Source: an optimization exercise on an open RTL-to-GDS flow (aim: small area, a short achievable clock period and few clock cycles). Production flows keep margins and buffers that such runs may drop.
Function was checked by simulation only, so behaviour that the tests miss may differ from the original.
Some runs may be left out. An edit can pass the tests and still lose a function that they never use.

===== flow/constraint.sdc =====
create_clock -name core_clock -period 12.0 [get_ports {clk}]
set_input_delay 2.4000 -clock core_clock [delete_from_list [all_inputs] [get_ports {clk}]]
set_output_delay 2.4000 -clock core_clock [all_outputs]
set_load 0.01 [all_outputs]

===== flow/run.sh =====
#!/bin/bash
# synth_recipe.tcl (not shown) runs the flow's synth.tcl, then flattens the netlist and writes it again
# the make line also repeats each setting of config.mk as NAME=value (left out here)
make -C /OpenROAD-flow-scripts/flow DESIGN_CONFIG=/design/flow/config.mk WORK_HOME=/design/flow/orfs CLKGATE_MAP_FILE= SYNTH_SCRIPT=/design/flow/synth_recipe.tcl finish

===== flow/design.v =====
`timescale 1ns/1ps
module register
	# (parameter width = 16)
	(input logic clk, reset, load_en,
		input logic [width-1:0] D,
		output logic [width-1:0] Q);
		always_ff @(posedge clk)
			if (reset) Q <= 0;
			else if (load_en) Q <= D;
endmodule
`timescale 1ns/1ps  
module reg_file
	#(parameter N=5, M=32)
	(clk, we, rdAddr0, rdAddr1, wrAddr, rdData0, rdData1, wrData);
	input logic clk, we;
	input logic[N-1:0] rdAddr0, rdAddr1, wrAddr;
	input logic[M-1:0] wrData;
	output logic [M-1:0] rdData0, rdData1;
	logic [M-1:0] mem[2**N-1:0];
	always @(posedge clk)
		if (we) mem[wrAddr] <= wrData;
	assign rdData0 = (rdAddr0 == 0) ? 0 : mem[rdAddr0];
	assign rdData1 = (rdAddr1 == 0) ? 0 : mem[rdAddr1];
endmodule
`timescale 1ns/1ps  
module alu
	#(parameter N = 32)
	(a, b, aluControl, shamt, aluResult, zero);
	input logic [N-1:0] a, b;
	input logic [3:0] aluControl;
	input logic [4:0] shamt;
	output logic [N-1:0] aluResult;
	output logic zero;
	assign zero = (aluResult == 0);
	always_comb
		case (aluControl)
			0: aluResult = a + b;
			1: aluResult = a - b;
			2: aluResult = a & b;
			3: aluResult = a | b;
			4: aluResult = ~(a | b);
			5: begin
			 if (a[N-1] && !b[N-1])
			     aluResult = 1;
			 else if (!a[N-1] && !b[N-1])
			     aluResult = a[N-2: 0] < b[N-2: 0];
			 else if (a[N-1] && b[N-1]) begin
			     aluResult = b[N-2:0] < a[N-2:0];
			 end else
			     aluResult = 0;
			end
			6: aluResult = b << shamt;
			7: aluResult = b >> shamt;
			8: aluResult = a && b;
			default: aluResult = a;
		endcase
endmodule
`timescale 1ns/1ps  
module alu_control (funct, aluop, alucontrol);
	input logic [5:0] funct;
	input logic [2:0] aluop;
	output logic [3:0] alucontrol;
	always_comb
		case (aluop)
			3'b000:	alucontrol = 4'b0000;
			3'b001:	alucontrol = 4'b0001;
			3'b010:	case(funct)
							6'b000000: alucontrol = 4'b0110;
							6'b000010: alucontrol = 4'b0111;
							6'b100000: alucontrol = 4'b0000;
							6'b100001: alucontrol = 4'b0000;
							6'b100010: alucontrol = 4'b0001;
							6'b100011: alucontrol = 4'b0001;
							6'b100100: alucontrol = 4'b0010;
							6'b100101: alucontrol = 4'b0011;
							6'b100111: alucontrol = 4'b0100;
							6'b101010: alucontrol = 4'b0101;
							6'b101011: alucontrol = 4'b0101;
							default: alucontrol = 4'b0000;
						endcase
			3'b011: 	alucontrol = 4'b1000;
			3'b100:	alucontrol = 4'b0000;
			3'b101:	alucontrol = 4'b0101;
			3'b110:	alucontrol = 4'b0010;
			3'b111:	alucontrol = 4'b0011;
		endcase
endmodule
`timescale 1ns/1ps  
module mips_control(clk, reset, op, memwrite, memread, alusrca, alusrcb, pcwrite, pcwriteCond, pcsource, memtoreg, regdst, iord, regwrite, irwrite, aluop);
	input logic clk, reset;
	input logic [5:0] op;
	output logic memwrite, memread, alusrca, pcwrite, pcwriteCond, memtoreg, regdst, iord, regwrite, irwrite;
	output logic [1:0] alusrcb, pcsource;
	output logic [2:0] aluop;
	typedef enum logic [3:0] {IF, ID, EXI, RCI, MAC, MAR, MAW, WB, EX, RC, BC, BNC, JC} statetype;
	statetype CS, NS;
	always_ff @(posedge clk)
	begin: state_ffs
		if (reset) CS <= IF;
		else CS <= NS;
	end  
	always_comb
	begin: state_table
		case (CS)
			IF: 	NS = ID;
			ID: 	casez (op)
						6'b000000: 	NS = EX;
						6'b1?????: 	NS = MAC;
						6'b000100: 	NS = BC;
						6'b000101:	NS = BNC;
						6'b00001?: 	NS = JC;
						6'b001???:	NS = EXI;
						default:		NS = IF;
					endcase
			MAC:	if (op[3]) NS = MAW;
					else NS = MAR;
			MAR:	NS = WB;
			MAW:	NS = IF;
			WB:	NS = IF;
			EX:	NS = RC;
			EXI:	NS = RCI;
			RC:	NS = IF;
			RCI:	NS = IF;
			BC:	NS = IF;
			BNC:	NS = IF;
			JC:	NS = IF;
		default: NS = IF;
		endcase
	end
	always_comb
	begin: aluop_table
		case (CS)
			IF:	aluop = 3'b000;
			ID:	aluop = 3'b000;
			MAC:	aluop = 3'b000;
			MAR:	aluop = 3'b000;
			MAW:	aluop = 3'b000;
			WB:	aluop = 3'b000;
			EX:	aluop = 3'b010;
			EXI:	case (op[2:0])
						3'b000:	aluop = 3'b100;
						3'b100:	aluop = 3'b110;
						3'b101:	aluop = 3'b111;
						3'b010:	aluop = 3'b101;
					default: aluop = 3'b000;
					endcase
			RC:	aluop = 3'b010;
			RCI:	case (op[2:0])
						3'b000:	aluop = 3'b100;
						3'b100:	aluop = 3'b110;
						3'b101:	aluop = 3'b111;
						3'b010:	aluop = 3'b101;
					default: aluop = 3'b000;
					endcase
			BC:	aluop = 3'b001;
			BNC:	aluop = 3'b011;
			JC:	aluop = 3'b000;
		default:	aluop = 3'b111;
		endcase
	end
	assign memwrite = 	(CS == MAW);
	assign memread = 		(CS == IF) || (CS == MAR) || (CS == WB);
	assign pcwrite = 		(CS == IF) || (CS == JC);
	assign pcwriteCond=	(CS == BC) || (CS == BNC);
	assign memtoreg = 	(CS == WB);
	assign regdst = 		(CS == RC);
	assign iord = 			(CS > MAC) && (CS < EX);
	assign regwrite =		(CS == RC) || (CS == RCI) || (CS == WB);
	assign irwrite = 		(CS == IF);
	assign alusrca =		(CS > ID) && (CS < JC);
	assign alusrcb = 		((CS > WB) && (CS < JC)) ? 2'b00 :
								((CS > ID) && (CS < EX)) ? 2'b10 :
								(CS == ID) ? 2'b11:
								2'b01;	
	assign pcsource =		(CS == JC) ? 2'b10 :
								((CS == BC) || (CS == BNC)) ? 2'b01 :
								2'b00;
endmodule
`timescale 1ns/1ps  
module mips_datapath (clk, reset, memdata, alusrca, alusrcb, pcwrite, pcwriteCond, pcsource, memtoreg, regdst, iord, regwrite, irwrite, alucontrol,
								addr, writedata, op, zero, funct);
	input logic clk, reset, alusrca, pcwrite, pcwriteCond, memtoreg, regdst, iord, regwrite, irwrite;
	input logic [1:0] alusrcb, pcsource;
	input logic [3:0] alucontrol;
	input logic [31:0] memdata;
	output logic zero;
	output logic [5:0] op, funct;
	output logic [31:0] addr, writedata;
	logic [31:0] pcIn, pcOut, instruct, memOut, aluInA, aluInB, aluOut, Ain, Aout, Bin, Bout, wrData, aluResult;
	logic [4:0] wrAddr, shamt;
	logic pc_enable, pcen;
	assign pcen = pcwriteCond & zero;
	assign pc_enable = pcwrite | pcen;
	register #(32) PC(clk, reset, pc_enable, pcIn, pcOut);
	register #(32) IR(clk, reset, irwrite, memdata, instruct); 
	register #(32) MDR(clk, reset, 1'b1, memdata, memOut);
	register #(32) A(clk, reset, 1'b1, Ain, Aout);
	register #(32) B(clk, reset, 1'b1, Bin, Bout);
	reg_file Registers(clk, regwrite, instruct[25:21], instruct[20:16], wrAddr, Ain, Bin, wrData);
	assign wrAddr = (regdst) ? instruct[15:11] : instruct[20:16];
	assign wrData = (memtoreg) ? memOut : aluOut;
	assign shamt = instruct[10:6];
	assign aluInA = (alusrca) ? Aout : pcOut;
	assign aluInB = (alusrcb == 2'b00) ? Bout : 
							(alusrcb == 2'b10) ? {16'h0000,instruct[15:0]} :
							(alusrcb == 2'b11) ? {16'h0000,instruct[15:0]} : 32'd1;
	alu m_alu (aluInA, aluInB, alucontrol, shamt, aluResult, zero);
	register #(32) aluOutReg(clk, reset, 1'b1, aluResult, aluOut);
	assign pcIn = (pcsource == 2'b00) ? aluResult :
						(pcsource == 2'b01) ? aluOut :
						(pcsource == 2'b10) ? {6'd0,instruct[25:0]}: 32'd0;
	assign op = instruct[31:26];
	assign funct = instruct[5:0];
	assign addr = (iord) ? aluOut : pcOut;
	assign writedata = Bout;
endmodule
`timescale 1ns/1ps
module mips_processor (clk, reset, memdata, addr, memread, memwrite, writedata);
	input logic clk, reset;
	input logic [31:0] memdata;
	output logic memread, memwrite;
	output logic [31:0] addr, writedata;
	logic alusrca, pcwrite, pcwriteCond, memtoreg, regdst, iord, regwrite, irwrite, zero;
	logic [1:0] alusrcb, pcsource;
	logic [2:0] aluop;
	logic [3:0] alucontrol;
	logic [5:0] op, funct;
	mips_control control(clk, reset, op, memwrite, memread, alusrca, alusrcb, pcwrite, pcwriteCond, pcsource, memtoreg, regdst, iord, regwrite, irwrite, aluop);
	alu_control a_control(funct, aluop, alucontrol);
	mips_datapath datapath(clk, reset, memdata, alusrca, alusrcb, pcwrite, pcwriteCond, pcsource, memtoreg, regdst, iord, regwrite, irwrite, alucontrol,
								addr, writedata, op, zero, funct);
endmodule

===== flow/config.mk =====
export PLATFORM = sky130hd
export DESIGN_NAME = mips_processor
export DESIGN_NICKNAME = mips_processor
export VERILOG_FILES = /design/flow/design.v
export SDC_FILE = /design/flow/constraint.sdc
export NUM_CORES = 4
export LEC_CHECK = 0
export CAP_MARGIN = 20
export CORE_MARGIN = 2
export CORE_UTILIZATION = 40
export SLEW_MARGIN = 20

Fig. 1: run 1, floorplan with the power grid
Scale bar: 100 um. Pins as bars on the die edge. Tap cells in grey.
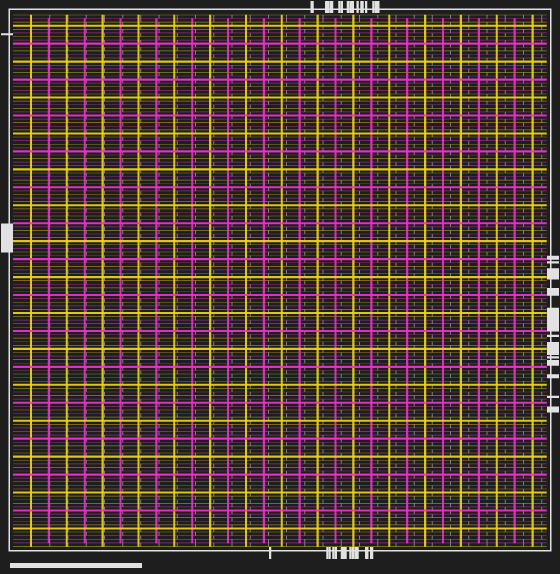
VSS -> yellow
VDD -> magenta
met4 straps = 29
rows = 148
core area: 163000 sq um
die height: 409 um

Fig. 2: run 1, cell classes on the final placement
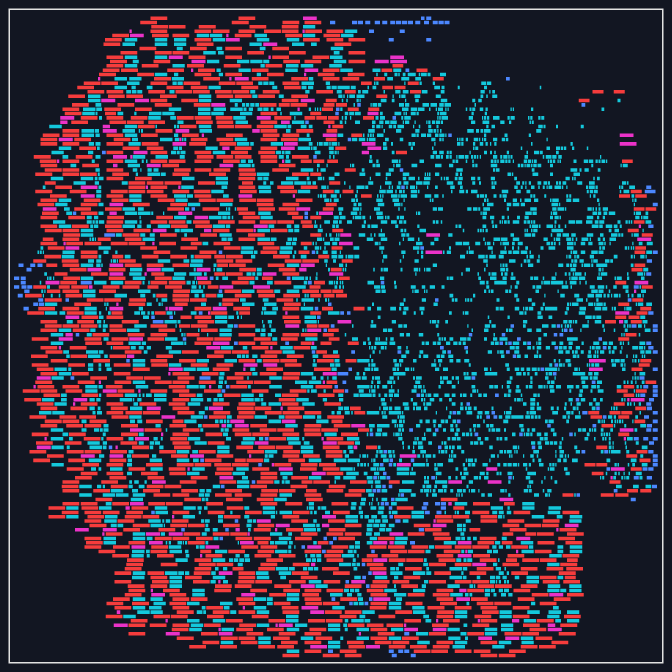
other buffers and delay cells -> blue  # cells 258, share of their area 3.2%
all other logic -> cyan  # cells 3120, share of their area 42%
flip-flops -> red  # cells 1220, share of their area 49%
clock drivers and dummy loads -> magenta  # cells 251, share of their area 6.3%

Fig. 3: run 1, clock wires, drivers and flops
Scale bar: 100 um.
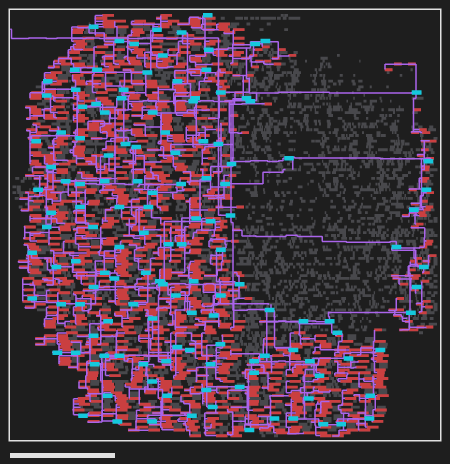
clock wires -> purple  # length 15700 um
flip-flops -> red  # count 1220
cells driving clock nets -> cyan  # count 136
routed clock nets = 137
flops lie = spread over the die
clk_skew: 0.0344 ns
worst skew pair latency: 0.80 ns

==> metrics.md, run 1 <==
| Metric | Value |
|---|---|
| Post-synthesis simple-gate area fraction | 7.12% |
| Gr ovfl total | 0 |
| Clock network area share | 6.10% |
| Synth Warn # | 5 |
| Placed Area | approximately 70000 sq um |
| Async SR Flop Fraction | 0% |
| Worst min path class | flop to flop |
| CP Cell Sequence | or3b_2 -> o21a_1 -> inv_1 -> nand3_1 -> nor4_1 -> and2_1 -> nand3_1 -> o31ai_1 -> xnor2_1 -> ha_1 -> nand4_1 -> inv_1 -> nand2_1 -> a2111oi_0 -> nor2_1 -> o211ai_1 -> nor3_1 -> nor4_1 -> nand3_1 -> o41a_2 -> buf_4 -> mux2_4 |
| Max Cap Viol | 0 |
| Met2 wire length | 124000 um |
| Clock-pin slew on the worst setup and hold paths | 0.06 ns |
| Layout cells sized above 1 | 22.7% |
| Vias per Instance | 6.72 |
| Crit path from | control.CS[3] |
| Post-synthesis cell count | roughly 4700 |
| Worst R2R Path Depth | 22 |
| Post-synthesis adder-cell area fraction | 2.41% |
| Met2 Resource Use GR | 49.6% |
| H-tree depth | 4 |
| Vias in the first global route | between 40000 and 50000 |
| Fraction of area in multi-input gates | 39.8% |
| Mux cell area share after synthesis | 23.7% |
| Cell mode on critical path | nand3_1 |
| Die ar. | 167000 sq um |
| Most instantiated cells after synthesis | edfxtp_1, mux4_2, mux2i_1 |
| HP Start | datapath.IR.Q[31] |
| Critical Path RT | between 10 and 15 ns |
| Synthesized area per cell | 13.9 sq um |
| Status | finished clean |
| WHS Path Cells | 2 |
| Metal-1 WL | 105000 um |
| Reg2reg start | control.CS[3] |
| Sequential share of cell area | between 40% and 50% |
| Met1 usage | 41.7% |
| Reg2reg end | datapath.PC.Q[27] |
| Final hold vios | 0 |
| Core Util, Final | between 40% and 50% |
| Clock buffer depth | 3 |
| Final non-filler cell total | 7033 |
| # setup viols final | 0 |
| Top-area cell type share of the netlist area | 46.9% |
| CP delay by family, top | simple AND/OR/NAND/NOR gates |
| Clock sinks | 1220 |
| Tap cells | ~2200 |
| Startpoint Class | flop |
Testbench counts for the RTL of run 1, summed over its fixed seeds: cycles 90,529.
## run 1: layout by cell type, fill, tap and decap left out, types with 33 or more instances in the layout
cell / Yosys / final
ha_1: 125 / 125
clkbuf_16: 0 / 141
a211oi_1: 77 / 73
o21ai_0: 108 / 107
o211ai_1: 83 / 83
nor2_4: 0 / 33
nor2b_1: 69 / 66
buf_4: 1 / 154
mux2i_1: 309 / 309
a221oi_1: 69 / 69
nand2_1: 247 / 245
nand3_1: 41 / 39
nor3_1: 73 / 71
edfxtp_1: 1024 / 1024
dfxtp_1: 196 / 180
nor2_1: 270 / 237
inv_1: 88 / 88
nand2b_1: 45 / 45
xnor2_1: 34 / 34
a21oi_1: 185 / 184
o22ai_1: 81 / 81
a211o_1: 40 / 40
mux4_2: 468 / 468
mux2_2: 164 / 164
o221ai_1: 50 / 50
clkbuf_1: 266 / 43
clkdlybuf4s50_1: 0 / 98
## run 1: flip-flops by register name (all words and copies together) (netlist names)
name                    count
datapath.A.Q               32
datapath.aluOutReg.Q       32
datapath.IR.Q              32
datapath.PC.Q              32
datapath.Registers.mem   1024
datapath.MDR.Q             32
control.CS                  4
datapath.B.Q               32
Fig. 4: run 1, signal routing as the flow saved it
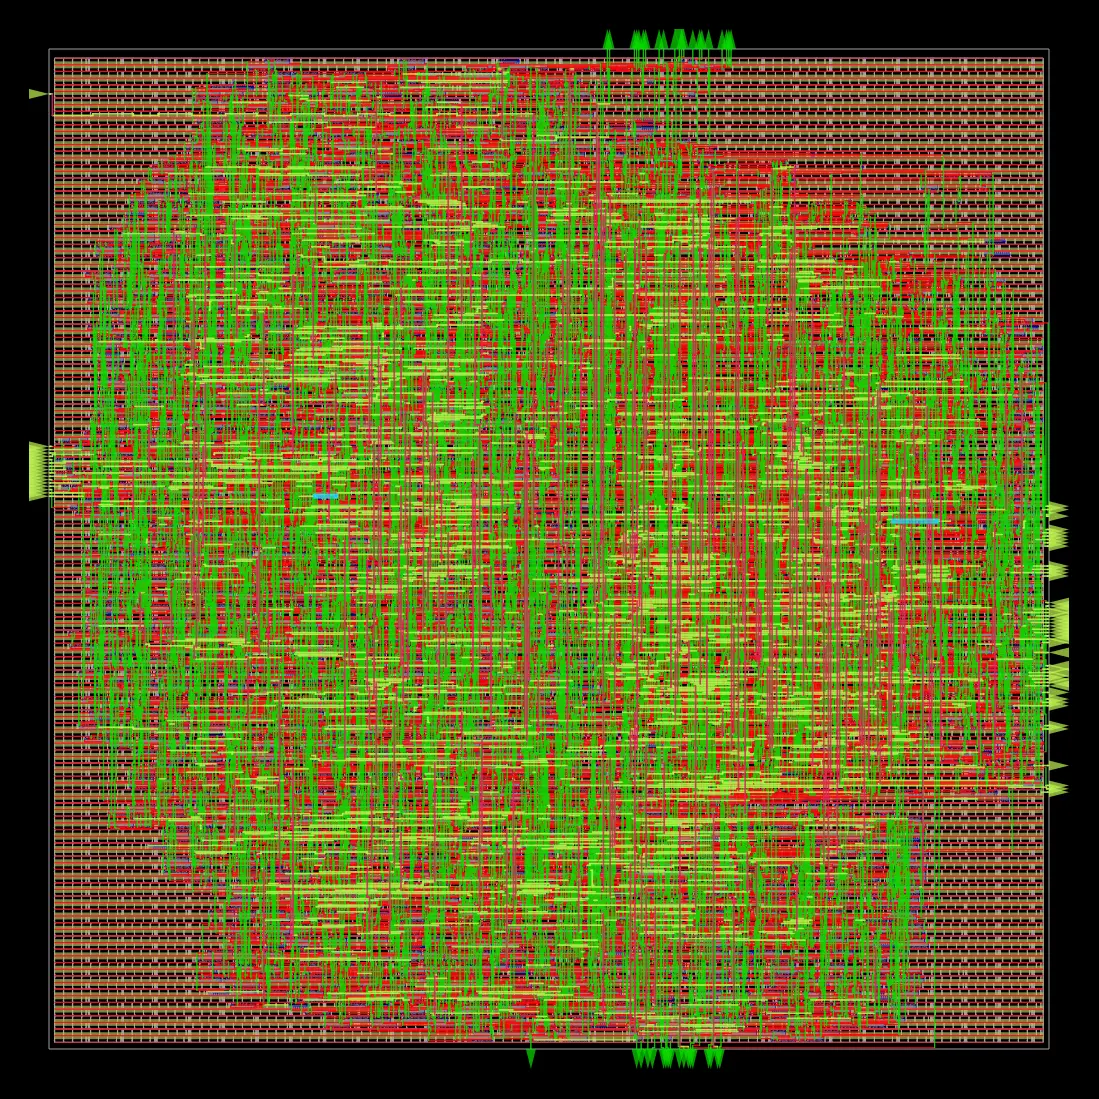

## Run 2: files that changed since run 1, shown whole
==> flow/design.v <==
`timescale 1ns/1ps
module reg_file (
  input  logic        clk,
  input  logic        we,
  input  logic [4:0]  wa,
  input  logic [31:0] wd,
  input  logic [4:0]  ra0,
  input  logic [4:0]  ra1,
  output logic [31:0] rd0,
  output logic [31:0] rd1
);
  logic [31:0] mem [1:31];
  always_ff @(posedge clk)
    if (we && wa != 5'd0) mem[wa] <= wd;
  assign rd0 = (ra0 == 5'd0) ? 32'd0 : mem[ra0];
  assign rd1 = (ra1 == 5'd0) ? 32'd0 : mem[ra1];
endmodule
`timescale 1ns/1ps
module alu (
  input  logic [31:0] a,
  input  logic [31:0] b,        
  input  logic [31:0] sb,       
  input  logic [4:0]  shamt,
  input  logic [7:0]  sel,
  output logic [31:0] sum,      
  output logic [31:0] y
);
  logic [31:0] diff, lg;
  logic lt, gt, slt;
  assign sum  = a + b;
  assign diff = a - b;
  assign lt   = a[30:0] < b[30:0];
  assign gt   = b[30:0] < a[30:0];
  assign slt  = (a[31] & ~b[31]) | (~a[31] & ~b[31] & lt) | (a[31] & b[31] & gt);
  always_comb begin
    y = 32'd0;
    if (sel[0]) y = y | sum;
    if (sel[1]) y = y | diff;
    if (sel[2]) y = y | (a & b);
    if (sel[3]) y = y | (a | b);
    if (sel[4]) y = y | ~(a | b);
    if (sel[5]) y = y | {31'd0, slt};
    if (sel[6]) y = y | (sb << shamt);
    if (sel[7]) y = y | (sb >> shamt);
  end
endmodule
`timescale 1ns/1ps
module mips_processor (clk, reset, memdata, addr, memread, memwrite, writedata);
  input  logic clk, reset;
  input  logic [31:0] memdata;
  output logic memread, memwrite;
  output logic [31:0] addr, writedata;
  logic [31:0] addr_q;         
  logic        rd_q, wr_q;     
  logic [31:0] wd_q;           
  logic        m_q;            
  logic        mld_q;          
  logic [4:0]  mrt_q;          
  logic        vD;
  logic [31:0] ir;
  logic [31:0] pc1D;           
  logic        vX;
  logic [31:0] xa, xb;
  logic [15:0] ximm;
  logic [4:0]  xshamt, xrs, xrt, xdst;
  logic        xuseimm, xwr, xld, xst, xbeq, xbne;
  logic [7:0]  xsel;
  logic [31:0] xbt;            
  assign addr      = addr_q;
  assign memread   = rd_q;
  assign memwrite  = wr_q;
  assign writedata = wd_q;
  logic [31:0] op2, sum, res;
  assign op2 = xuseimm ? {16'd0, ximm} : xb;
  alu u_alu (.a(xa), .b(op2), .sb(xb), .shamt(xshamt), .sel(xsel), .sum(sum), .y(res));
  logic taken, ldst, xwe;
  assign taken = vX & ((xbeq & (xa == xb)) | (xbne & ((xa == 32'd0) | (xb == 32'd0))));
  assign ldst  = vX & (xld | xst);
  assign xwe   = vX & xwr & (xdst != 5'd0);
  logic        we;
  logic [4:0]  wa;
  logic [31:0] wdat;
  assign we   = m_q ? mld_q : xwe;
  assign wa   = m_q ? mrt_q : xdst;
  assign wdat = m_q ? memdata : res;
  logic [5:0] op;
  logic [4:0] rs, rt, rd;
  assign op = ir[31:26];
  assign rs = ir[25:21];
  assign rt = ir[20:16];
  assign rd = ir[15:11];
  logic [31:0] rf0, rf1, va, vb;
  reg_file u_rf (.clk(clk), .we(we), .wa(wa), .wd(wdat), .ra0(rs), .ra1(rt), .rd0(rf0), .rd1(rf1));
  assign va = (xwe && xdst == rs) ? res : rf0;
  assign vb = (xwe && xdst == rt) ? res : rf1;
  logic d_r, d_mem, d_beq, d_bne, d_imm;
  assign d_r   = (op == 6'b000000);
  assign d_mem = op[5];
  assign d_beq = (op == 6'b000100);
  assign d_bne = (op == 6'b000101);
  assign d_imm = (op[5:3] == 3'b001);
  logic [7:0] rsel, isel, dsel;
  always_comb begin
    case (ir[5:0])
      6'b000000:            rsel = 8'b0100_0000;
      6'b000010:            rsel = 8'b1000_0000;
      6'b100010, 6'b100011: rsel = 8'b0000_0010;
      6'b100100:            rsel = 8'b0000_0100;
      6'b100101:            rsel = 8'b0000_1000;
      6'b100111:            rsel = 8'b0001_0000;
      6'b101010, 6'b101011: rsel = 8'b0010_0000;
      default:              rsel = 8'b0000_0001;
    endcase
    case (op[2:0])
      3'b100:  isel = 8'b0000_0100;
      3'b101:  isel = 8'b0000_1000;
      3'b010:  isel = 8'b0010_0000;
      default: isel = 8'b0000_0001;
    endcase
    dsel = d_r ? rsel : isel;
  end
  logic        fjmp;
  logic [31:0] fnext;
  assign fjmp  = (memdata[31:27] == 5'b00001);
  assign fnext = fjmp ? {6'd0, memdata[25:0]} : addr_q + 32'd1;
  always_ff @(posedge clk) begin
    if (reset) begin
      addr_q <= 32'd0;
      rd_q   <= 1'b1;
      wr_q   <= 1'b0;
      m_q    <= 1'b0;
      vD     <= 1'b0;
      vX     <= 1'b0;
    end else if (m_q) begin
      m_q    <= 1'b0;
      addr_q <= pc1D;
      rd_q   <= 1'b1;
      wr_q   <= 1'b0;
    end else if (taken) begin
      vD     <= 1'b0;
      vX     <= 1'b0;
      addr_q <= xbt;
    end else begin
      vD     <= ~fjmp;
      vX     <= vD;
      pc1D   <= fnext;
      if (ldst) begin
        addr_q <= sum;
        m_q    <= 1'b1;
        rd_q   <= xld;
        wr_q   <= xst;
      end else begin
        addr_q <= fnext;
      end
    end
  end
  always_ff @(posedge clk) begin
    if (m_q) begin
      if (mld_q && mrt_q != 5'd0 && mrt_q == xrs) xa <= memdata;
      if (mld_q && mrt_q != 5'd0 && mrt_q == xrt) xb <= memdata;
    end else if (!taken) begin
      ir      <= memdata;
      xa      <= va;
      xb      <= vb;
      ximm    <= ir[15:0];
      xshamt  <= ir[10:6];
      xrs     <= rs;
      xrt     <= rt;
      xdst    <= d_r ? rd : rt;
      xuseimm <= ~d_r;
      xwr     <= d_r | d_imm;
      xld     <= d_mem & ~op[3];
      xst     <= d_mem & op[3];
      xbeq    <= d_beq;
      xbne    <= d_bne;
      xsel    <= (d_r | d_imm) ? dsel : 8'b0000_0001;
      xbt     <= pc1D + {16'd0, ir[15:0]};
      if (ldst) begin
        wd_q  <= xb;
        mld_q <= xld;
        mrt_q <= xdst;
      end
    end
  end
endmodule
Fig. 5: run 2, signal routing as the flow saved it
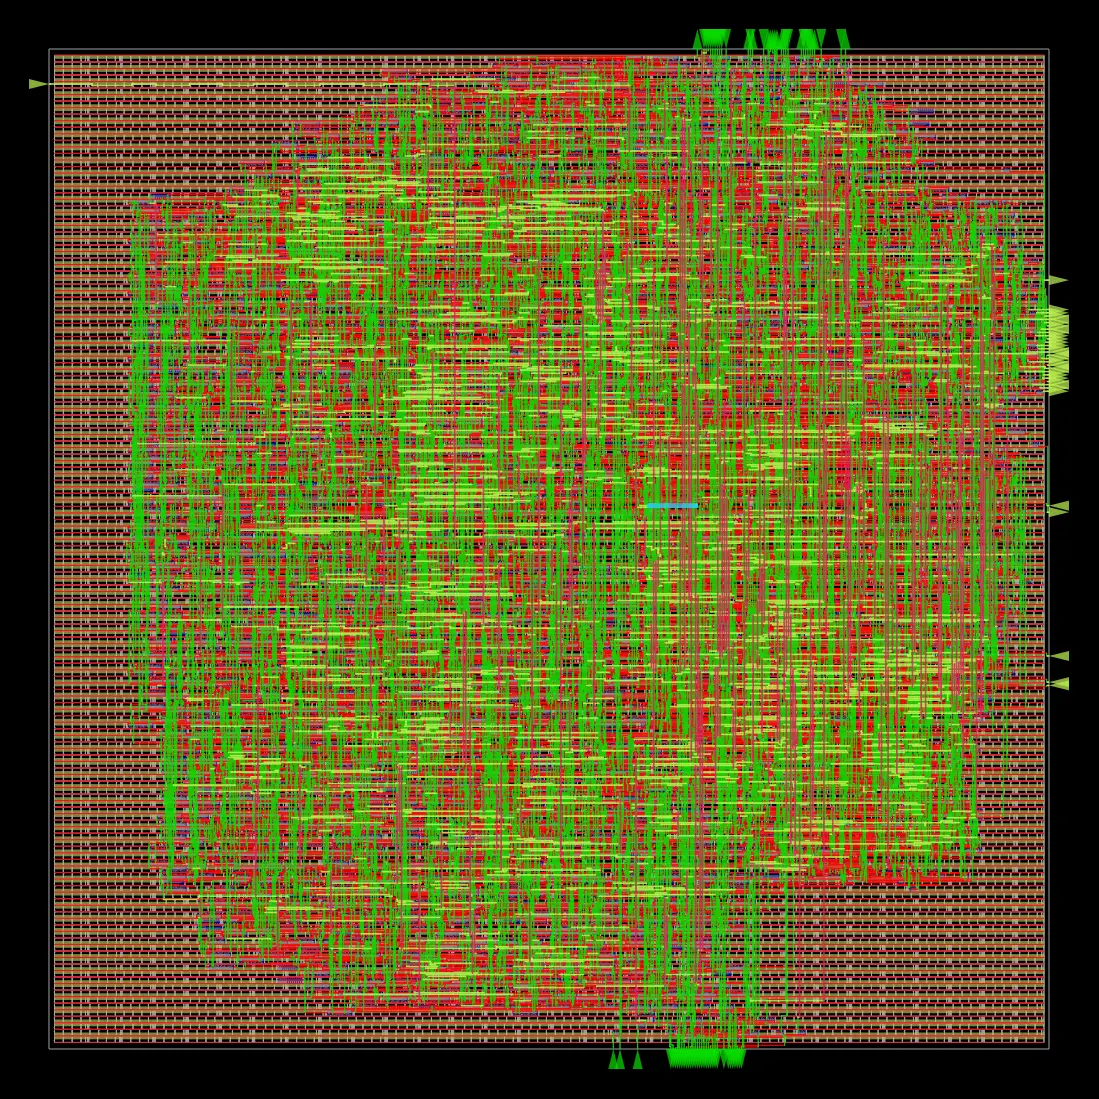
Max Used Layer: met5
final WL: 239000 um

Fig. 6: run 2, signal wires by layer
Scale bar: 100 um.
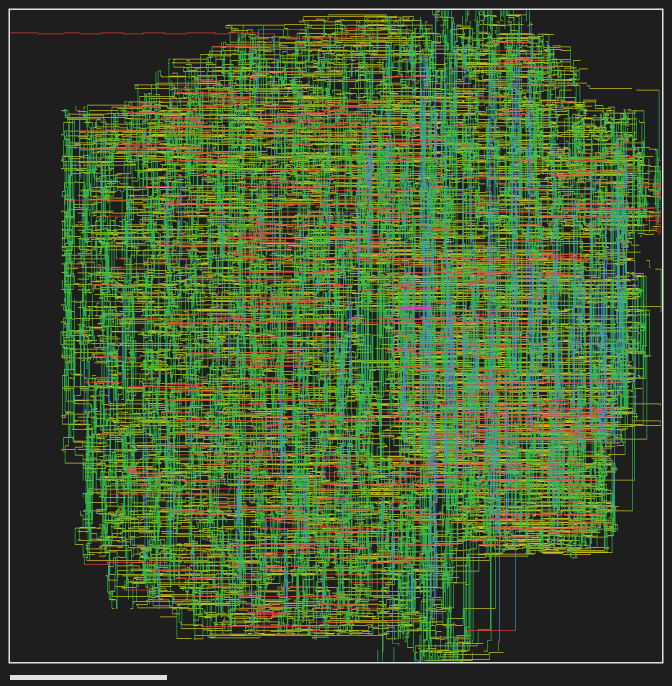
met2 -> green  # wire length 114 mm
met5 -> magenta  # wire length 19.3 um
met4 -> blue  # wire length 12800 um
met1 -> yellow  # wire length 92.3 mm
met3 -> red  # wire length 20.5 mm
drt wl/cell: 34.7 um
Global Route Usage Sum: 27.3%
vias: 44900

==> run 2 against run 1 <==
Against the previous run:
- first-iteration DRC count down 4.6%
- sequential share of layout area rose by 3.0 points
==> metrics.md, run 2 <==
| Metric | Value |
|---|---|
| Synthesized area per cell | 15.0 sq um (was 13.9 sq um) |
| HP Start | rd_q (was datapath.IR.Q[31]) |
| Async SR Flop Fraction | 0% (unchanged) |
| Most instantiated cells after synthesis | edfxtp_1, mux4_2, nor2_1 (was edfxtp_1, mux4_2, mux2i_1) |
| Leading cell type in the layout, fill and taps excluded | edfxtp_1 (unchanged) |
| Die height | 416 um (was 409 um) |
| Core Util, Final | 45.1% (was 45.5%) |
| Vias per Instance | 6.50 (was 6.72) |
| Status | finished clean (unchanged) |
| Reg2reg start | xuseimm (was control.CS[3]) |
| Worst min path class | flop to flop (unchanged) |
| Clk_skew | 0.0571 ns (was 0.0344 ns) |
| Core area | 169000 sq um (was 163000 sq um) |
| Crit path from | xuseimm (was control.CS[3]) |
| CP Cell Sequence | buf_4 -> mux2i_1 -> inv_1 -> ha_1 -> fa_1 -> or2_2 -> a221oi_1 -> nand2_1 -> nand3_1 -> a221oi_1 -> a21oi_1 -> a211oi_1 -> o211ai_1 -> o2bb2ai_1 -> o21ai_4 (was or3b_2 -> o21a_1 -> inv_1 -> nand3_1 -> nor4_1 -> and2_1 -> nand3_1 -> o31ai_1 -> xnor2_1 -> ha_1 -> nand4_1 -> inv_1 -> nand2_1 -> a2111oi_0 -> nor2_1 -> o211ai_1 -> nor3_1 -> nor4_1 -> nand3_1 -> o41a_2 -> buf_4 -> mux2_4) |
| Post-synthesis adder-cell area fraction | 2.54% (was 2.41%) |
| Clock-pin slew on the worst setup and hold paths | 0.06 ns (about the same) |
| Most frequent cells in the layout | edfxtp_1, mux4_2, nor2_1, mux2i_1, a21oi_1 (was edfxtp_1, mux4_2, mux2i_1, nand2_1, nor2_1) |
| Reg with most FFs | u_rf.mem (was datapath.Registers.mem) |
| Vias in the first global route | 43800 (was 45800) |
| Synth Warn # | 3 (was 5) |
| Max reg flops | 992 (was 1024) |
| Worst skew pair latency | 0.79 ns (was 0.80 ns) |
| Placed Area | 71700 sq um (was 69500 sq um) |
Testbench counts for the RTL of run 2, summed over its fixed seeds: cycles 31,689.
[run 2: cell type report]
type,count,area (sq um),area share [%]
flip-flops and latches,1282,38100,49.9
multi-input cells,2786,28500,37.3
clock buffers,182,3790,4.96
well taps,2218,2780,3.64
repair buffers,214,1900,2.49
clock inverters,74,772,1.01
inverters,136,512,0.671
diodes,5,12.5,0.0164
[run 2: routing by layer]
layer	share of wire, %	track usage [%]	vias to the layer above	routed length [um]
met5	0.0079	0	-	19
met2	48	43.5	2527	114000
li1	-	-	18400	-
met3	8.6	4.73	486	20500
met4	5.3	13.8	2	12800
met1	39	36.2	23400	92300
[run 2: final timing paths]
path / to / slack [ns] / cells after the start
worst max-delay path: u_rf.mem[31][30] / 6.51 / 15
worst min-delay path: rd_q / 0.48 / 2
worst max register to register: u_rf.mem[31][30] / 6.51 / 15
worst min register to register: rd_q / 0.48 / 2
[run 2: worst register-to-register path: cells and delay by family (launching register included)]
family | cells | cell delay [ns]
AOI/OAI and AO/OA | 7 | 2.45
and+or+nand+nor | 3 | 0.75
adders and majority gates | 2 | 0.66
buffers and inverters | 2 | 0.56
muxes | 1 | 0.36
DFF | 1 | 0.32
Fig. 7: run 2, floorplan with the power grid
Scale bar: 100 um. Pins as bars on the die edge. Tap cells in grey.
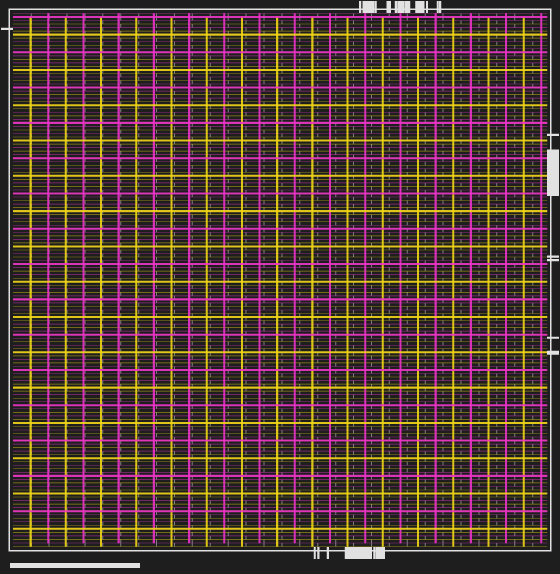

## Run 3: files that changed since run 2, shown whole
removed: flow/run.sh
==> flow/design.v <==
`timescale 1ns/1ps
module reg_file (
  input  logic        clk,
  input  logic        we,
  input  logic [4:0]  wa,
  input  logic [31:0] wd,
  input  logic [4:0]  ra0,
  input  logic [4:0]  ra1,
  output logic [31:0] rd0,
  output logic [31:0] rd1
);
  logic [31:0] mem [1:31];
  always_ff @(posedge clk)
    if (we && wa != 5'd0) mem[wa] <= wd;
  always_comb begin
    rd0 = 32'd0;
    rd1 = 32'd0;
    for (int i = 1; i < 32; i++) begin
      rd0 = rd0 | ({32{ra0 == 5'(i)}} & mem[i]);
      rd1 = rd1 | ({32{ra1 == 5'(i)}} & mem[i]);
    end
  end
endmodule
`timescale 1ns/1ps
module alu (
  input  logic [31:0] a,
  input  logic [31:0] b,        
  input  logic        sub,      
  input  logic [31:0] sb,       
  input  logic [4:0]  shamt,
  input  logic [6:0]  sel,
  output logic [31:0] sum,      
  output logic [31:0] y
);
  logic [31:0] bx;
  logic        c31, eq31, lt, gt, slt;
  assign bx = b ^ {32{sub}};
  assign {c31, sum[30:0]} = {1'b0, a[30:0]} + {1'b0, bx[30:0]} + {31'd0, sub};
  assign sum[31] = a[31] ^ bx[31] ^ c31;
  assign eq31 = (a[30:0] == b[30:0]);
  assign lt   = ~c31;               
  assign gt   = c31 & ~eq31;        
  assign slt  = (a[31] & ~b[31]) | (~a[31] & ~b[31] & lt) | (a[31] & b[31] & gt);
  always_comb begin
    y = 32'd0;
    if (sel[0]) y = y | sum;
    if (sel[1]) y = y | (a & b);
    if (sel[2]) y = y | (a | b);
    if (sel[3]) y = y | ~(a | b);
    if (sel[4]) y = y | {31'd0, slt};
    if (sel[5]) y = y | (sb << shamt);
    if (sel[6]) y = y | (sb >> shamt);
  end
endmodule
`timescale 1ns/1ps
module mips_processor (clk, reset, memdata, addr, memread, memwrite, writedata);
  input  logic clk, reset;
  input  logic [31:0] memdata;
  output logic memread, memwrite;
  output logic [31:0] addr, writedata;
  logic [31:0] addr_q;         
  logic        rd_q, wr_q;     
  logic [31:0] wd_q;           
  logic        m_q;            
  logic        mld_q;          
  logic [4:0]  mrt_q;          
  logic        vD;             
  logic [31:0] ir;             
  logic [31:0] pcD;
  logic        vX;
  logic [31:0] xa, xb;
  logic [15:0] ximm;
  logic [4:0]  xrs, xrt;
  logic        xr, xuseimm, xsub, xwr, xld, xst, xbeq, xbne;
  logic [6:0]  xsel;
  assign addr      = addr_q;
  assign memread   = rd_q;
  assign memwrite  = wr_q;
  assign writedata = wd_q;
  logic [31:0] op2, sum, res;
  logic [4:0]  xdst;
  assign op2  = xuseimm ? {16'd0, ximm} : xb;
  assign xdst = xr ? ximm[15:11] : xrt;
  alu u_alu (.a(xa), .b(op2), .sub(xsub), .sb(xb), .shamt(ximm[10:6]), .sel(xsel), .sum(sum), .y(res));
  logic taken, ldst, xwe;
  assign taken = vX & ((xbeq & (xa == xb)) | (xbne & ((xa == 32'd0) | (xb == 32'd0))));
  assign ldst  = vX & (xld | xst);
  assign xwe   = vX & xwr;
  logic [31:0] btgt;
  assign btgt = pcD + {16'd0, ximm};
  logic        we;
  logic [4:0]  wa;
  logic [31:0] wdat;
  assign we   = m_q ? mld_q : xwe;
  assign wa   = m_q ? mrt_q : xdst;
  assign wdat = m_q ? memdata : res;
  logic [5:0] op;
  logic [4:0] rs, rt, ra0, ra1;
  assign op = ir[31:26];
  assign rs = ir[25:21];
  assign rt = ir[20:16];
  assign ra0 = rs;
  assign ra1 = rt;
  logic [31:0] rf0, rf1, va, vb;
  reg_file u_rf (.clk(clk), .we(we), .wa(wa), .wd(wdat), .ra0(ra0), .ra1(ra1), .rd0(rf0), .rd1(rf1));
  assign va = (we && wa == ra0 && ra0 != 5'd0) ? wdat : rf0;
  assign vb = (we && wa == ra1 && ra1 != 5'd0) ? wdat : rf1;
  logic d_r, d_mem, d_imm;
  assign d_r   = (op == 6'b000000);
  assign d_mem = op[5];
  assign d_imm = (op[5:3] == 3'b001);
  logic [6:0] rsel, isel;
  logic       rsub;
  always_comb begin
    rsub = 1'b0;
    case (ir[5:0])
      6'b000000:            rsel = 7'b010_0000;
      6'b000010:            rsel = 7'b100_0000;
      6'b100010, 6'b100011: begin rsel = 7'b000_0001; rsub = 1'b1; end
      6'b100100:            rsel = 7'b000_0010;
      6'b100101:            rsel = 7'b000_0100;
      6'b100111:            rsel = 7'b000_1000;
      6'b101010, 6'b101011: begin rsel = 7'b001_0000; rsub = 1'b1; end
      default:              rsel = 7'b000_0001;
    endcase
    case (op[2:0])
      3'b100:  isel = 7'b000_0010;
      3'b101:  isel = 7'b000_0100;
      3'b010:  isel = 7'b001_0000;
      default: isel = 7'b000_0001;
    endcase
  end
  logic [31:0] fw, fa, fnext;
  logic        fjmp;
  assign fw    = m_q ? ir  : memdata;
  assign fa    = m_q ? pcD : addr_q;
  assign fjmp  = (fw[31:27] == 5'b00001);
  assign fnext = fjmp ? {6'd0, fw[25:0]} : fa + 32'd1;
  always_ff @(posedge clk) begin
    if (reset) begin
      addr_q <= 32'd0;
      rd_q   <= 1'b1;
      wr_q   <= 1'b0;
      m_q    <= 1'b0;
      vD     <= 1'b0;
      vX     <= 1'b0;
    end else if (m_q) begin
      m_q    <= 1'b0;
      addr_q <= fnext;
      rd_q   <= 1'b1;
      wr_q   <= 1'b0;
    end else if (taken) begin
      vD     <= 1'b0;
      vX     <= 1'b0;
      addr_q <= btgt;
    end else begin
      vD     <= ~fjmp;
      vX     <= vD;
      if (ldst) begin
        addr_q <= sum;
        m_q    <= 1'b1;
        rd_q   <= xld;
        wr_q   <= xst;
      end else begin
        addr_q <= fnext;
      end
    end
  end
  always_ff @(posedge clk) begin
    if (m_q) begin
      if (mld_q && mrt_q != 5'd0 && mrt_q == xrs) xa <= memdata;
      if (mld_q && mrt_q != 5'd0 && mrt_q == xrt) xb <= memdata;
    end else if (!taken) begin
      xa <= va;
      xb <= vb;
    end
    if (!m_q && !taken) begin
      ir      <= memdata;
      pcD     <= addr_q;
      ximm    <= ir[15:0];
      xrs     <= rs;
      xrt     <= rt;
      xr      <= d_r;
      xuseimm <= ~d_r;
      xsub    <= d_r & rsub | d_imm & (op[2:0] == 3'b010);
      xwr     <= d_r | d_imm;
      xld     <= d_mem & ~op[3];
      xst     <= d_mem & op[3];
      xbeq    <= (op == 6'b000100);
      xbne    <= (op == 6'b000101);
      xsel    <= d_r ? rsel : d_imm ? isel : 7'b000_0001;
      if (ldst) begin
        wd_q  <= xb;
        mld_q <= xld;
        mrt_q <= xdst;
      end
    end
  end
endmodule
==> flow/flow/run.sh <==
#!/bin/bash
# Standard ORFS layout, with repair_timing asked to keep a larger setup margin
# (the SDC, clock period and I/O constraints are unchanged).
set -euo pipefail
bash standard.sh SETUP_SLACK_MARGIN=8 finish > standard_flow.log 2>&1
==> flow/standard.sh <==
#!/bin/bash
# synth_recipe.tcl (not shown) runs the flow's synth.tcl, then flattens the netlist and writes it again
# the make line also repeats each setting of config.mk as NAME=value (left out here)
make -C /OpenROAD-flow-scripts/flow DESIGN_CONFIG=/design/flow/config.mk WORK_HOME=/design/flow/orfs CLKGATE_MAP_FILE= SYNTH_SCRIPT=/design/flow/synth_recipe.tcl "${@:-finish}"
Fig. 8: run 3, floorplan with the power grid
Scale bar: 100 um. Pins as bars on the die edge. Tap cells in grey.
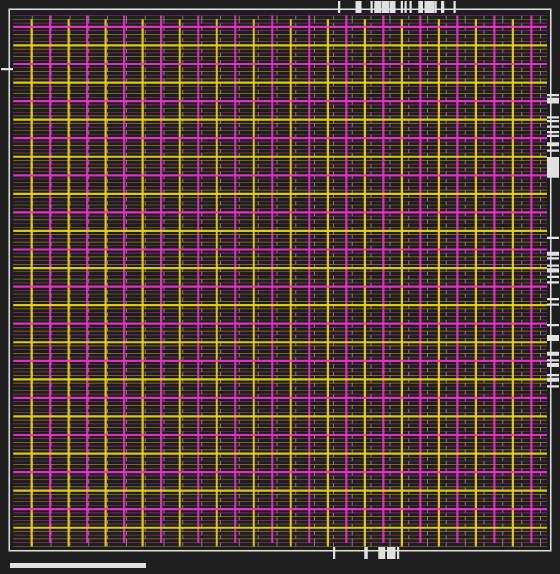
VSS -> yellow
VDD -> magenta
met4 straps = 28
rows = 143
Die X: 396 um
die height: 396 um
core area: 152000 sq um

==> run 3 against run 2 <==
Against the previous run:
- still clean on timing, DRC and antenna
- sequential cell count decreased by 46
- critical path depth unchanged
- sequential share of layout area increased by 0.50 points
- synthesized cell count rose by 5.5%
- highest routed layer unchanged
==> metrics.md, run 3 <==
| Metric | Value |
|---|---|
| Async SR Flop Fraction | 0% (unchanged) |
| Post-synthesis adder-cell area fraction | 2.29% (was 2.54%) |
| Critical Path RT | 12.51 ns (was 12.44 ns) |
| Synth Warn # | 3 (unchanged) |
| Most frequent cells in the layout | edfxtp_1, a22oi_1, buf_4, a221oi_1, a22o_1 (was edfxtp_1, mux4_2, nor2_1, mux2i_1, a21oi_1) |
| Cell depth of the worst setup path | 15 (unchanged) |
| Metal-1 WL | 101000 um (was 92300 um) |
| Hold path endpoint | ximm[12] (was rd_q) |
| CP Cell Sequence | buf_12 -> buf_12 -> mux2i_1 -> xnor2_1 -> ha_1 -> a21oi_1 -> nand3_1 -> o2111ai_1 -> nand2_2 -> buf_4 -> o21ai_2 -> xnor2_2 -> a221oi_4 -> a21boi_2 -> buf_4 (was buf_4 -> mux2i_1 -> inv_1 -> ha_1 -> fa_1 -> or2_2 -> a221oi_1 -> nand2_1 -> nand3_1 -> a221oi_1 -> a21oi_1 -> a211oi_1 -> o211ai_1 -> o2bb2ai_1 -> o21ai_4) |
| Final WL | 312000 um (was 239000 um) |
| Met2 wire length | 127000 um (was 114000 um) |
| Reg2reg setup slack | 7.74 ns (was 6.51 ns) |
| Gr busiest metal | met2 (unchanged) |
| CP delay by family, top | compound AO/OA/AOI/OAI gates (unchanged) |
| Leading cell type in the layout, fill and taps excluded | edfxtp_1 (unchanged) |
| Clock buffer depth | 3 (unchanged) |
| H-tree depth | 4 (unchanged) |
| Max reg flops | 992 (unchanged) |
| Post-synthesis cell count | 4778 (was 4531) |
| Worst min path class | flop to flop (unchanged) |
| Top-area cell type share of the netlist area | 58.6% (was 54.6%) |
| Startpoint Class | flop (unchanged) |
| Met3 WL | 53400 um (was 20500 um) |
| Max Cap Viol | 0 (unchanged) |
| Reg2reg start | xuseimm (unchanged) |
| WHS Path Cells | 0 (was 2) |
| Met1 usage | 45.3% (was 36.2%) |
| Layout cells sized above 1 | 18.6% (was 21.7%) |
| Placed Area | 65800 sq um (was 71700 sq um) |
| Gr ovfl total | 0 (unchanged) |
| Clock sinks | 1236 (was 1282) |
| Reg with most FFs | u_rf.mem (unchanged) |
| Vias per Instance | 7.64 (was 6.50) |
| Met3 usage | 17.5% (was 4.73%) |
| Vias in the first global route | 49900 (was 43800) |
| Die ar. | 157000 sq um (was 173000 sq um) |
| Register area | 36800 sq um (was 38100 sq um) |
| Core Util, Final | 47.9% (was 45.1%) |
| Crit path from | xuseimm (unchanged) |
| Max Used Layer | met5 (unchanged) |
| Status | finished clean (unchanged) |
| Post-synthesis simple-gate area fraction | 8.65% (was 5.53%) |
Testbench counts for the RTL of run 3, summed over its fixed seeds: cycles 31,689.
Fig. 9: run 3, signal routing as the flow saved it
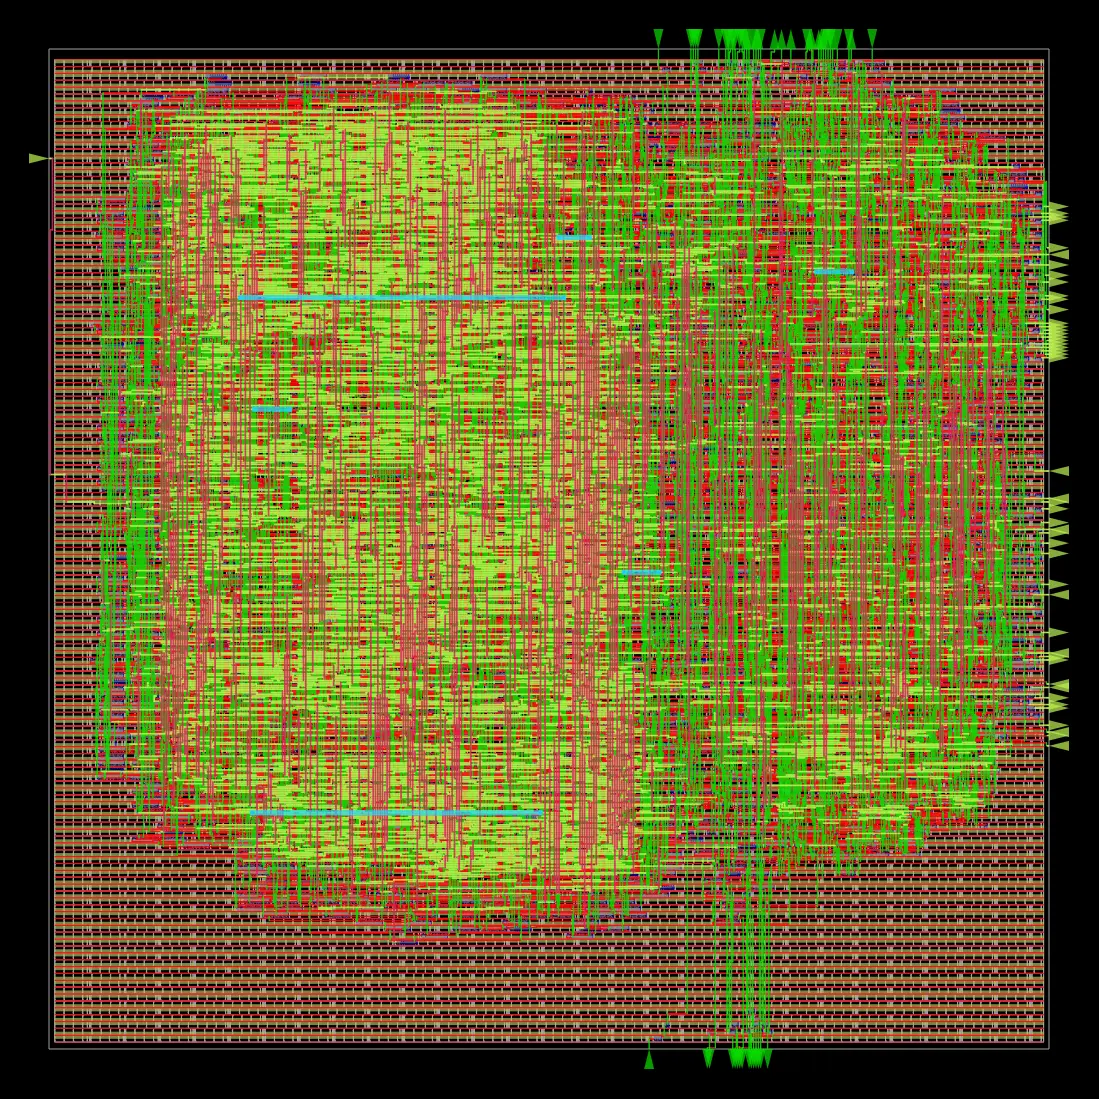
vias: 54400
drt wl/cell: 43.8 um

==> run 3: changes by cell type in the layout (fill, tap and decap cells not counted), moves of 67 or more <==
cell,previous run,this run
clkdlybuf4s50_1,99,29
a22oi_1,9,529
a211oi_1,94,19
mux4_2,571,49
buf_4,110,251
a22o_1,2,192
nand4_1,25,166
nor2_1,297,181
a221oi_1,54,198
a21oi_1,202,97
mux2i_1,223,94
nand3_1,48,115
==> run 3: area by class of cell <==
| cell class | count | area share (%) |
|---|---|---|
| diodes | 15 | 0.0514 |
| clock buffers | 153 | 4.69 |
| clock inverters | 82 | 1.29 |
| inverters | 103 | 0.540 |
| multi-input cells | 3101 | 34.4 |
| flip-flops and latches | 1236 | 50.4 |
| well taps | 2030 | 3.48 |
| repair buffers | 406 | 5.17 |
Fig. 10: run 3, signal wires by layer
Scale bar: 100 um.
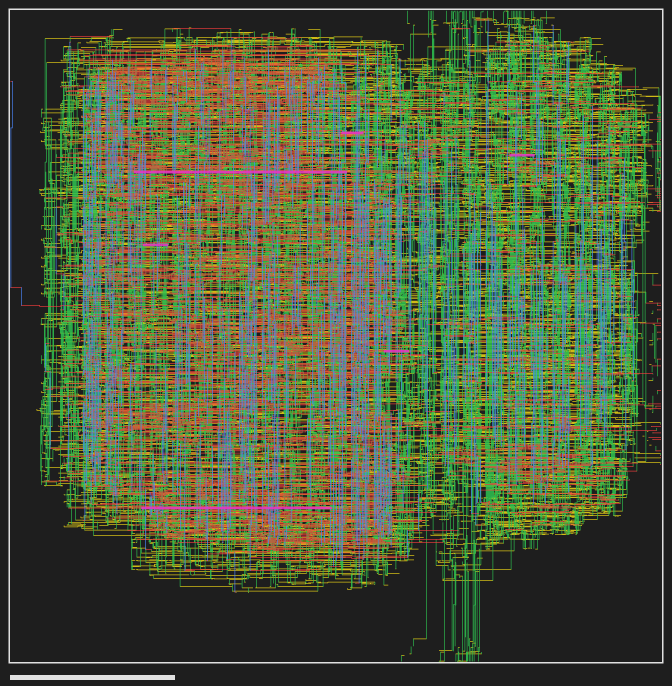

==> run 4, diff against run 3 <==
==> flow/run.sh (new file) <==
#!/bin/bash
# synth_recipe.tcl (not shown) runs the flow's synth.tcl, then flattens the netlist and writes it again
# the make line also repeats each setting of config.mk as NAME=value (left out here)
make -C /OpenROAD-flow-scripts/flow DESIGN_CONFIG=/design/flow/config.mk WORK_HOME=/design/flow/orfs CLKGATE_MAP_FILE= SYNTH_SCRIPT=/design/flow/synth_recipe.tcl finish
removed: flow/flow/run.sh
removed: flow/standard.sh
Fig. 11: run 4, signal wires by layer
Scale bar: 100 um.
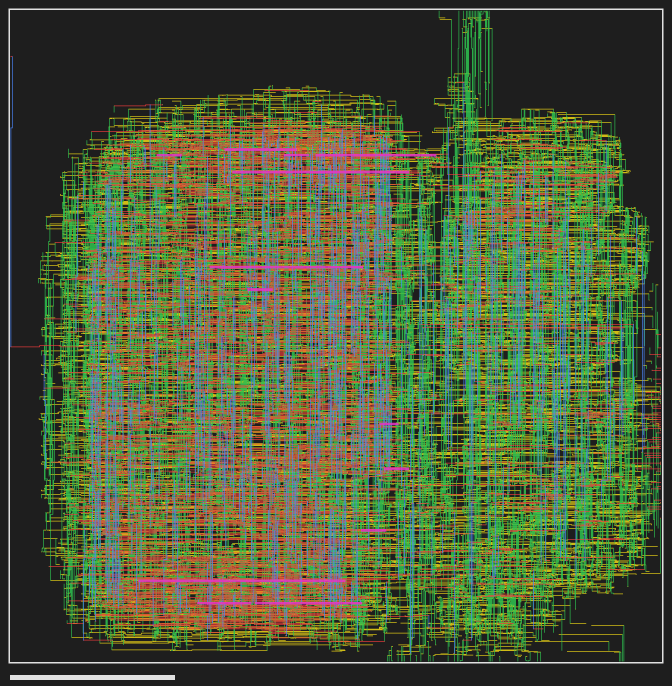
met4 -> blue  # wire length 25.2 mm
met3 -> red  # wire length 50.3 mm
met1 -> yellow  # wire length 102 mm
met5 -> magenta  # wire length 610 um
met2 -> green  # wire length 124 mm

Fig. 12: run 4, cell classes on the final placement
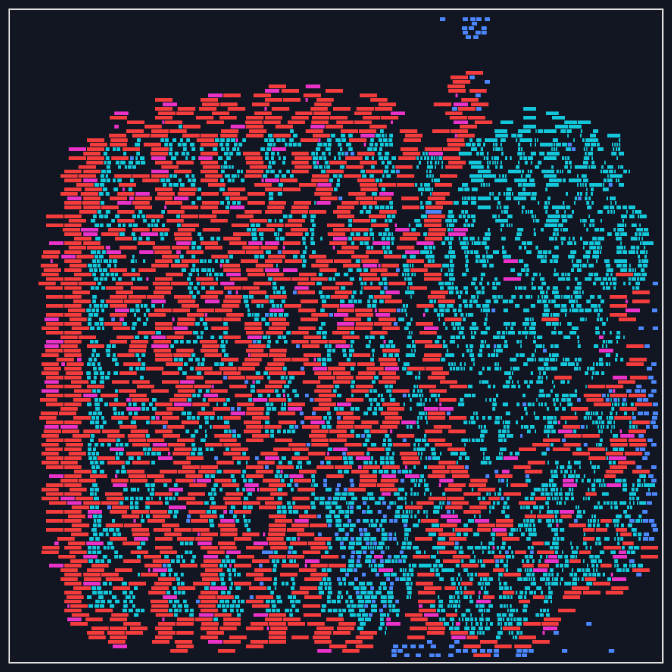
clock drivers and dummy loads -> magenta  # cells 237, share of their area 6.6%
other buffers and delay cells -> blue  # cells 258, share of their area 3.3%
flip-flops -> red  # cells 1236, share of their area 54%
all other logic -> cyan  # cells 3187, share of their area 36%

==> run 4 against run 3 <==
Against the previous run:
- critical path depth fell by 3
- non-clock buffer count fell by 148
- via count fell by 2.9%
- fmax fell by 19%
- routed wire length fell by 3.0%
- register-to-register slack got worse by 0.99 ns
- count of clock-buffer cells in the layout rose by 8
- first-iteration DRC count rose by 0.43%
- clock skew fell by 0.0089 ns
- setup slack got worse by 0.99 ns
- critical path type unchanged
==> metrics.md, run 4 <==
| Metric | Value |
|---|---|
| Synthesized area per cell | 12.9 sq um (unchanged) |
| Die ar. | 157000 sq um (unchanged) |
| H-tree depth | 4 (unchanged) |
| Core Util, Final | 46.0% (was 47.9%) |
| Synth Warn # | 3 (unchanged) |
| Cell depth of the worst setup path | 12 (was 15) |
| Top-area cell type share of the netlist area | 58.6% (unchanged) |
| Crit path to | u_rf.mem[19][26] (was u_rf.mem[10][21]) |
| Critical Path RT | 12.41 ns (was 12.51 ns) |
| Worst min path class | flop to flop (unchanged) |
| Reg2reg start | xb[19] (was xuseimm) |
| HP Start | ir[13] (was ir[12]) |
| Async SR Flop Fraction | 0% (unchanged) |
| Met1 usage | 45.7% (was 45.3%) |
| Worst skew pair latency | 0.82 ns (was 0.81 ns) |
| Most instantiated cells after synthesis | edfxtp_1, a22oi_1, nor2_1 (unchanged) |
| Reg2reg setup slack | 6.75 ns (was 7.74 ns) |
| Area of the multi-input gates | 23700 sq um (was 25100 sq um) |
| Met3 WL | 50300 um (was 53400 um) |
| Worst R2R Path Depth | 12 (was 15) |
| Clk_skew | 0.0554 ns (was 0.0643 ns) |
| Status | finished clean (unchanged) |
| Layout cells sized above 1 | 12.7% (was 18.6%) |
| Max Used Layer | met5 (unchanged) |
| Cell mode on critical path | xnor2_1 |
| Global Route Usage Sum | 37.2% (was 38.1%) |
| Register area | 36700 sq um (was 36800 sq um) |
| Max Cap Viol | 0 (unchanged) |
| Startpoint Class | flop (unchanged) |
| Met3 usage | 16.0% (was 17.5%) |
| Metal-1 WL | 102000 um (was 101000 um) |
| Vias in the first global route | 48800 (was 49900) |
| Reg2reg end | u_rf.mem[19][26] (was u_rf.mem[10][21]) |
## run 4: stage by stage
step	instances	area, sq um
2_1_floorplan	4778	61400
4_1_cts	6947	70000
3_3_place_gp	6707	65500
5_1_grt	6948	70100
3_5_place_dp	6710	65500
6_report	6957	70100
## run 4: how the worst min path moves through the flow
stage                     endpoint  slack, ns  cells past startpoint
after detailed placement  ximm[12]       0.44                      0
final                     ximm[13]       0.46                      0
after global routing      ximm[14]       0.47                      0
after floorplan             xrt[1]       0.42                      0
after CTS                 ximm[13]       0.46                      0
after global placement     ximm[9]       0.43                      0
## run 4: cell families after synthesis
kind of cell               count (synthesis)  share of synthesized area, %
and+or+nand+nor                         1056                          8.65
buffers and inverters                    458                          2.93
xor gates and xnor gates                 169                          2.41
adders and majority gates                111                          2.29
AOI/OAI and AO/OA                       1526                          19.1
DFF                                     1236                          59.8
muxes                                    222                          4.80
## run 4: cell type report
cell class | count | share of cell area (%)
well taps | 2030 | 3.62
flip-flops and latches | 1236 | 52.4
inverters | 103 | 0.555
diodes | 9 | 0.0321
multi-input cells | 3084 | 33.9
clock buffers | 161 | 4.93
repair buffers | 258 | 3.16
clock inverters | 76 | 1.40
Fig. 13: run 4, signal routing as the flow saved it
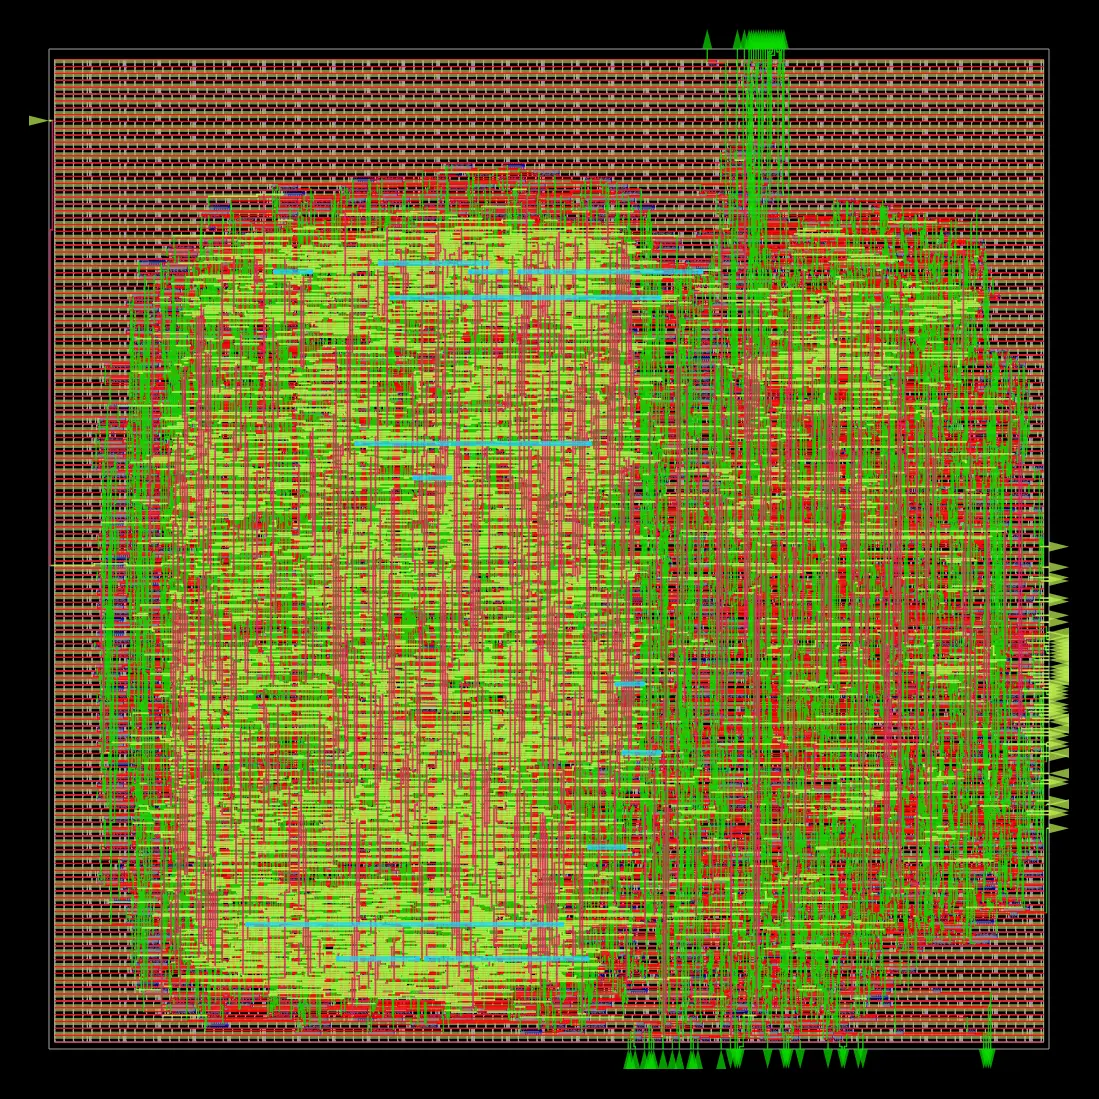

==> run 5: a larger rewrite; changed files in full <==
removed: flow/run.sh
==> flow/design.v <==
`timescale 1ns/1ps
module reg_file (
  input  logic        clk,
  input  logic        we,
  input  logic [4:0]  wa,
  input  logic [31:0] wd,
  input  logic [4:0]  ra0,
  input  logic [4:0]  ra1,
  output logic [31:0] rd0,
  output logic [31:0] rd1
);
  logic [31:0] mem [1:31];
  always_ff @(posedge clk)
    if (we && wa != 5'd0) mem[wa] <= wd;
  always_comb begin
    rd0 = 32'd0;
    rd1 = 32'd0;
    for (int i = 1; i < 32; i++) begin
      rd0 = rd0 | ({32{ra0 == 5'(i)}} & mem[i]);
      rd1 = rd1 | ({32{ra1 == 5'(i)}} & mem[i]);
    end
  end
endmodule
`timescale 1ns/1ps
module padd (
  input  logic [31:0] a,
  input  logic [31:0] b,
  input  logic        cin,
  output logic [31:0] s,
  output logic        c31
);
  logic [31:0] p, g;
  logic [31:0] gg [0:5];
  logic [31:0] pp [0:5];
  logic [32:0] c;
  assign p = a ^ b;
  assign g = (a & b) | {31'd0, cin & p[0]};
  always_comb begin
    gg[0] = g;
    pp[0] = p;
    for (int l = 0; l < 5; l++) begin
      for (int i = 0; i < 32; i++) begin
        if (((i >> l) & 1) == 1) begin
          int j;
          j = ((i >> l) << l) - 1;
          gg[l+1][i] = gg[l][i] | (pp[l][i] & gg[l][j]);
          pp[l+1][i] = pp[l][i] & pp[l][j];
        end else begin
          gg[l+1][i] = gg[l][i];
          pp[l+1][i] = pp[l][i];
        end
      end
    end
  end
  assign c[0] = cin;
  assign c[32:1] = gg[5];
  assign s   = p ^ {c[31:1], cin};
  assign c31 = c[31];
endmodule
module alu (
  input  logic [31:0] a,
  input  logic [31:0] b,        
  input  logic        sub,      
  input  logic [31:0] sb,       
  input  logic [4:0]  shamt,
  input  logic [6:0]  sel,
  output logic [31:0] sum,      
  output logic [31:0] y
);
  logic [31:0] bx;
  logic        c31, eq31, lt, gt, slt;
  assign bx = b ^ {32{sub}};
  padd u_add (.a(a), .b(bx), .cin(sub), .s(sum), .c31(c31));
  assign eq31 = (a[30:0] == b[30:0]);
  assign lt   = ~c31;
  assign gt   = c31 & ~eq31;
  assign slt  = (a[31] & ~b[31]) | (~a[31] & ~b[31] & lt) | (a[31] & b[31] & gt);
  always_comb begin
    y = 32'd0;
    if (sel[0]) y = y | sum;
    if (sel[1]) y = y | (a & b);
    if (sel[2]) y = y | (a | b);
    if (sel[3]) y = y | ~(a | b);
    if (sel[4]) y = y | {31'd0, slt};
    if (sel[5]) y = y | (sb << shamt);
    if (sel[6]) y = y | (sb >> shamt);
  end
endmodule
`timescale 1ns/1ps
module mips_processor (clk, reset, memdata, addr, memread, memwrite, writedata);
  input  logic clk, reset;
  input  logic [31:0] memdata;
  output logic memread, memwrite;
  output logic [31:0] addr, writedata;
  logic [31:0] addr_q;         
  logic        rd_q, wr_q;     
  logic [31:0] wd_q;           
  logic        m_q;            
  logic        mld_q;          
  logic [4:0]  mrt_q;          
  logic        vD;             
  logic [31:0] ir;             
  logic [31:0] pcD;
  logic        vX;
  logic [31:0] xa, xb;         
  logic [15:0] ximm;
  logic [4:0]  xrs, xrt;
  logic        xr, xbr, xsub, xwr, xld, xst, xbeq, xbne;
  logic [6:0]  xsel;
  logic        wv;
  logic [4:0]  wa_q;
  logic [31:0] wr_q_d;
  assign addr      = addr_q;
  assign memread   = rd_q;
  assign memwrite  = wr_q;
  assign writedata = wd_q;
  logic [31:0] sum, res, ea;
  logic [4:0]  xdst;
  logic        eac, btc;
  assign xdst = xr ? ximm[15:11] : xrt;
  alu u_alu (.a(xa), .b(xb), .sub(xsub), .sb(xb), .shamt(ximm[10:6]), .sel(xsel), .sum(sum), .y(res));
  padd u_eadd (.a(xa), .b({16'd0, ximm}), .cin(1'b0), .s(ea), .c31(eac));
  logic taken, ldst, xwe;
  assign taken = vX & ((xbeq & (xa == xb)) | (xbne & ((xa == 32'd0) | (xb == 32'd0))));
  assign ldst  = vX & (xld | xst);
  assign xwe   = vX & xwr & (xdst != 5'd0);
  logic [31:0] btgt;
  padd u_badd (.a(pcD), .b({16'd0, ximm}), .cin(1'b0), .s(btgt), .c31(btc));
  logic [5:0] op;
  logic [4:0] rs, rt;
  assign op = ir[31:26];
  assign rs = ir[25:21];
  assign rt = ir[20:16];
  logic [31:0] rf0, rf1, va, vb;
  reg_file u_rf (.clk(clk), .we(wv), .wa(wa_q), .wd(wr_q_d), .ra0(rs), .ra1(rt), .rd0(rf0), .rd1(rf1));
  assign va = (xwe && xdst == rs) ? res : (wv && wa_q == rs) ? wr_q_d : rf0;
  assign vb = (xwe && xdst == rt) ? res : (wv && wa_q == rt) ? wr_q_d : rf1;
  logic d_r, d_mem, d_imm;
  assign d_r   = (op == 6'b000000);
  assign d_mem = op[5];
  assign d_imm = (op[5:3] == 3'b001);
  logic [6:0] rsel, isel;
  logic       rsub;
  always_comb begin
    rsub = 1'b0;
    case (ir[5:0])
      6'b000000:            rsel = 7'b010_0000;
      6'b000010:            rsel = 7'b100_0000;
      6'b100010, 6'b100011: begin rsel = 7'b000_0001; rsub = 1'b1; end
      6'b100100:            rsel = 7'b000_0010;
      6'b100101:            rsel = 7'b000_0100;
      6'b100111:            rsel = 7'b000_1000;
      6'b101010, 6'b101011: begin rsel = 7'b001_0000; rsub = 1'b1; end
      default:              rsel = 7'b000_0001;
    endcase
    case (op[2:0])
      3'b100:  isel = 7'b000_0010;
      3'b101:  isel = 7'b000_0100;
      3'b010:  isel = 7'b001_0000;
      default: isel = 7'b000_0001;
    endcase
  end
  logic [31:0] fw, fa, fnext;
  logic        fjmp;
  assign fw    = m_q ? ir  : memdata;
  assign fa    = m_q ? pcD : addr_q;
  assign fjmp  = (fw[31:27] == 5'b00001);
  assign fnext = fjmp ? {6'd0, fw[25:0]} : fa + 32'd1;
  always_ff @(posedge clk) begin
    if (reset) begin
      addr_q <= 32'd0;
      rd_q   <= 1'b1;
      wr_q   <= 1'b0;
      m_q    <= 1'b0;
      vD     <= 1'b0;
      vX     <= 1'b0;
    end else if (m_q) begin
      m_q    <= 1'b0;
      addr_q <= fnext;
      rd_q   <= 1'b1;
      wr_q   <= 1'b0;
    end else if (taken) begin
      vD     <= 1'b0;
      vX     <= 1'b0;
      addr_q <= btgt;
    end else begin
      vD     <= ~fjmp;
      vX     <= vD;
      if (ldst) begin
        addr_q <= ea;
        m_q    <= 1'b1;
        rd_q   <= xld;
        wr_q   <= xst;
      end else begin
        addr_q <= fnext;
      end
    end
  end
  always_ff @(posedge clk) begin
    if (reset) begin
      wv <= 1'b0;
    end else begin
      wv <= m_q ? (mld_q && mrt_q != 5'd0) : xwe;
    end
    wa_q   <= m_q ? mrt_q : xdst;
    wr_q_d <= m_q ? memdata : res;
  end
  always_ff @(posedge clk) begin
    if (m_q) begin
      if (mld_q && mrt_q != 5'd0 && mrt_q == xrs) xa <= memdata;
      if (mld_q && mrt_q != 5'd0 && mrt_q == xrt && xbr) xb <= memdata;
    end else begin
      xa      <= va;
      xb      <= d_imm ? {16'd0, ir[15:0]} : vb;
      ir      <= memdata;
      pcD     <= addr_q;
      ximm    <= ir[15:0];
      xrs     <= rs;
      xrt     <= rt;
      xr      <= d_r;
      xbr     <= ~d_imm;
      xsub    <= d_r & rsub | d_imm & (op[2:0] == 3'b010);
      xwr     <= d_r | d_imm;
      xld     <= d_mem & ~op[3];
      xst     <= d_mem & op[3];
      xbeq    <= (op == 6'b000100);
      xbne    <= (op == 6'b000101);
      xsel    <= d_r ? rsel : isel;
      wd_q    <= xb;
      mld_q   <= xld;
      mrt_q   <= xdst;
    end
  end
endmodule
==> flow/flow/run.sh <==
#!/bin/bash
# Standard ORFS layout (standard.sh), with two changes to how the
# layout is made; the SDC, clock period and I/O constraints are unchanged:
#  - repair_timing is asked to keep a larger setup margin, so that the
#    resizer works on the paths that set the achievable period;
#  - adders are left to ABC as plain gates (no fa/ha cells from the adder map).
set -euo pipefail
bash standard.sh SETUP_SLACK_MARGIN=8.5 TNS_END_PERCENT=10 ADDER_MAP_FILE= finish > standard_flow.log 2>&1
==> flow/standard.sh <==
#!/bin/bash
# synth_recipe.tcl (not shown) runs the flow's synth.tcl, then flattens the netlist and writes it again
# the make line also repeats each setting of config.mk as NAME=value (left out here)
make -C /OpenROAD-flow-scripts/flow DESIGN_CONFIG=/design/flow/config.mk WORK_HOME=/design/flow/orfs CLKGATE_MAP_FILE= SYNTH_SCRIPT=/design/flow/synth_recipe.tcl "${@:-finish}"
Fig. 14: run 5, signal routing as the flow saved it
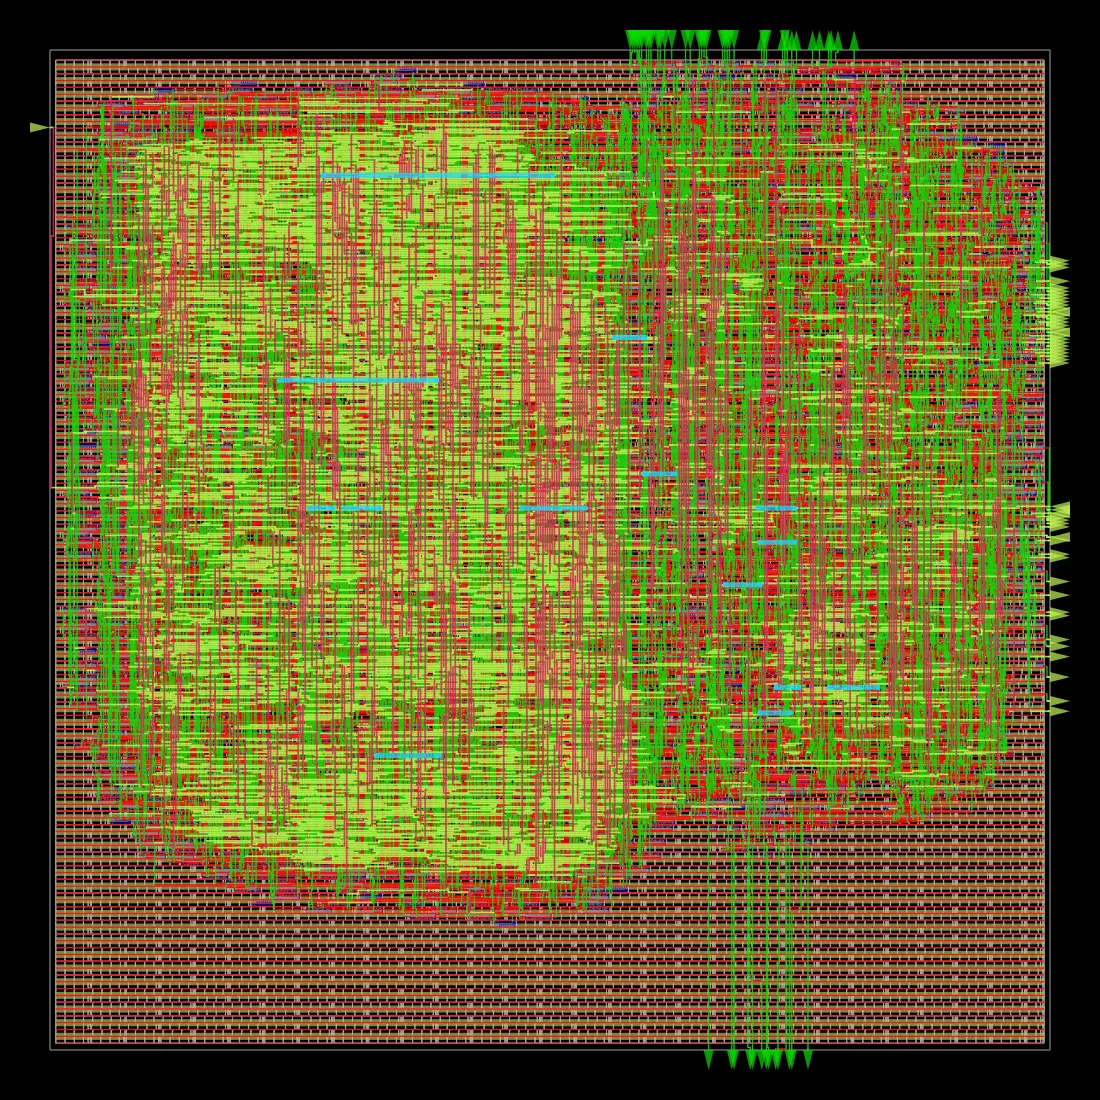
met2 wire length: 126000 um
final WL: 305000 um
vias: 55500
drt wl/cell: 40.4 um
Metal-1 WL: 102000 um

Fig. 15: run 5, signal wires by layer
Scale bar: 100 um.
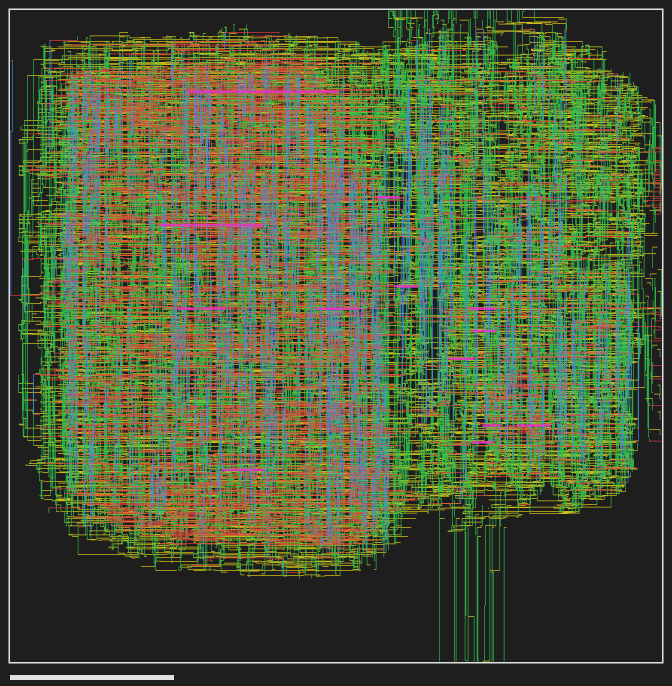
met1 -> yellow  # wire length 102 mm
met5 -> magenta  # wire length 333 um
met2 -> green  # wire length 126 mm
met3 -> red  # wire length 50.9 mm
met4 -> blue  # wire length 25.9 mm

==> run 5 against run 4 <==
Against the previous run:
- design area grew 4.2%
- non-clock buffer count grew 203
- first-iteration DRC count shrank 2.8%
- sequential cell count grew 33
- synthesized area grew 1.3%
- count of clock-buffer cells in the layout shrank 6
==> metrics.md, run 5 <==
| Metric | Value |
|---|---|
| Status | finished clean (unchanged) |
| Top-area cell type share of the netlist area | 54.8% (was 58.6%) |
| CP delay by family, top | simple AND/OR/NAND/NOR gates (was compound AO/OA/AOI/OAI gates) |
| # placed instances | 7120 (was 6710) |
| Vias per Instance | 7.34 (was 7.60) |
| Worst skew pair latency | 0.80 ns (was 0.82 ns) |
| Vias in the first global route | 50900 (was 48800) |
| H-tree depth | 4 (unchanged) |
| # setup viols final | 0 (unchanged) |
| Cell mode on critical path | a21oi_1 (was xnor2_1) |
| Cell area after layout | 73000 sq um (was 70100 sq um) |
| Global Route Usage Sum | 37.0% (was 37.2%) |
| Die height | 398 um (was 396 um) |
| Met2 Resource Use GR | 53.5% (was 53.2%) |
| Met1 usage | 45.3% (was 45.7%) |
| Met3 usage | 15.6% (was 16.0%) |
| Max Used Layer | met5 (unchanged) |
| Worst min path class | flop to flop (unchanged) |
| Most instantiated cells after synthesis | edfxtp_1, a22oi_1, nor2_1 (unchanged) |
| Met3 WL | 50900 um (was 50300 um) |
| Leading cell type in the layout, fill and taps excluded | edfxtp_1 (unchanged) |
| Reg2reg start | ir[17] (was xb[19]) |
| Reg with most FFs | u_rf.mem (unchanged) |
| Placed Area | 66100 sq um (was 65500 sq um) |
| Die ar. | 159000 sq um (was 157000 sq um) |
| Clock sinks | 1269 (was 1236) |
| Max Cap Viol | 0 (unchanged) |
| Cell depth of the worst setup path | 13 (was 12) |
| Async SR Flop Fraction | 0% (unchanged) |
| Core Util, Final | 47.4% (was 46.0%) |
| HP Start | ir[13] (unchanged) |
Testbench counts for the RTL of run 5, summed over its fixed seeds: cycles 31,689.
## run 5: changes by cell type after synthesis, sizes merged, moves of 34 or more
cell / change
nor2: +146
ha: -109
a21oi: +106
dfxtp: +96
a22oi: +88
nand2: +88
clkbuf: +72
edfxtp: -63
xor2: +55
nand4: -53
o21ai: +35
nor3: +34
## run 5: cells by family after synthesis
family | count (synthesis) | synth area share (%)
AO/OA/AOI/OAI | 1719 | 20.4
AND/OR/NAND/NOR | 1291 | 9.86
flip-flops | 1269 | 59.1
buffers and inverters | 525 | 3.29
XOR/XNOR | 250 | 3.52
multiplexers | 170 | 3.43
adder cells (fa/ha/maj) | 22 | 0.366
## run 5: layout make-up
| type | instances | area (sq um) | share of cell area (%) |
|---|---|---|---|
| Sequential cell | 1269 | 36800 | 50.4 |
| Multi-Input combinational cell | 3453 | 24900 | 34.1 |
| Timing Repair Buffer | 461 | 4000 | 5.48 |
| Clock buffer | 155 | 3500 | 4.80 |
| Tap cell | 2044 | 2560 | 3.50 |
| Clock inverter | 85 | 928 | 1.27 |
| Inverter | 76 | 302 | 0.413 |
| Antenna cell | 8 | 20.0 | 0.0274 |
| Timing Repair inverter | 1 | 5.00 | 0.00685 |
Fig. 16: run 5, floorplan with the power grid
Scale bar: 100 um. Pins as bars on the die edge. Tap cells in grey.
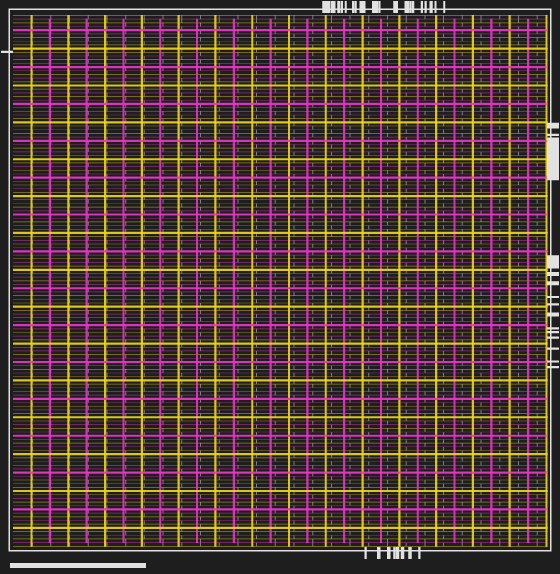

==> run 6, diff against run 5 <==
--- a/flow/design.v
+++ b/flow/design.v
@@ -69,4 +69,9 @@
 );
-  logic [31:0] bx;
+  logic [31:0] bx, sin, sr, sh;
   logic        c31, eq31, lt, gt, slt;
+  always_comb begin
+    for (int i = 0; i < 32; i++) sin[i] = sel[5] ? sb[31-i] : sb[i];
+    sr = sin >> shamt;
+    for (int i = 0; i < 32; i++) sh[i] = sel[5] ? sr[31-i] : sr[i];
+  end
   assign bx = b ^ {32{sub}};
@@ -84,4 +89,3 @@
     if (sel[4]) y = y | {31'd0, slt};
-    if (sel[5]) y = y | (sb << shamt);
-    if (sel[6]) y = y | (sb >> shamt);
+    if (sel[5] | sel[6]) y = y | sh;
   end
@@ -162,11 +166,20 @@
   end
-  logic [31:0] fw, fa, fnext;
+  logic [31:0] inc, fnext_m;
   logic        fjmp;
-  assign fw    = m_q ? ir  : memdata;
-  assign fa    = m_q ? pcD : addr_q;
-  assign fjmp  = (fw[31:27] == 5'b00001);
-  assign fnext = fjmp ? {6'd0, fw[25:0]} : fa + 32'd1;
+  assign inc     = (m_q ? pcD : addr_q) + 32'd1;
+  assign fnext_m = vD ? inc : {6'd0, ir[25:0]};
+  assign fjmp    = (memdata[31:27] == 5'b00001);
+  logic [31:0] anext_o;
+  logic        jsel;
+  always_comb begin
+    if (reset)      anext_o = 32'd0;
+    else if (m_q)   anext_o = fnext_m;
+    else if (taken) anext_o = btgt;
+    else if (ldst)  anext_o = ea;
+    else            anext_o = inc;
+  end
+  assign jsel = ~reset & ~m_q & ~taken & ~ldst & fjmp;
   always_ff @(posedge clk) begin
+    addr_q <= jsel ? {6'd0, memdata[25:0]} : anext_o;
     if (reset) begin
-      addr_q <= 32'd0;
       rd_q   <= 1'b1;
@@ -178,3 +191,2 @@
       m_q    <= 1'b0;
-      addr_q <= fnext;
       rd_q   <= 1'b1;
@@ -184,3 +196,2 @@
       vX     <= 1'b0;
-      addr_q <= btgt;
     end else begin
@@ -189,3 +200,2 @@
       if (ldst) begin
-        addr_q <= ea;
         m_q    <= 1'b1;
@@ -193,4 +203,2 @@
         wr_q   <= xst;
-      end else begin
-        addr_q <= fnext;
       end
Fig. 17: run 6, floorplan with the power grid
Scale bar: 100 um. Pins as bars on the die edge. Tap cells in grey.
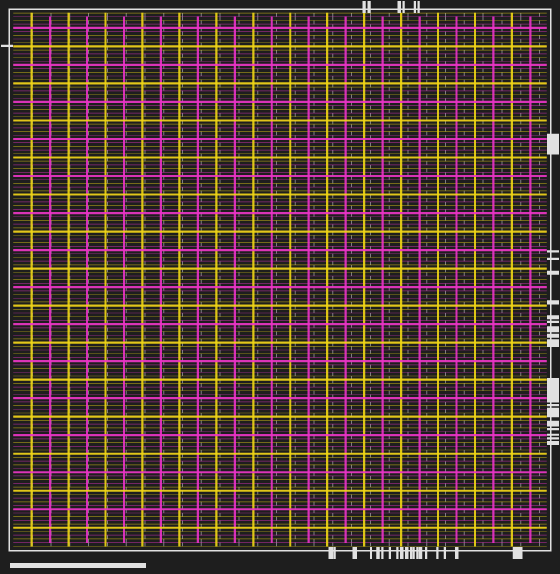
VSS -> yellow
VDD -> magenta
met4 straps = 28
rows = 144
tap cells = 2044
signal pins = 100
met5 straps = 28
Die X: 397 um
core area: 154000 sq um

Fig. 18: run 6, cell classes on the final placement
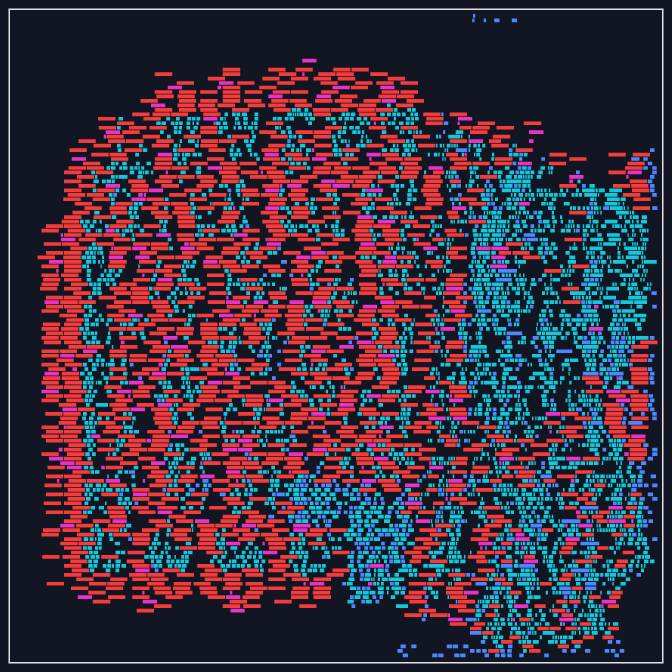
flip-flops -> red  # cells 1269, share of their area 52%
other buffers and delay cells -> blue  # cells 521, share of their area 6.6%
all other logic -> cyan  # cells 3384, share of their area 35%
clock drivers and dummy loads -> magenta  # cells 238, share of their area 6.1%

==> run 6 against run 5 <==
Against the previous run:
- first-iteration DRC count is 7.0% higher
- clock skew grew 0.0046 ns
- sequential share of layout area is 0.12 points higher
- critical endpoint is now xa[5]
==> metrics.md, run 6 <==
| Metric | Value |
|---|---|
| Mux cell area share after synthesis | 2.87% (was 3.43%) |
| Core Util, Final | 47.9% (was 47.4%) |
| Met3 WL | 52200 um (was 50900 um) |
| Post-synthesis simple-gate area fraction | 9.69% (was 9.86%) |
| Synth Warn # | 6 (unchanged) |
| Most instantiated cells after synthesis | edfxtp_1, a22oi_1, clkbuf_1 (was edfxtp_1, a22oi_1, nor2_1) |
| HP Start | ir[10] (was ir[13]) |
| Worst min path class | flop to flop (unchanged) |
| Global Route Usage Sum | 36.9% (was 37.0%) |
| Met2 Resource Use GR | 52.5% (was 53.5%) |
| Vias | 55200 (was 55500) |
| Clk_skew | 0.0409 ns (was 0.0363 ns) |
| Critical Path RT | 12.62 ns (was 12.53 ns) |
| Layout cells sized above 1 | 18.3% (was 17.5%) |
| Crit path from | ir[23] (was ir[17]) |
| Register area | 37100 sq um (was 36800 sq um) |
| Post-synthesis adder-cell area fraction | 0.394% (was 0.366%) |
| Area of the multi-input gates | 24500 sq um (was 24900 sq um) |
| CP delay by family, top | simple AND/OR/NAND/NOR gates (unchanged) |
| Largest family of logic cells by synthesized area | compound AO/OA/AOI/OAI gates (unchanged) |
| Final hold vios | 0 (unchanged) |
| Startpoint Class | flop (unchanged) |
| Max Cap Viol | 0 (unchanged) |
| Routed Antenna Nets | 0 (unchanged) |
| DP HPWL | 164000 um (was 174000 um) |
| H-tree depth | 4 (unchanged) |
| Met2 wire length | 123000 um (was 126000 um) |
| Status | finished clean (unchanged) |
| CP Cell Sequence | or3b_2 -> nor2_4 -> buf_6 -> a22o_1 -> a221oi_1 -> nand4_1 -> nor3_1 -> nor3_1 -> a21oi_1 -> a21oi_1 (was or3b_2 -> nor2_4 -> buf_4 -> buf_6 -> a22oi_1 -> nand2_1 -> nor4_1 -> a31o_2 -> nor2_1 -> a21oi_1 -> a21oi_1 -> nor2_1 -> a21oi_1) |
| Placed Area | 65800 sq um (was 66100 sq um) |
| Clock-pin slew on the worst setup and hold paths | 0.06 ns (was 0.07 ns) |
| # setup viols final | 0 (unchanged) |
| Max Transition Viols Final | 0 (unchanged) |
| Max Used Layer | met5 (unchanged) |
| Gr busiest metal | met2 (unchanged) |
| XOR/XNOR Fraction of Synth Area | 3.86% (was 3.52%) |
| Reg with most FFs | u_rf.mem (unchanged) |
| # placed instances | 6986 (was 7120) |
| Final WL | 303000 um (was 305000 um) |
| Clock sinks | 1269 (unchanged) |
| Async SR Flop Fraction | 0% (unchanged) |
| Clock buffer depth | 3 (unchanged) |
| Reg2reg start | ir[23] (was ir[17]) |
| Initial drt markers | 13000 (was 12200) |
| Cell area after layout | 73500 sq um (was 73000 sq um) |
| Most frequent cells in the layout | edfxtp_1, a22oi_1, buf_4, nand2_1, nor2_1 (was edfxtp_1, a22oi_1, nor2_1, buf_4, nand2_1) |
| Leading cell type in the layout, fill and taps excluded | edfxtp_1 (unchanged) |
| Top-area cell type share of the netlist area | 56.8% (was 54.8%) |
| Max reg flops | 992 (unchanged) |
| Vias in the first global route | 50600 (was 50900) |
| Compound-Gate Fraction of Synth Area | 20.0% (was 20.4%) |
| Metal-1 WL | 101000 um (was 102000 um) |
Testbench counts for the RTL of run 6, summed over its fixed seeds: cycles 31,689.
## run 6: cell types whose count changed after synthesis, moves of 17 or more
cell and change:
nand2_1 +36, edfxtp_1 +31, a221oi_1 +36, a21oi_1 -47, o21ai_0 -17, mux2i_1 -18
nor2_1 -89, dfxtp_1 -31, a22oi_1 -31
## run 6: path summary, 6_finish.rpt
path | end | cells past startpoint
worst max register to register | xa[5] | 10
worst min-delay path | ximm[10] | 0
worst max-delay path | xa[5] | 10
worst min register to register | ximm[10] | 0
## run 6: area by class of cell
cell class / instances / area share (%)
sequential: 1269 / 50.5
clock inverter: 69 / 1.09
multi-input combinational: 3325 / 33.4
clock buffer: 169 / 4.83
tap: 2044 / 3.48
timing repair buffer: 521 / 6.35
inverter: 59 / 0.322
antenna: 13 / 0.0443
Fig. 19: run 6, signal routing as the flow saved it
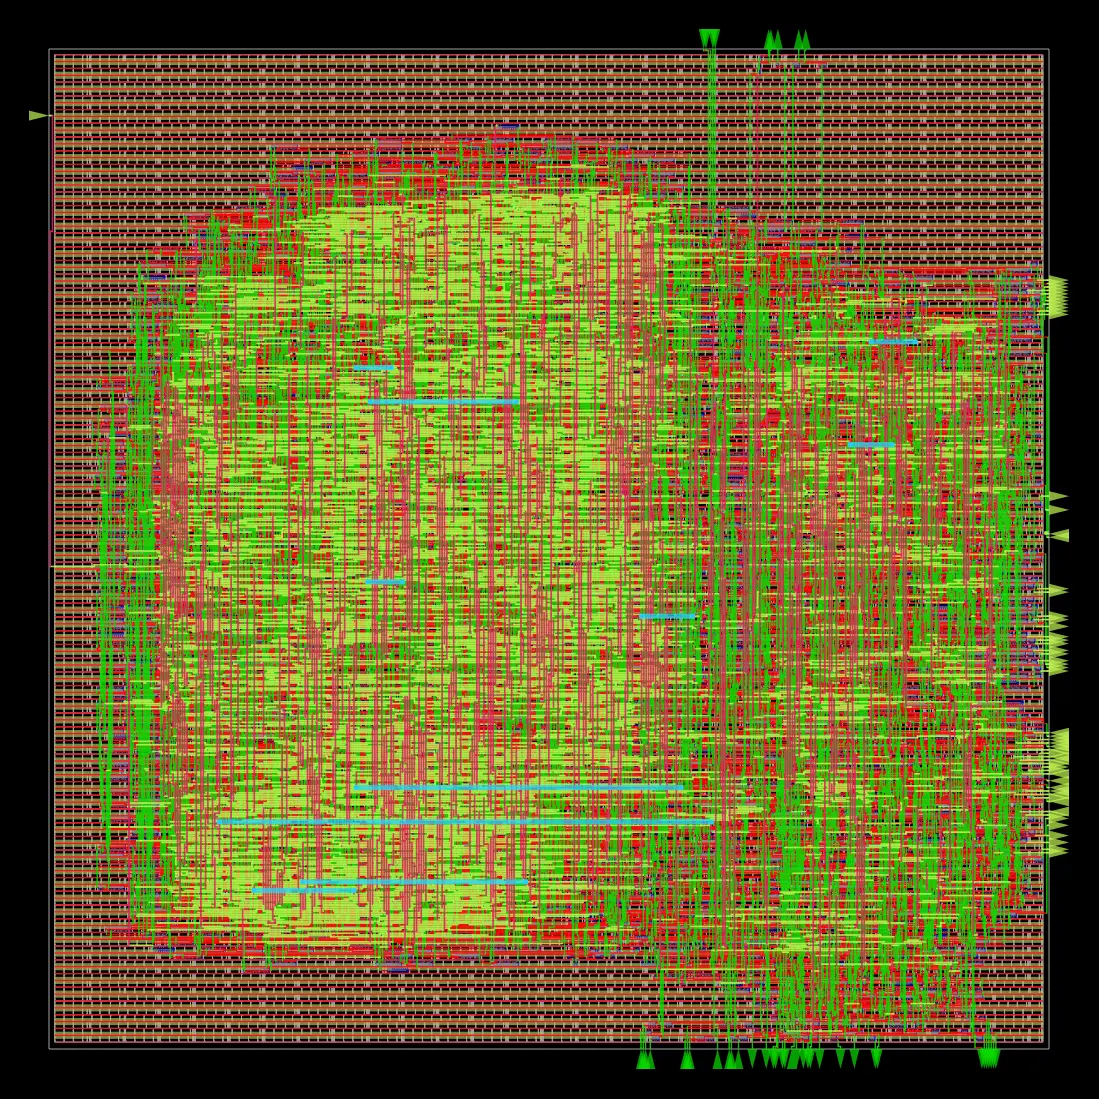

==> run 7, diff against run 6 <==
==> flow/flow/run.sh (replaced) <==
#!/bin/bash
# Standard ORFS layout (standard.sh), with two changes to how the
# layout is made; the SDC, clock period and I/O constraints are unchanged:
#  - repair_timing is asked to keep a larger setup margin, so that the
#    resizer works on the paths that set the achievable period;
#  - adders are left to ABC as plain gates (no fa/ha cells from the adder map);
#  - a denser floorplan (50% utilisation).
set -euo pipefail
bash standard.sh SETUP_SLACK_MARGIN=8.5 TNS_END_PERCENT=10 ADDER_MAP_FILE= CORE_UTILIZATION=50 finish > standard_flow.log 2>&1
Fig. 20: run 7, signal routing as the flow saved it
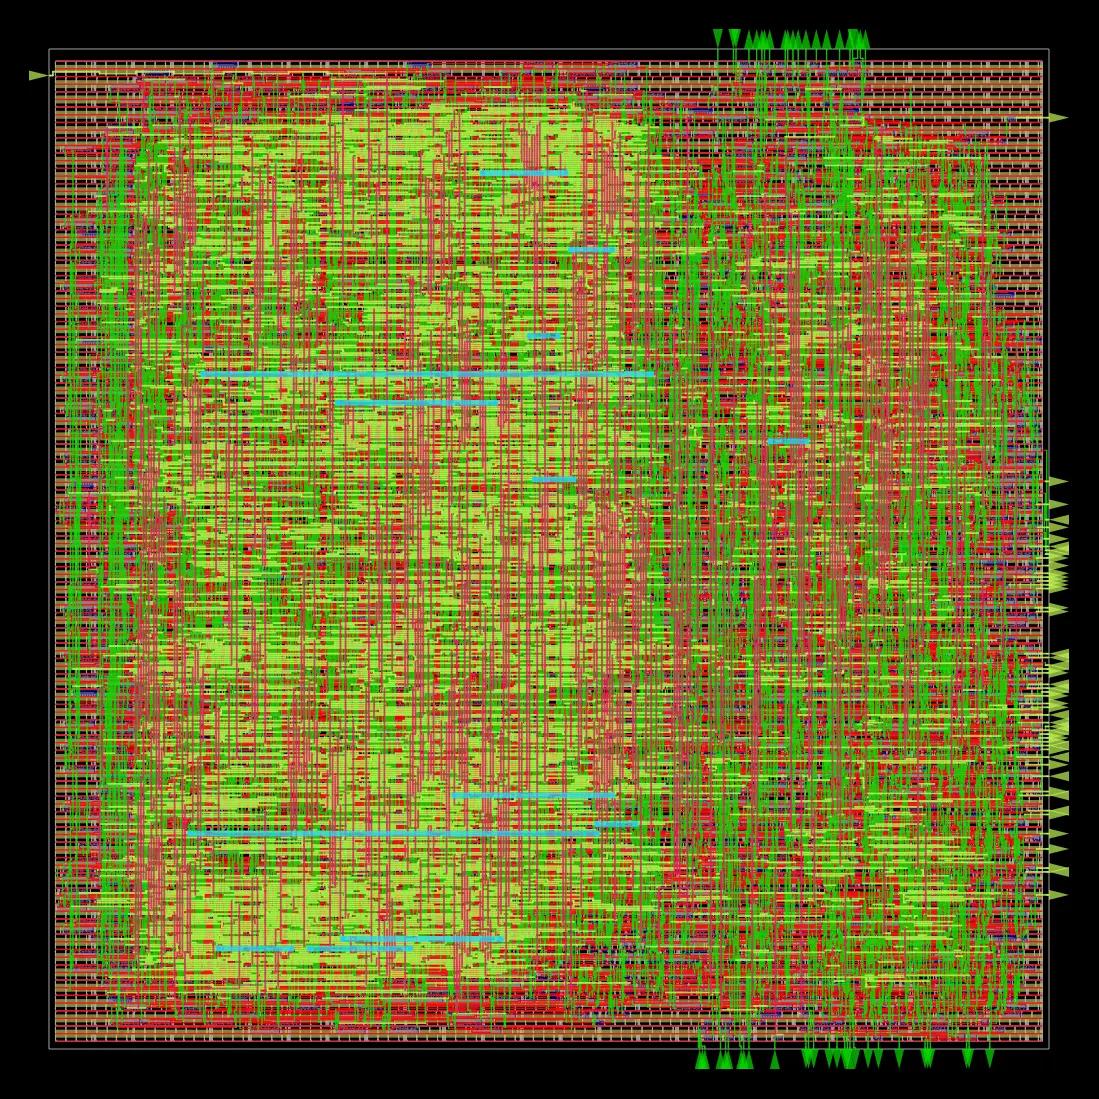
drt wl/cell: 42.5 um
vias: 54700

Fig. 21: run 7, signal wires by layer
Scale bar: 100 um.
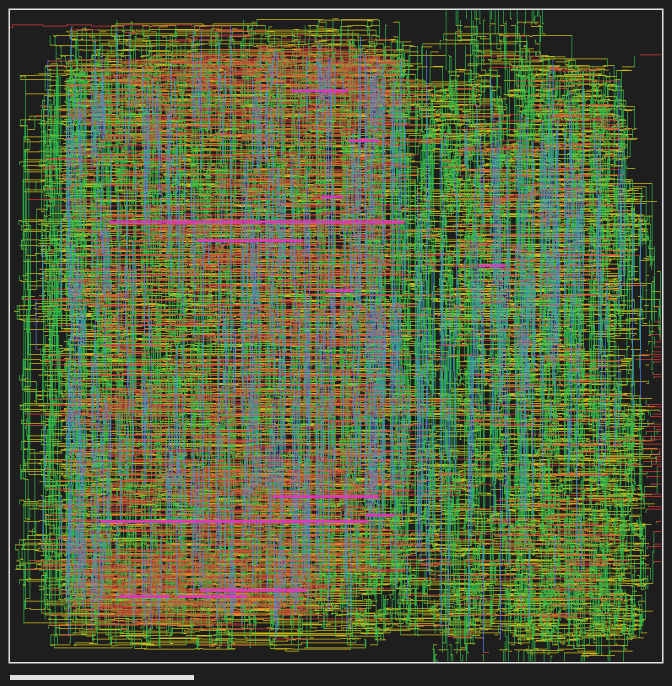
met4 -> blue  # wire length 27.3 mm
met5 -> magenta  # wire length 628 um
met3 -> red  # wire length 50.5 mm
met1 -> yellow  # wire length 98.4 mm
met2 -> green  # wire length 122 mm
Global Route Usage Sum: 46.1%
final WL: 299000 um

==> run 7 against run 6 <==
Against the previous run:
- global-route usage up 9.1 points
- design area down 0.64%
- worst hold slack worse by 0.014 ns
- register-to-register slack better by 0.07 ns
- clock skew down 0.014 ns
- fmax up 1.8%
- sequential cell count unchanged
- count of clock-buffer cells in the layout up 4
- first-iteration DRC count down 5.6%
- routed wire length down 1.3%
==> metrics.md, run 7 <==
| Metric | Value |
|---|---|
| Status | finished clean (unchanged) |
| XOR/XNOR Fraction of Synth Area | 3.86% (unchanged) |
| Vias per Instance | 7.76 (was 7.39) |
| Area of the multi-input gates | 24600 sq um (was 24500 sq um) |
| Layout cells sized above 1 | 18.4% (was 18.3%) |
| # placed instances | 6561 (was 6986) |
| Placed Area | 65200 sq um (was 65800 sq um) |
| Final hold vios | 0 (unchanged) |
| Largest family of logic cells by synthesized area | compound AO/OA/AOI/OAI gates (unchanged) |
| Worst R2R Path Depth | 12 (was 10) |
| Worst min path class | flop to flop (unchanged) |
| Met2 Resource Use GR | 64.9% (was 52.5%) |
| Gr busiest metal | met2 (unchanged) |
| Final non-filler cell total | 7043 (was 7469) |
| Clock sinks | 1269 (unchanged) |
| Routed Antenna Nets | 0 (unchanged) |
| Met3 usage | 20.4% (was 17.4%) |
| Async SR Flop Fraction | 0% (unchanged) |
| Die X | 355 um (was 397 um) |
| Met1 usage | 56.0% (was 44.3%) |
| Met2 wire length | 122000 um (was 123000 um) |
| Clock-pin slew on the worst setup and hold paths | 0.06 ns (about the same) |
| Compound-Gate Fraction of Synth Area | 20.0% (unchanged) |
| Reg2reg setup slack | 8.07 ns (was 8.00 ns) |
| DP HPWL | 162000 um (was 164000 um) |
| Leading cell type in the layout, fill and taps excluded | edfxtp_1 (unchanged) |
| Max Transition Viols Final | 0 (unchanged) |
| Metal-1 WL | 98400 um (was 101000 um) |
| Max reg flops | 992 (unchanged) |
| Cell area after layout | 73000 sq um (was 73500 sq um) |
| Post-synthesis cell count | 5082 (unchanged) |
| Post-synthesis simple-gate area fraction | 9.69% (unchanged) |
| CP delay by family, top | compound AO/OA/AOI/OAI gates (was simple AND/OR/NAND/NOR gates) |
| Met3 WL | 50500 um (was 52200 um) |
| Die ar. | 126000 sq um (was 157000 sq um) |
| Synthesized area per cell | 12.1 sq um (unchanged) |
| Core area | 122000 sq um (was 154000 sq um) |
| Core Util, Final | 59.8% (was 47.9%) |
| HP Start | ir[10] (unchanged) |
| Vias in the first global route | 50100 (was 50600) |
| Gr ovfl total | 0 (unchanged) |
| Post-synthesis adder-cell area fraction | 0.394% (unchanged) |
| Startpoint Class | flop (unchanged) |
| Clk_skew | 0.0268 ns (was 0.0409 ns) |
| WHS Path Cells | 0 (unchanged) |
| Reg with most FFs | u_rf.mem (unchanged) |
| Mux cell area share after synthesis | 2.87% (unchanged) |
[run 7: worst max path at each step]
stage	from	to	slack [ns]	depth (start not counted)
after global routing	xsub	xa[31]	8.03	16
after global placement	memdata[31]	addr_q[23]	5.97	10
final	xsel[5]	xb[15]	8.07	12
after floorplan	wa_q[4]	u_rf.mem[9][0]	8.14	4
after CTS	addr_q[19]	addr[19]	8.16	1
after detailed placement	memdata[31]	addr_q[23]	5.92	10
[run 7: final cells by class]
class | count | share of cell area (%)
clock inverter | 68 | 0.818
sequential | 1269 | 50.9
antenna | 10 | 0.0343
inverter | 59 | 0.319
tap | 1625 | 2.79
multi-input combinational | 3325 | 33.6
clock buffer | 173 | 5.04
timing repair buffer | 514 | 6.51
[run 7: repair_timing]
item                                    CTS  global route
buffers inserted                        151            69
resized for setup                       326           104
pin swaps                                66            41
endpoints found under the setup margin  199           180
gates cloned                             11             0

==> gallery <==
Cell classes on the final placement.
picture 1
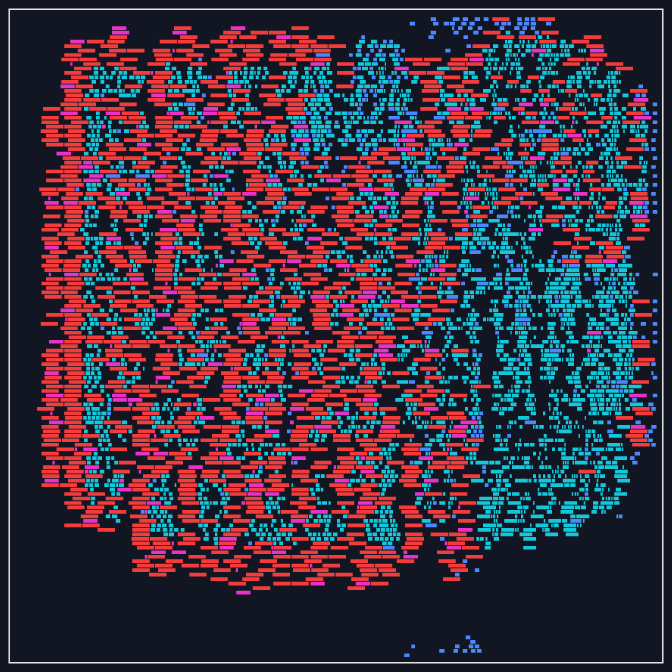
picture 2
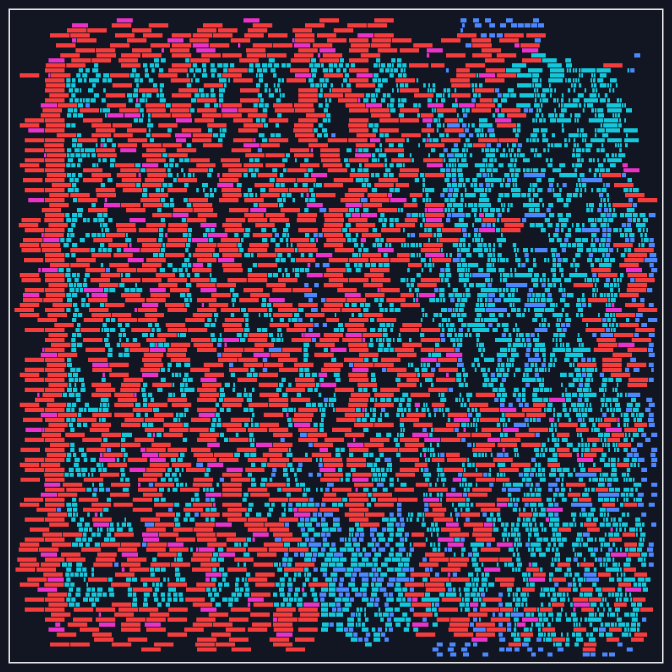
picture 3
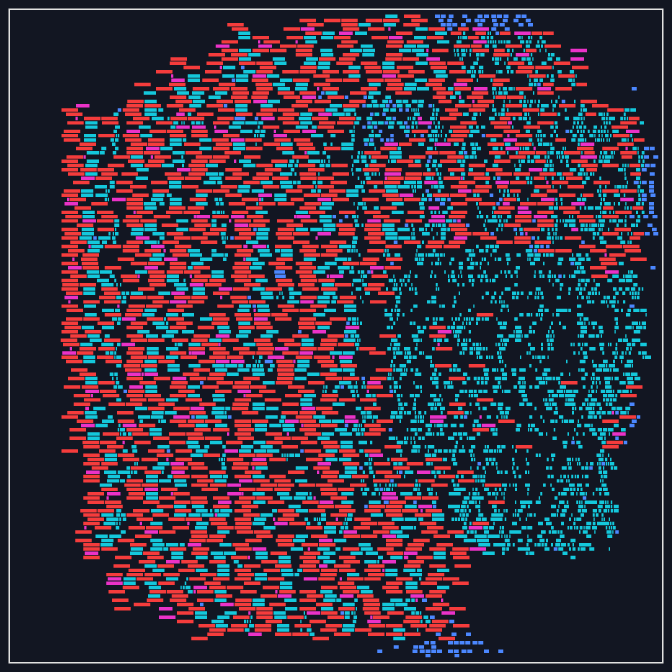
run 3: picture 1
run 2: picture 3
run 7: picture 2
- highest utilization: picture 2

Key to picture 2:
clock drivers and dummy loads -> magenta  # cells 241, share of their area 6.0%
flip-flops -> red  # cells 1269, share of their area 52%
all other logic -> cyan  # cells 3384, share of their area 35%
other buffers and delay cells -> blue  # cells 514, share of their area 6.7%


==> screenshots <==
Clock wires, drivers and flops.
Scale bar: 100 um.
(a)
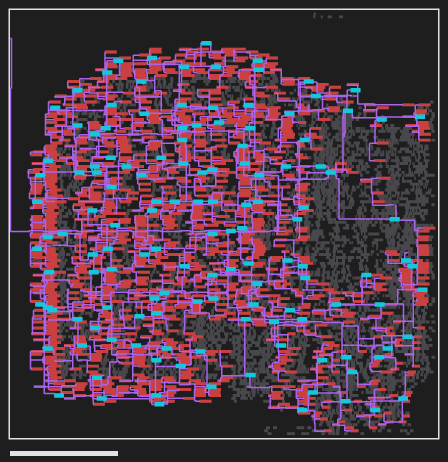
(b)
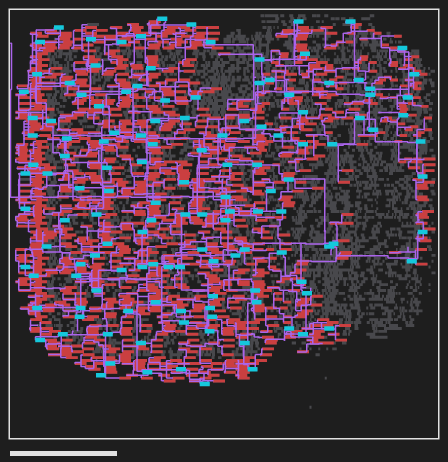
(c)
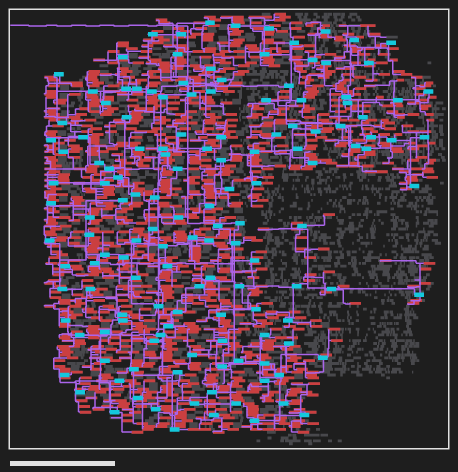
(d)
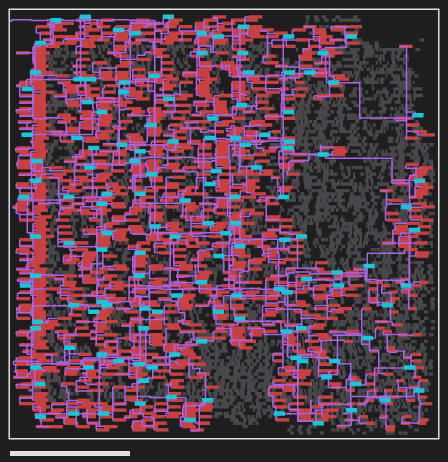
(b) is run 5.
(a) is run 6.
(d) is run 7.
(c) is run 2.

Key to (c):
cells driving clock nets -> cyan  # count 141
clock wires -> purple  # length 16300 um
flip-flops -> red  # count 1282
routed clock nets = 142

-- port drivers added, routing unchanged --
The flow's constraints put no driver on any port. The routed layouts listed below were extracted and timed again, unchanged, in two steps.
Step 1, drivers: a clkbuf_16 drives clk and a buf_2 each remaining input, both assumed.
Step 2 adds t to the input delays and takes it off the output delays; t is the mean of the earliest and latest rising clock arrival at the registers after step 1. Input paths then give back, and output paths get back, about the clock's delay inside the block.
a / b / c = no drivers / after step 1 / after step 2; a / b = the first two.
| run | shift t [ns] | setup slack, ns | slew at the worst register clock pin (ns) | pins driven straight from the clock port |
|---|---|---|---|---|
| run 1 | 0.872 | 3.787 / 3.787 / 3.787 | 0.08 / 0.08 | 1 |
| run 2 | 0.851 | 6.514 / 6.514 / 6.514 | 0.06 / 0.06 | 1 |
| run 3 | 0.855 | 7.743 / 7.743 / 7.196 | 0.08 / 0.08 | 1 |
| run 4 | 0.867 | 6.753 / 6.753 / 6.073 | 0.07 / 0.07 | 1 |
| run 5 | 0.867 | 8.051 / 8.051 / 7.530 | 0.07 / 0.07 | 1 |
| run 6 | 0.871 | 7.996 / 7.996 / 7.432 | 0.07 / 0.07 | 1 |
| run 7 | 0.854 | 8.066 / 8.066 / 7.626 | 0.07 / 0.07 | 1 |
After both steps every run listed still meets setup and hold. For run 4, which loses most, drivers alone change the setup slack by 0.000 ns; drivers and shift together by -0.680 ns.
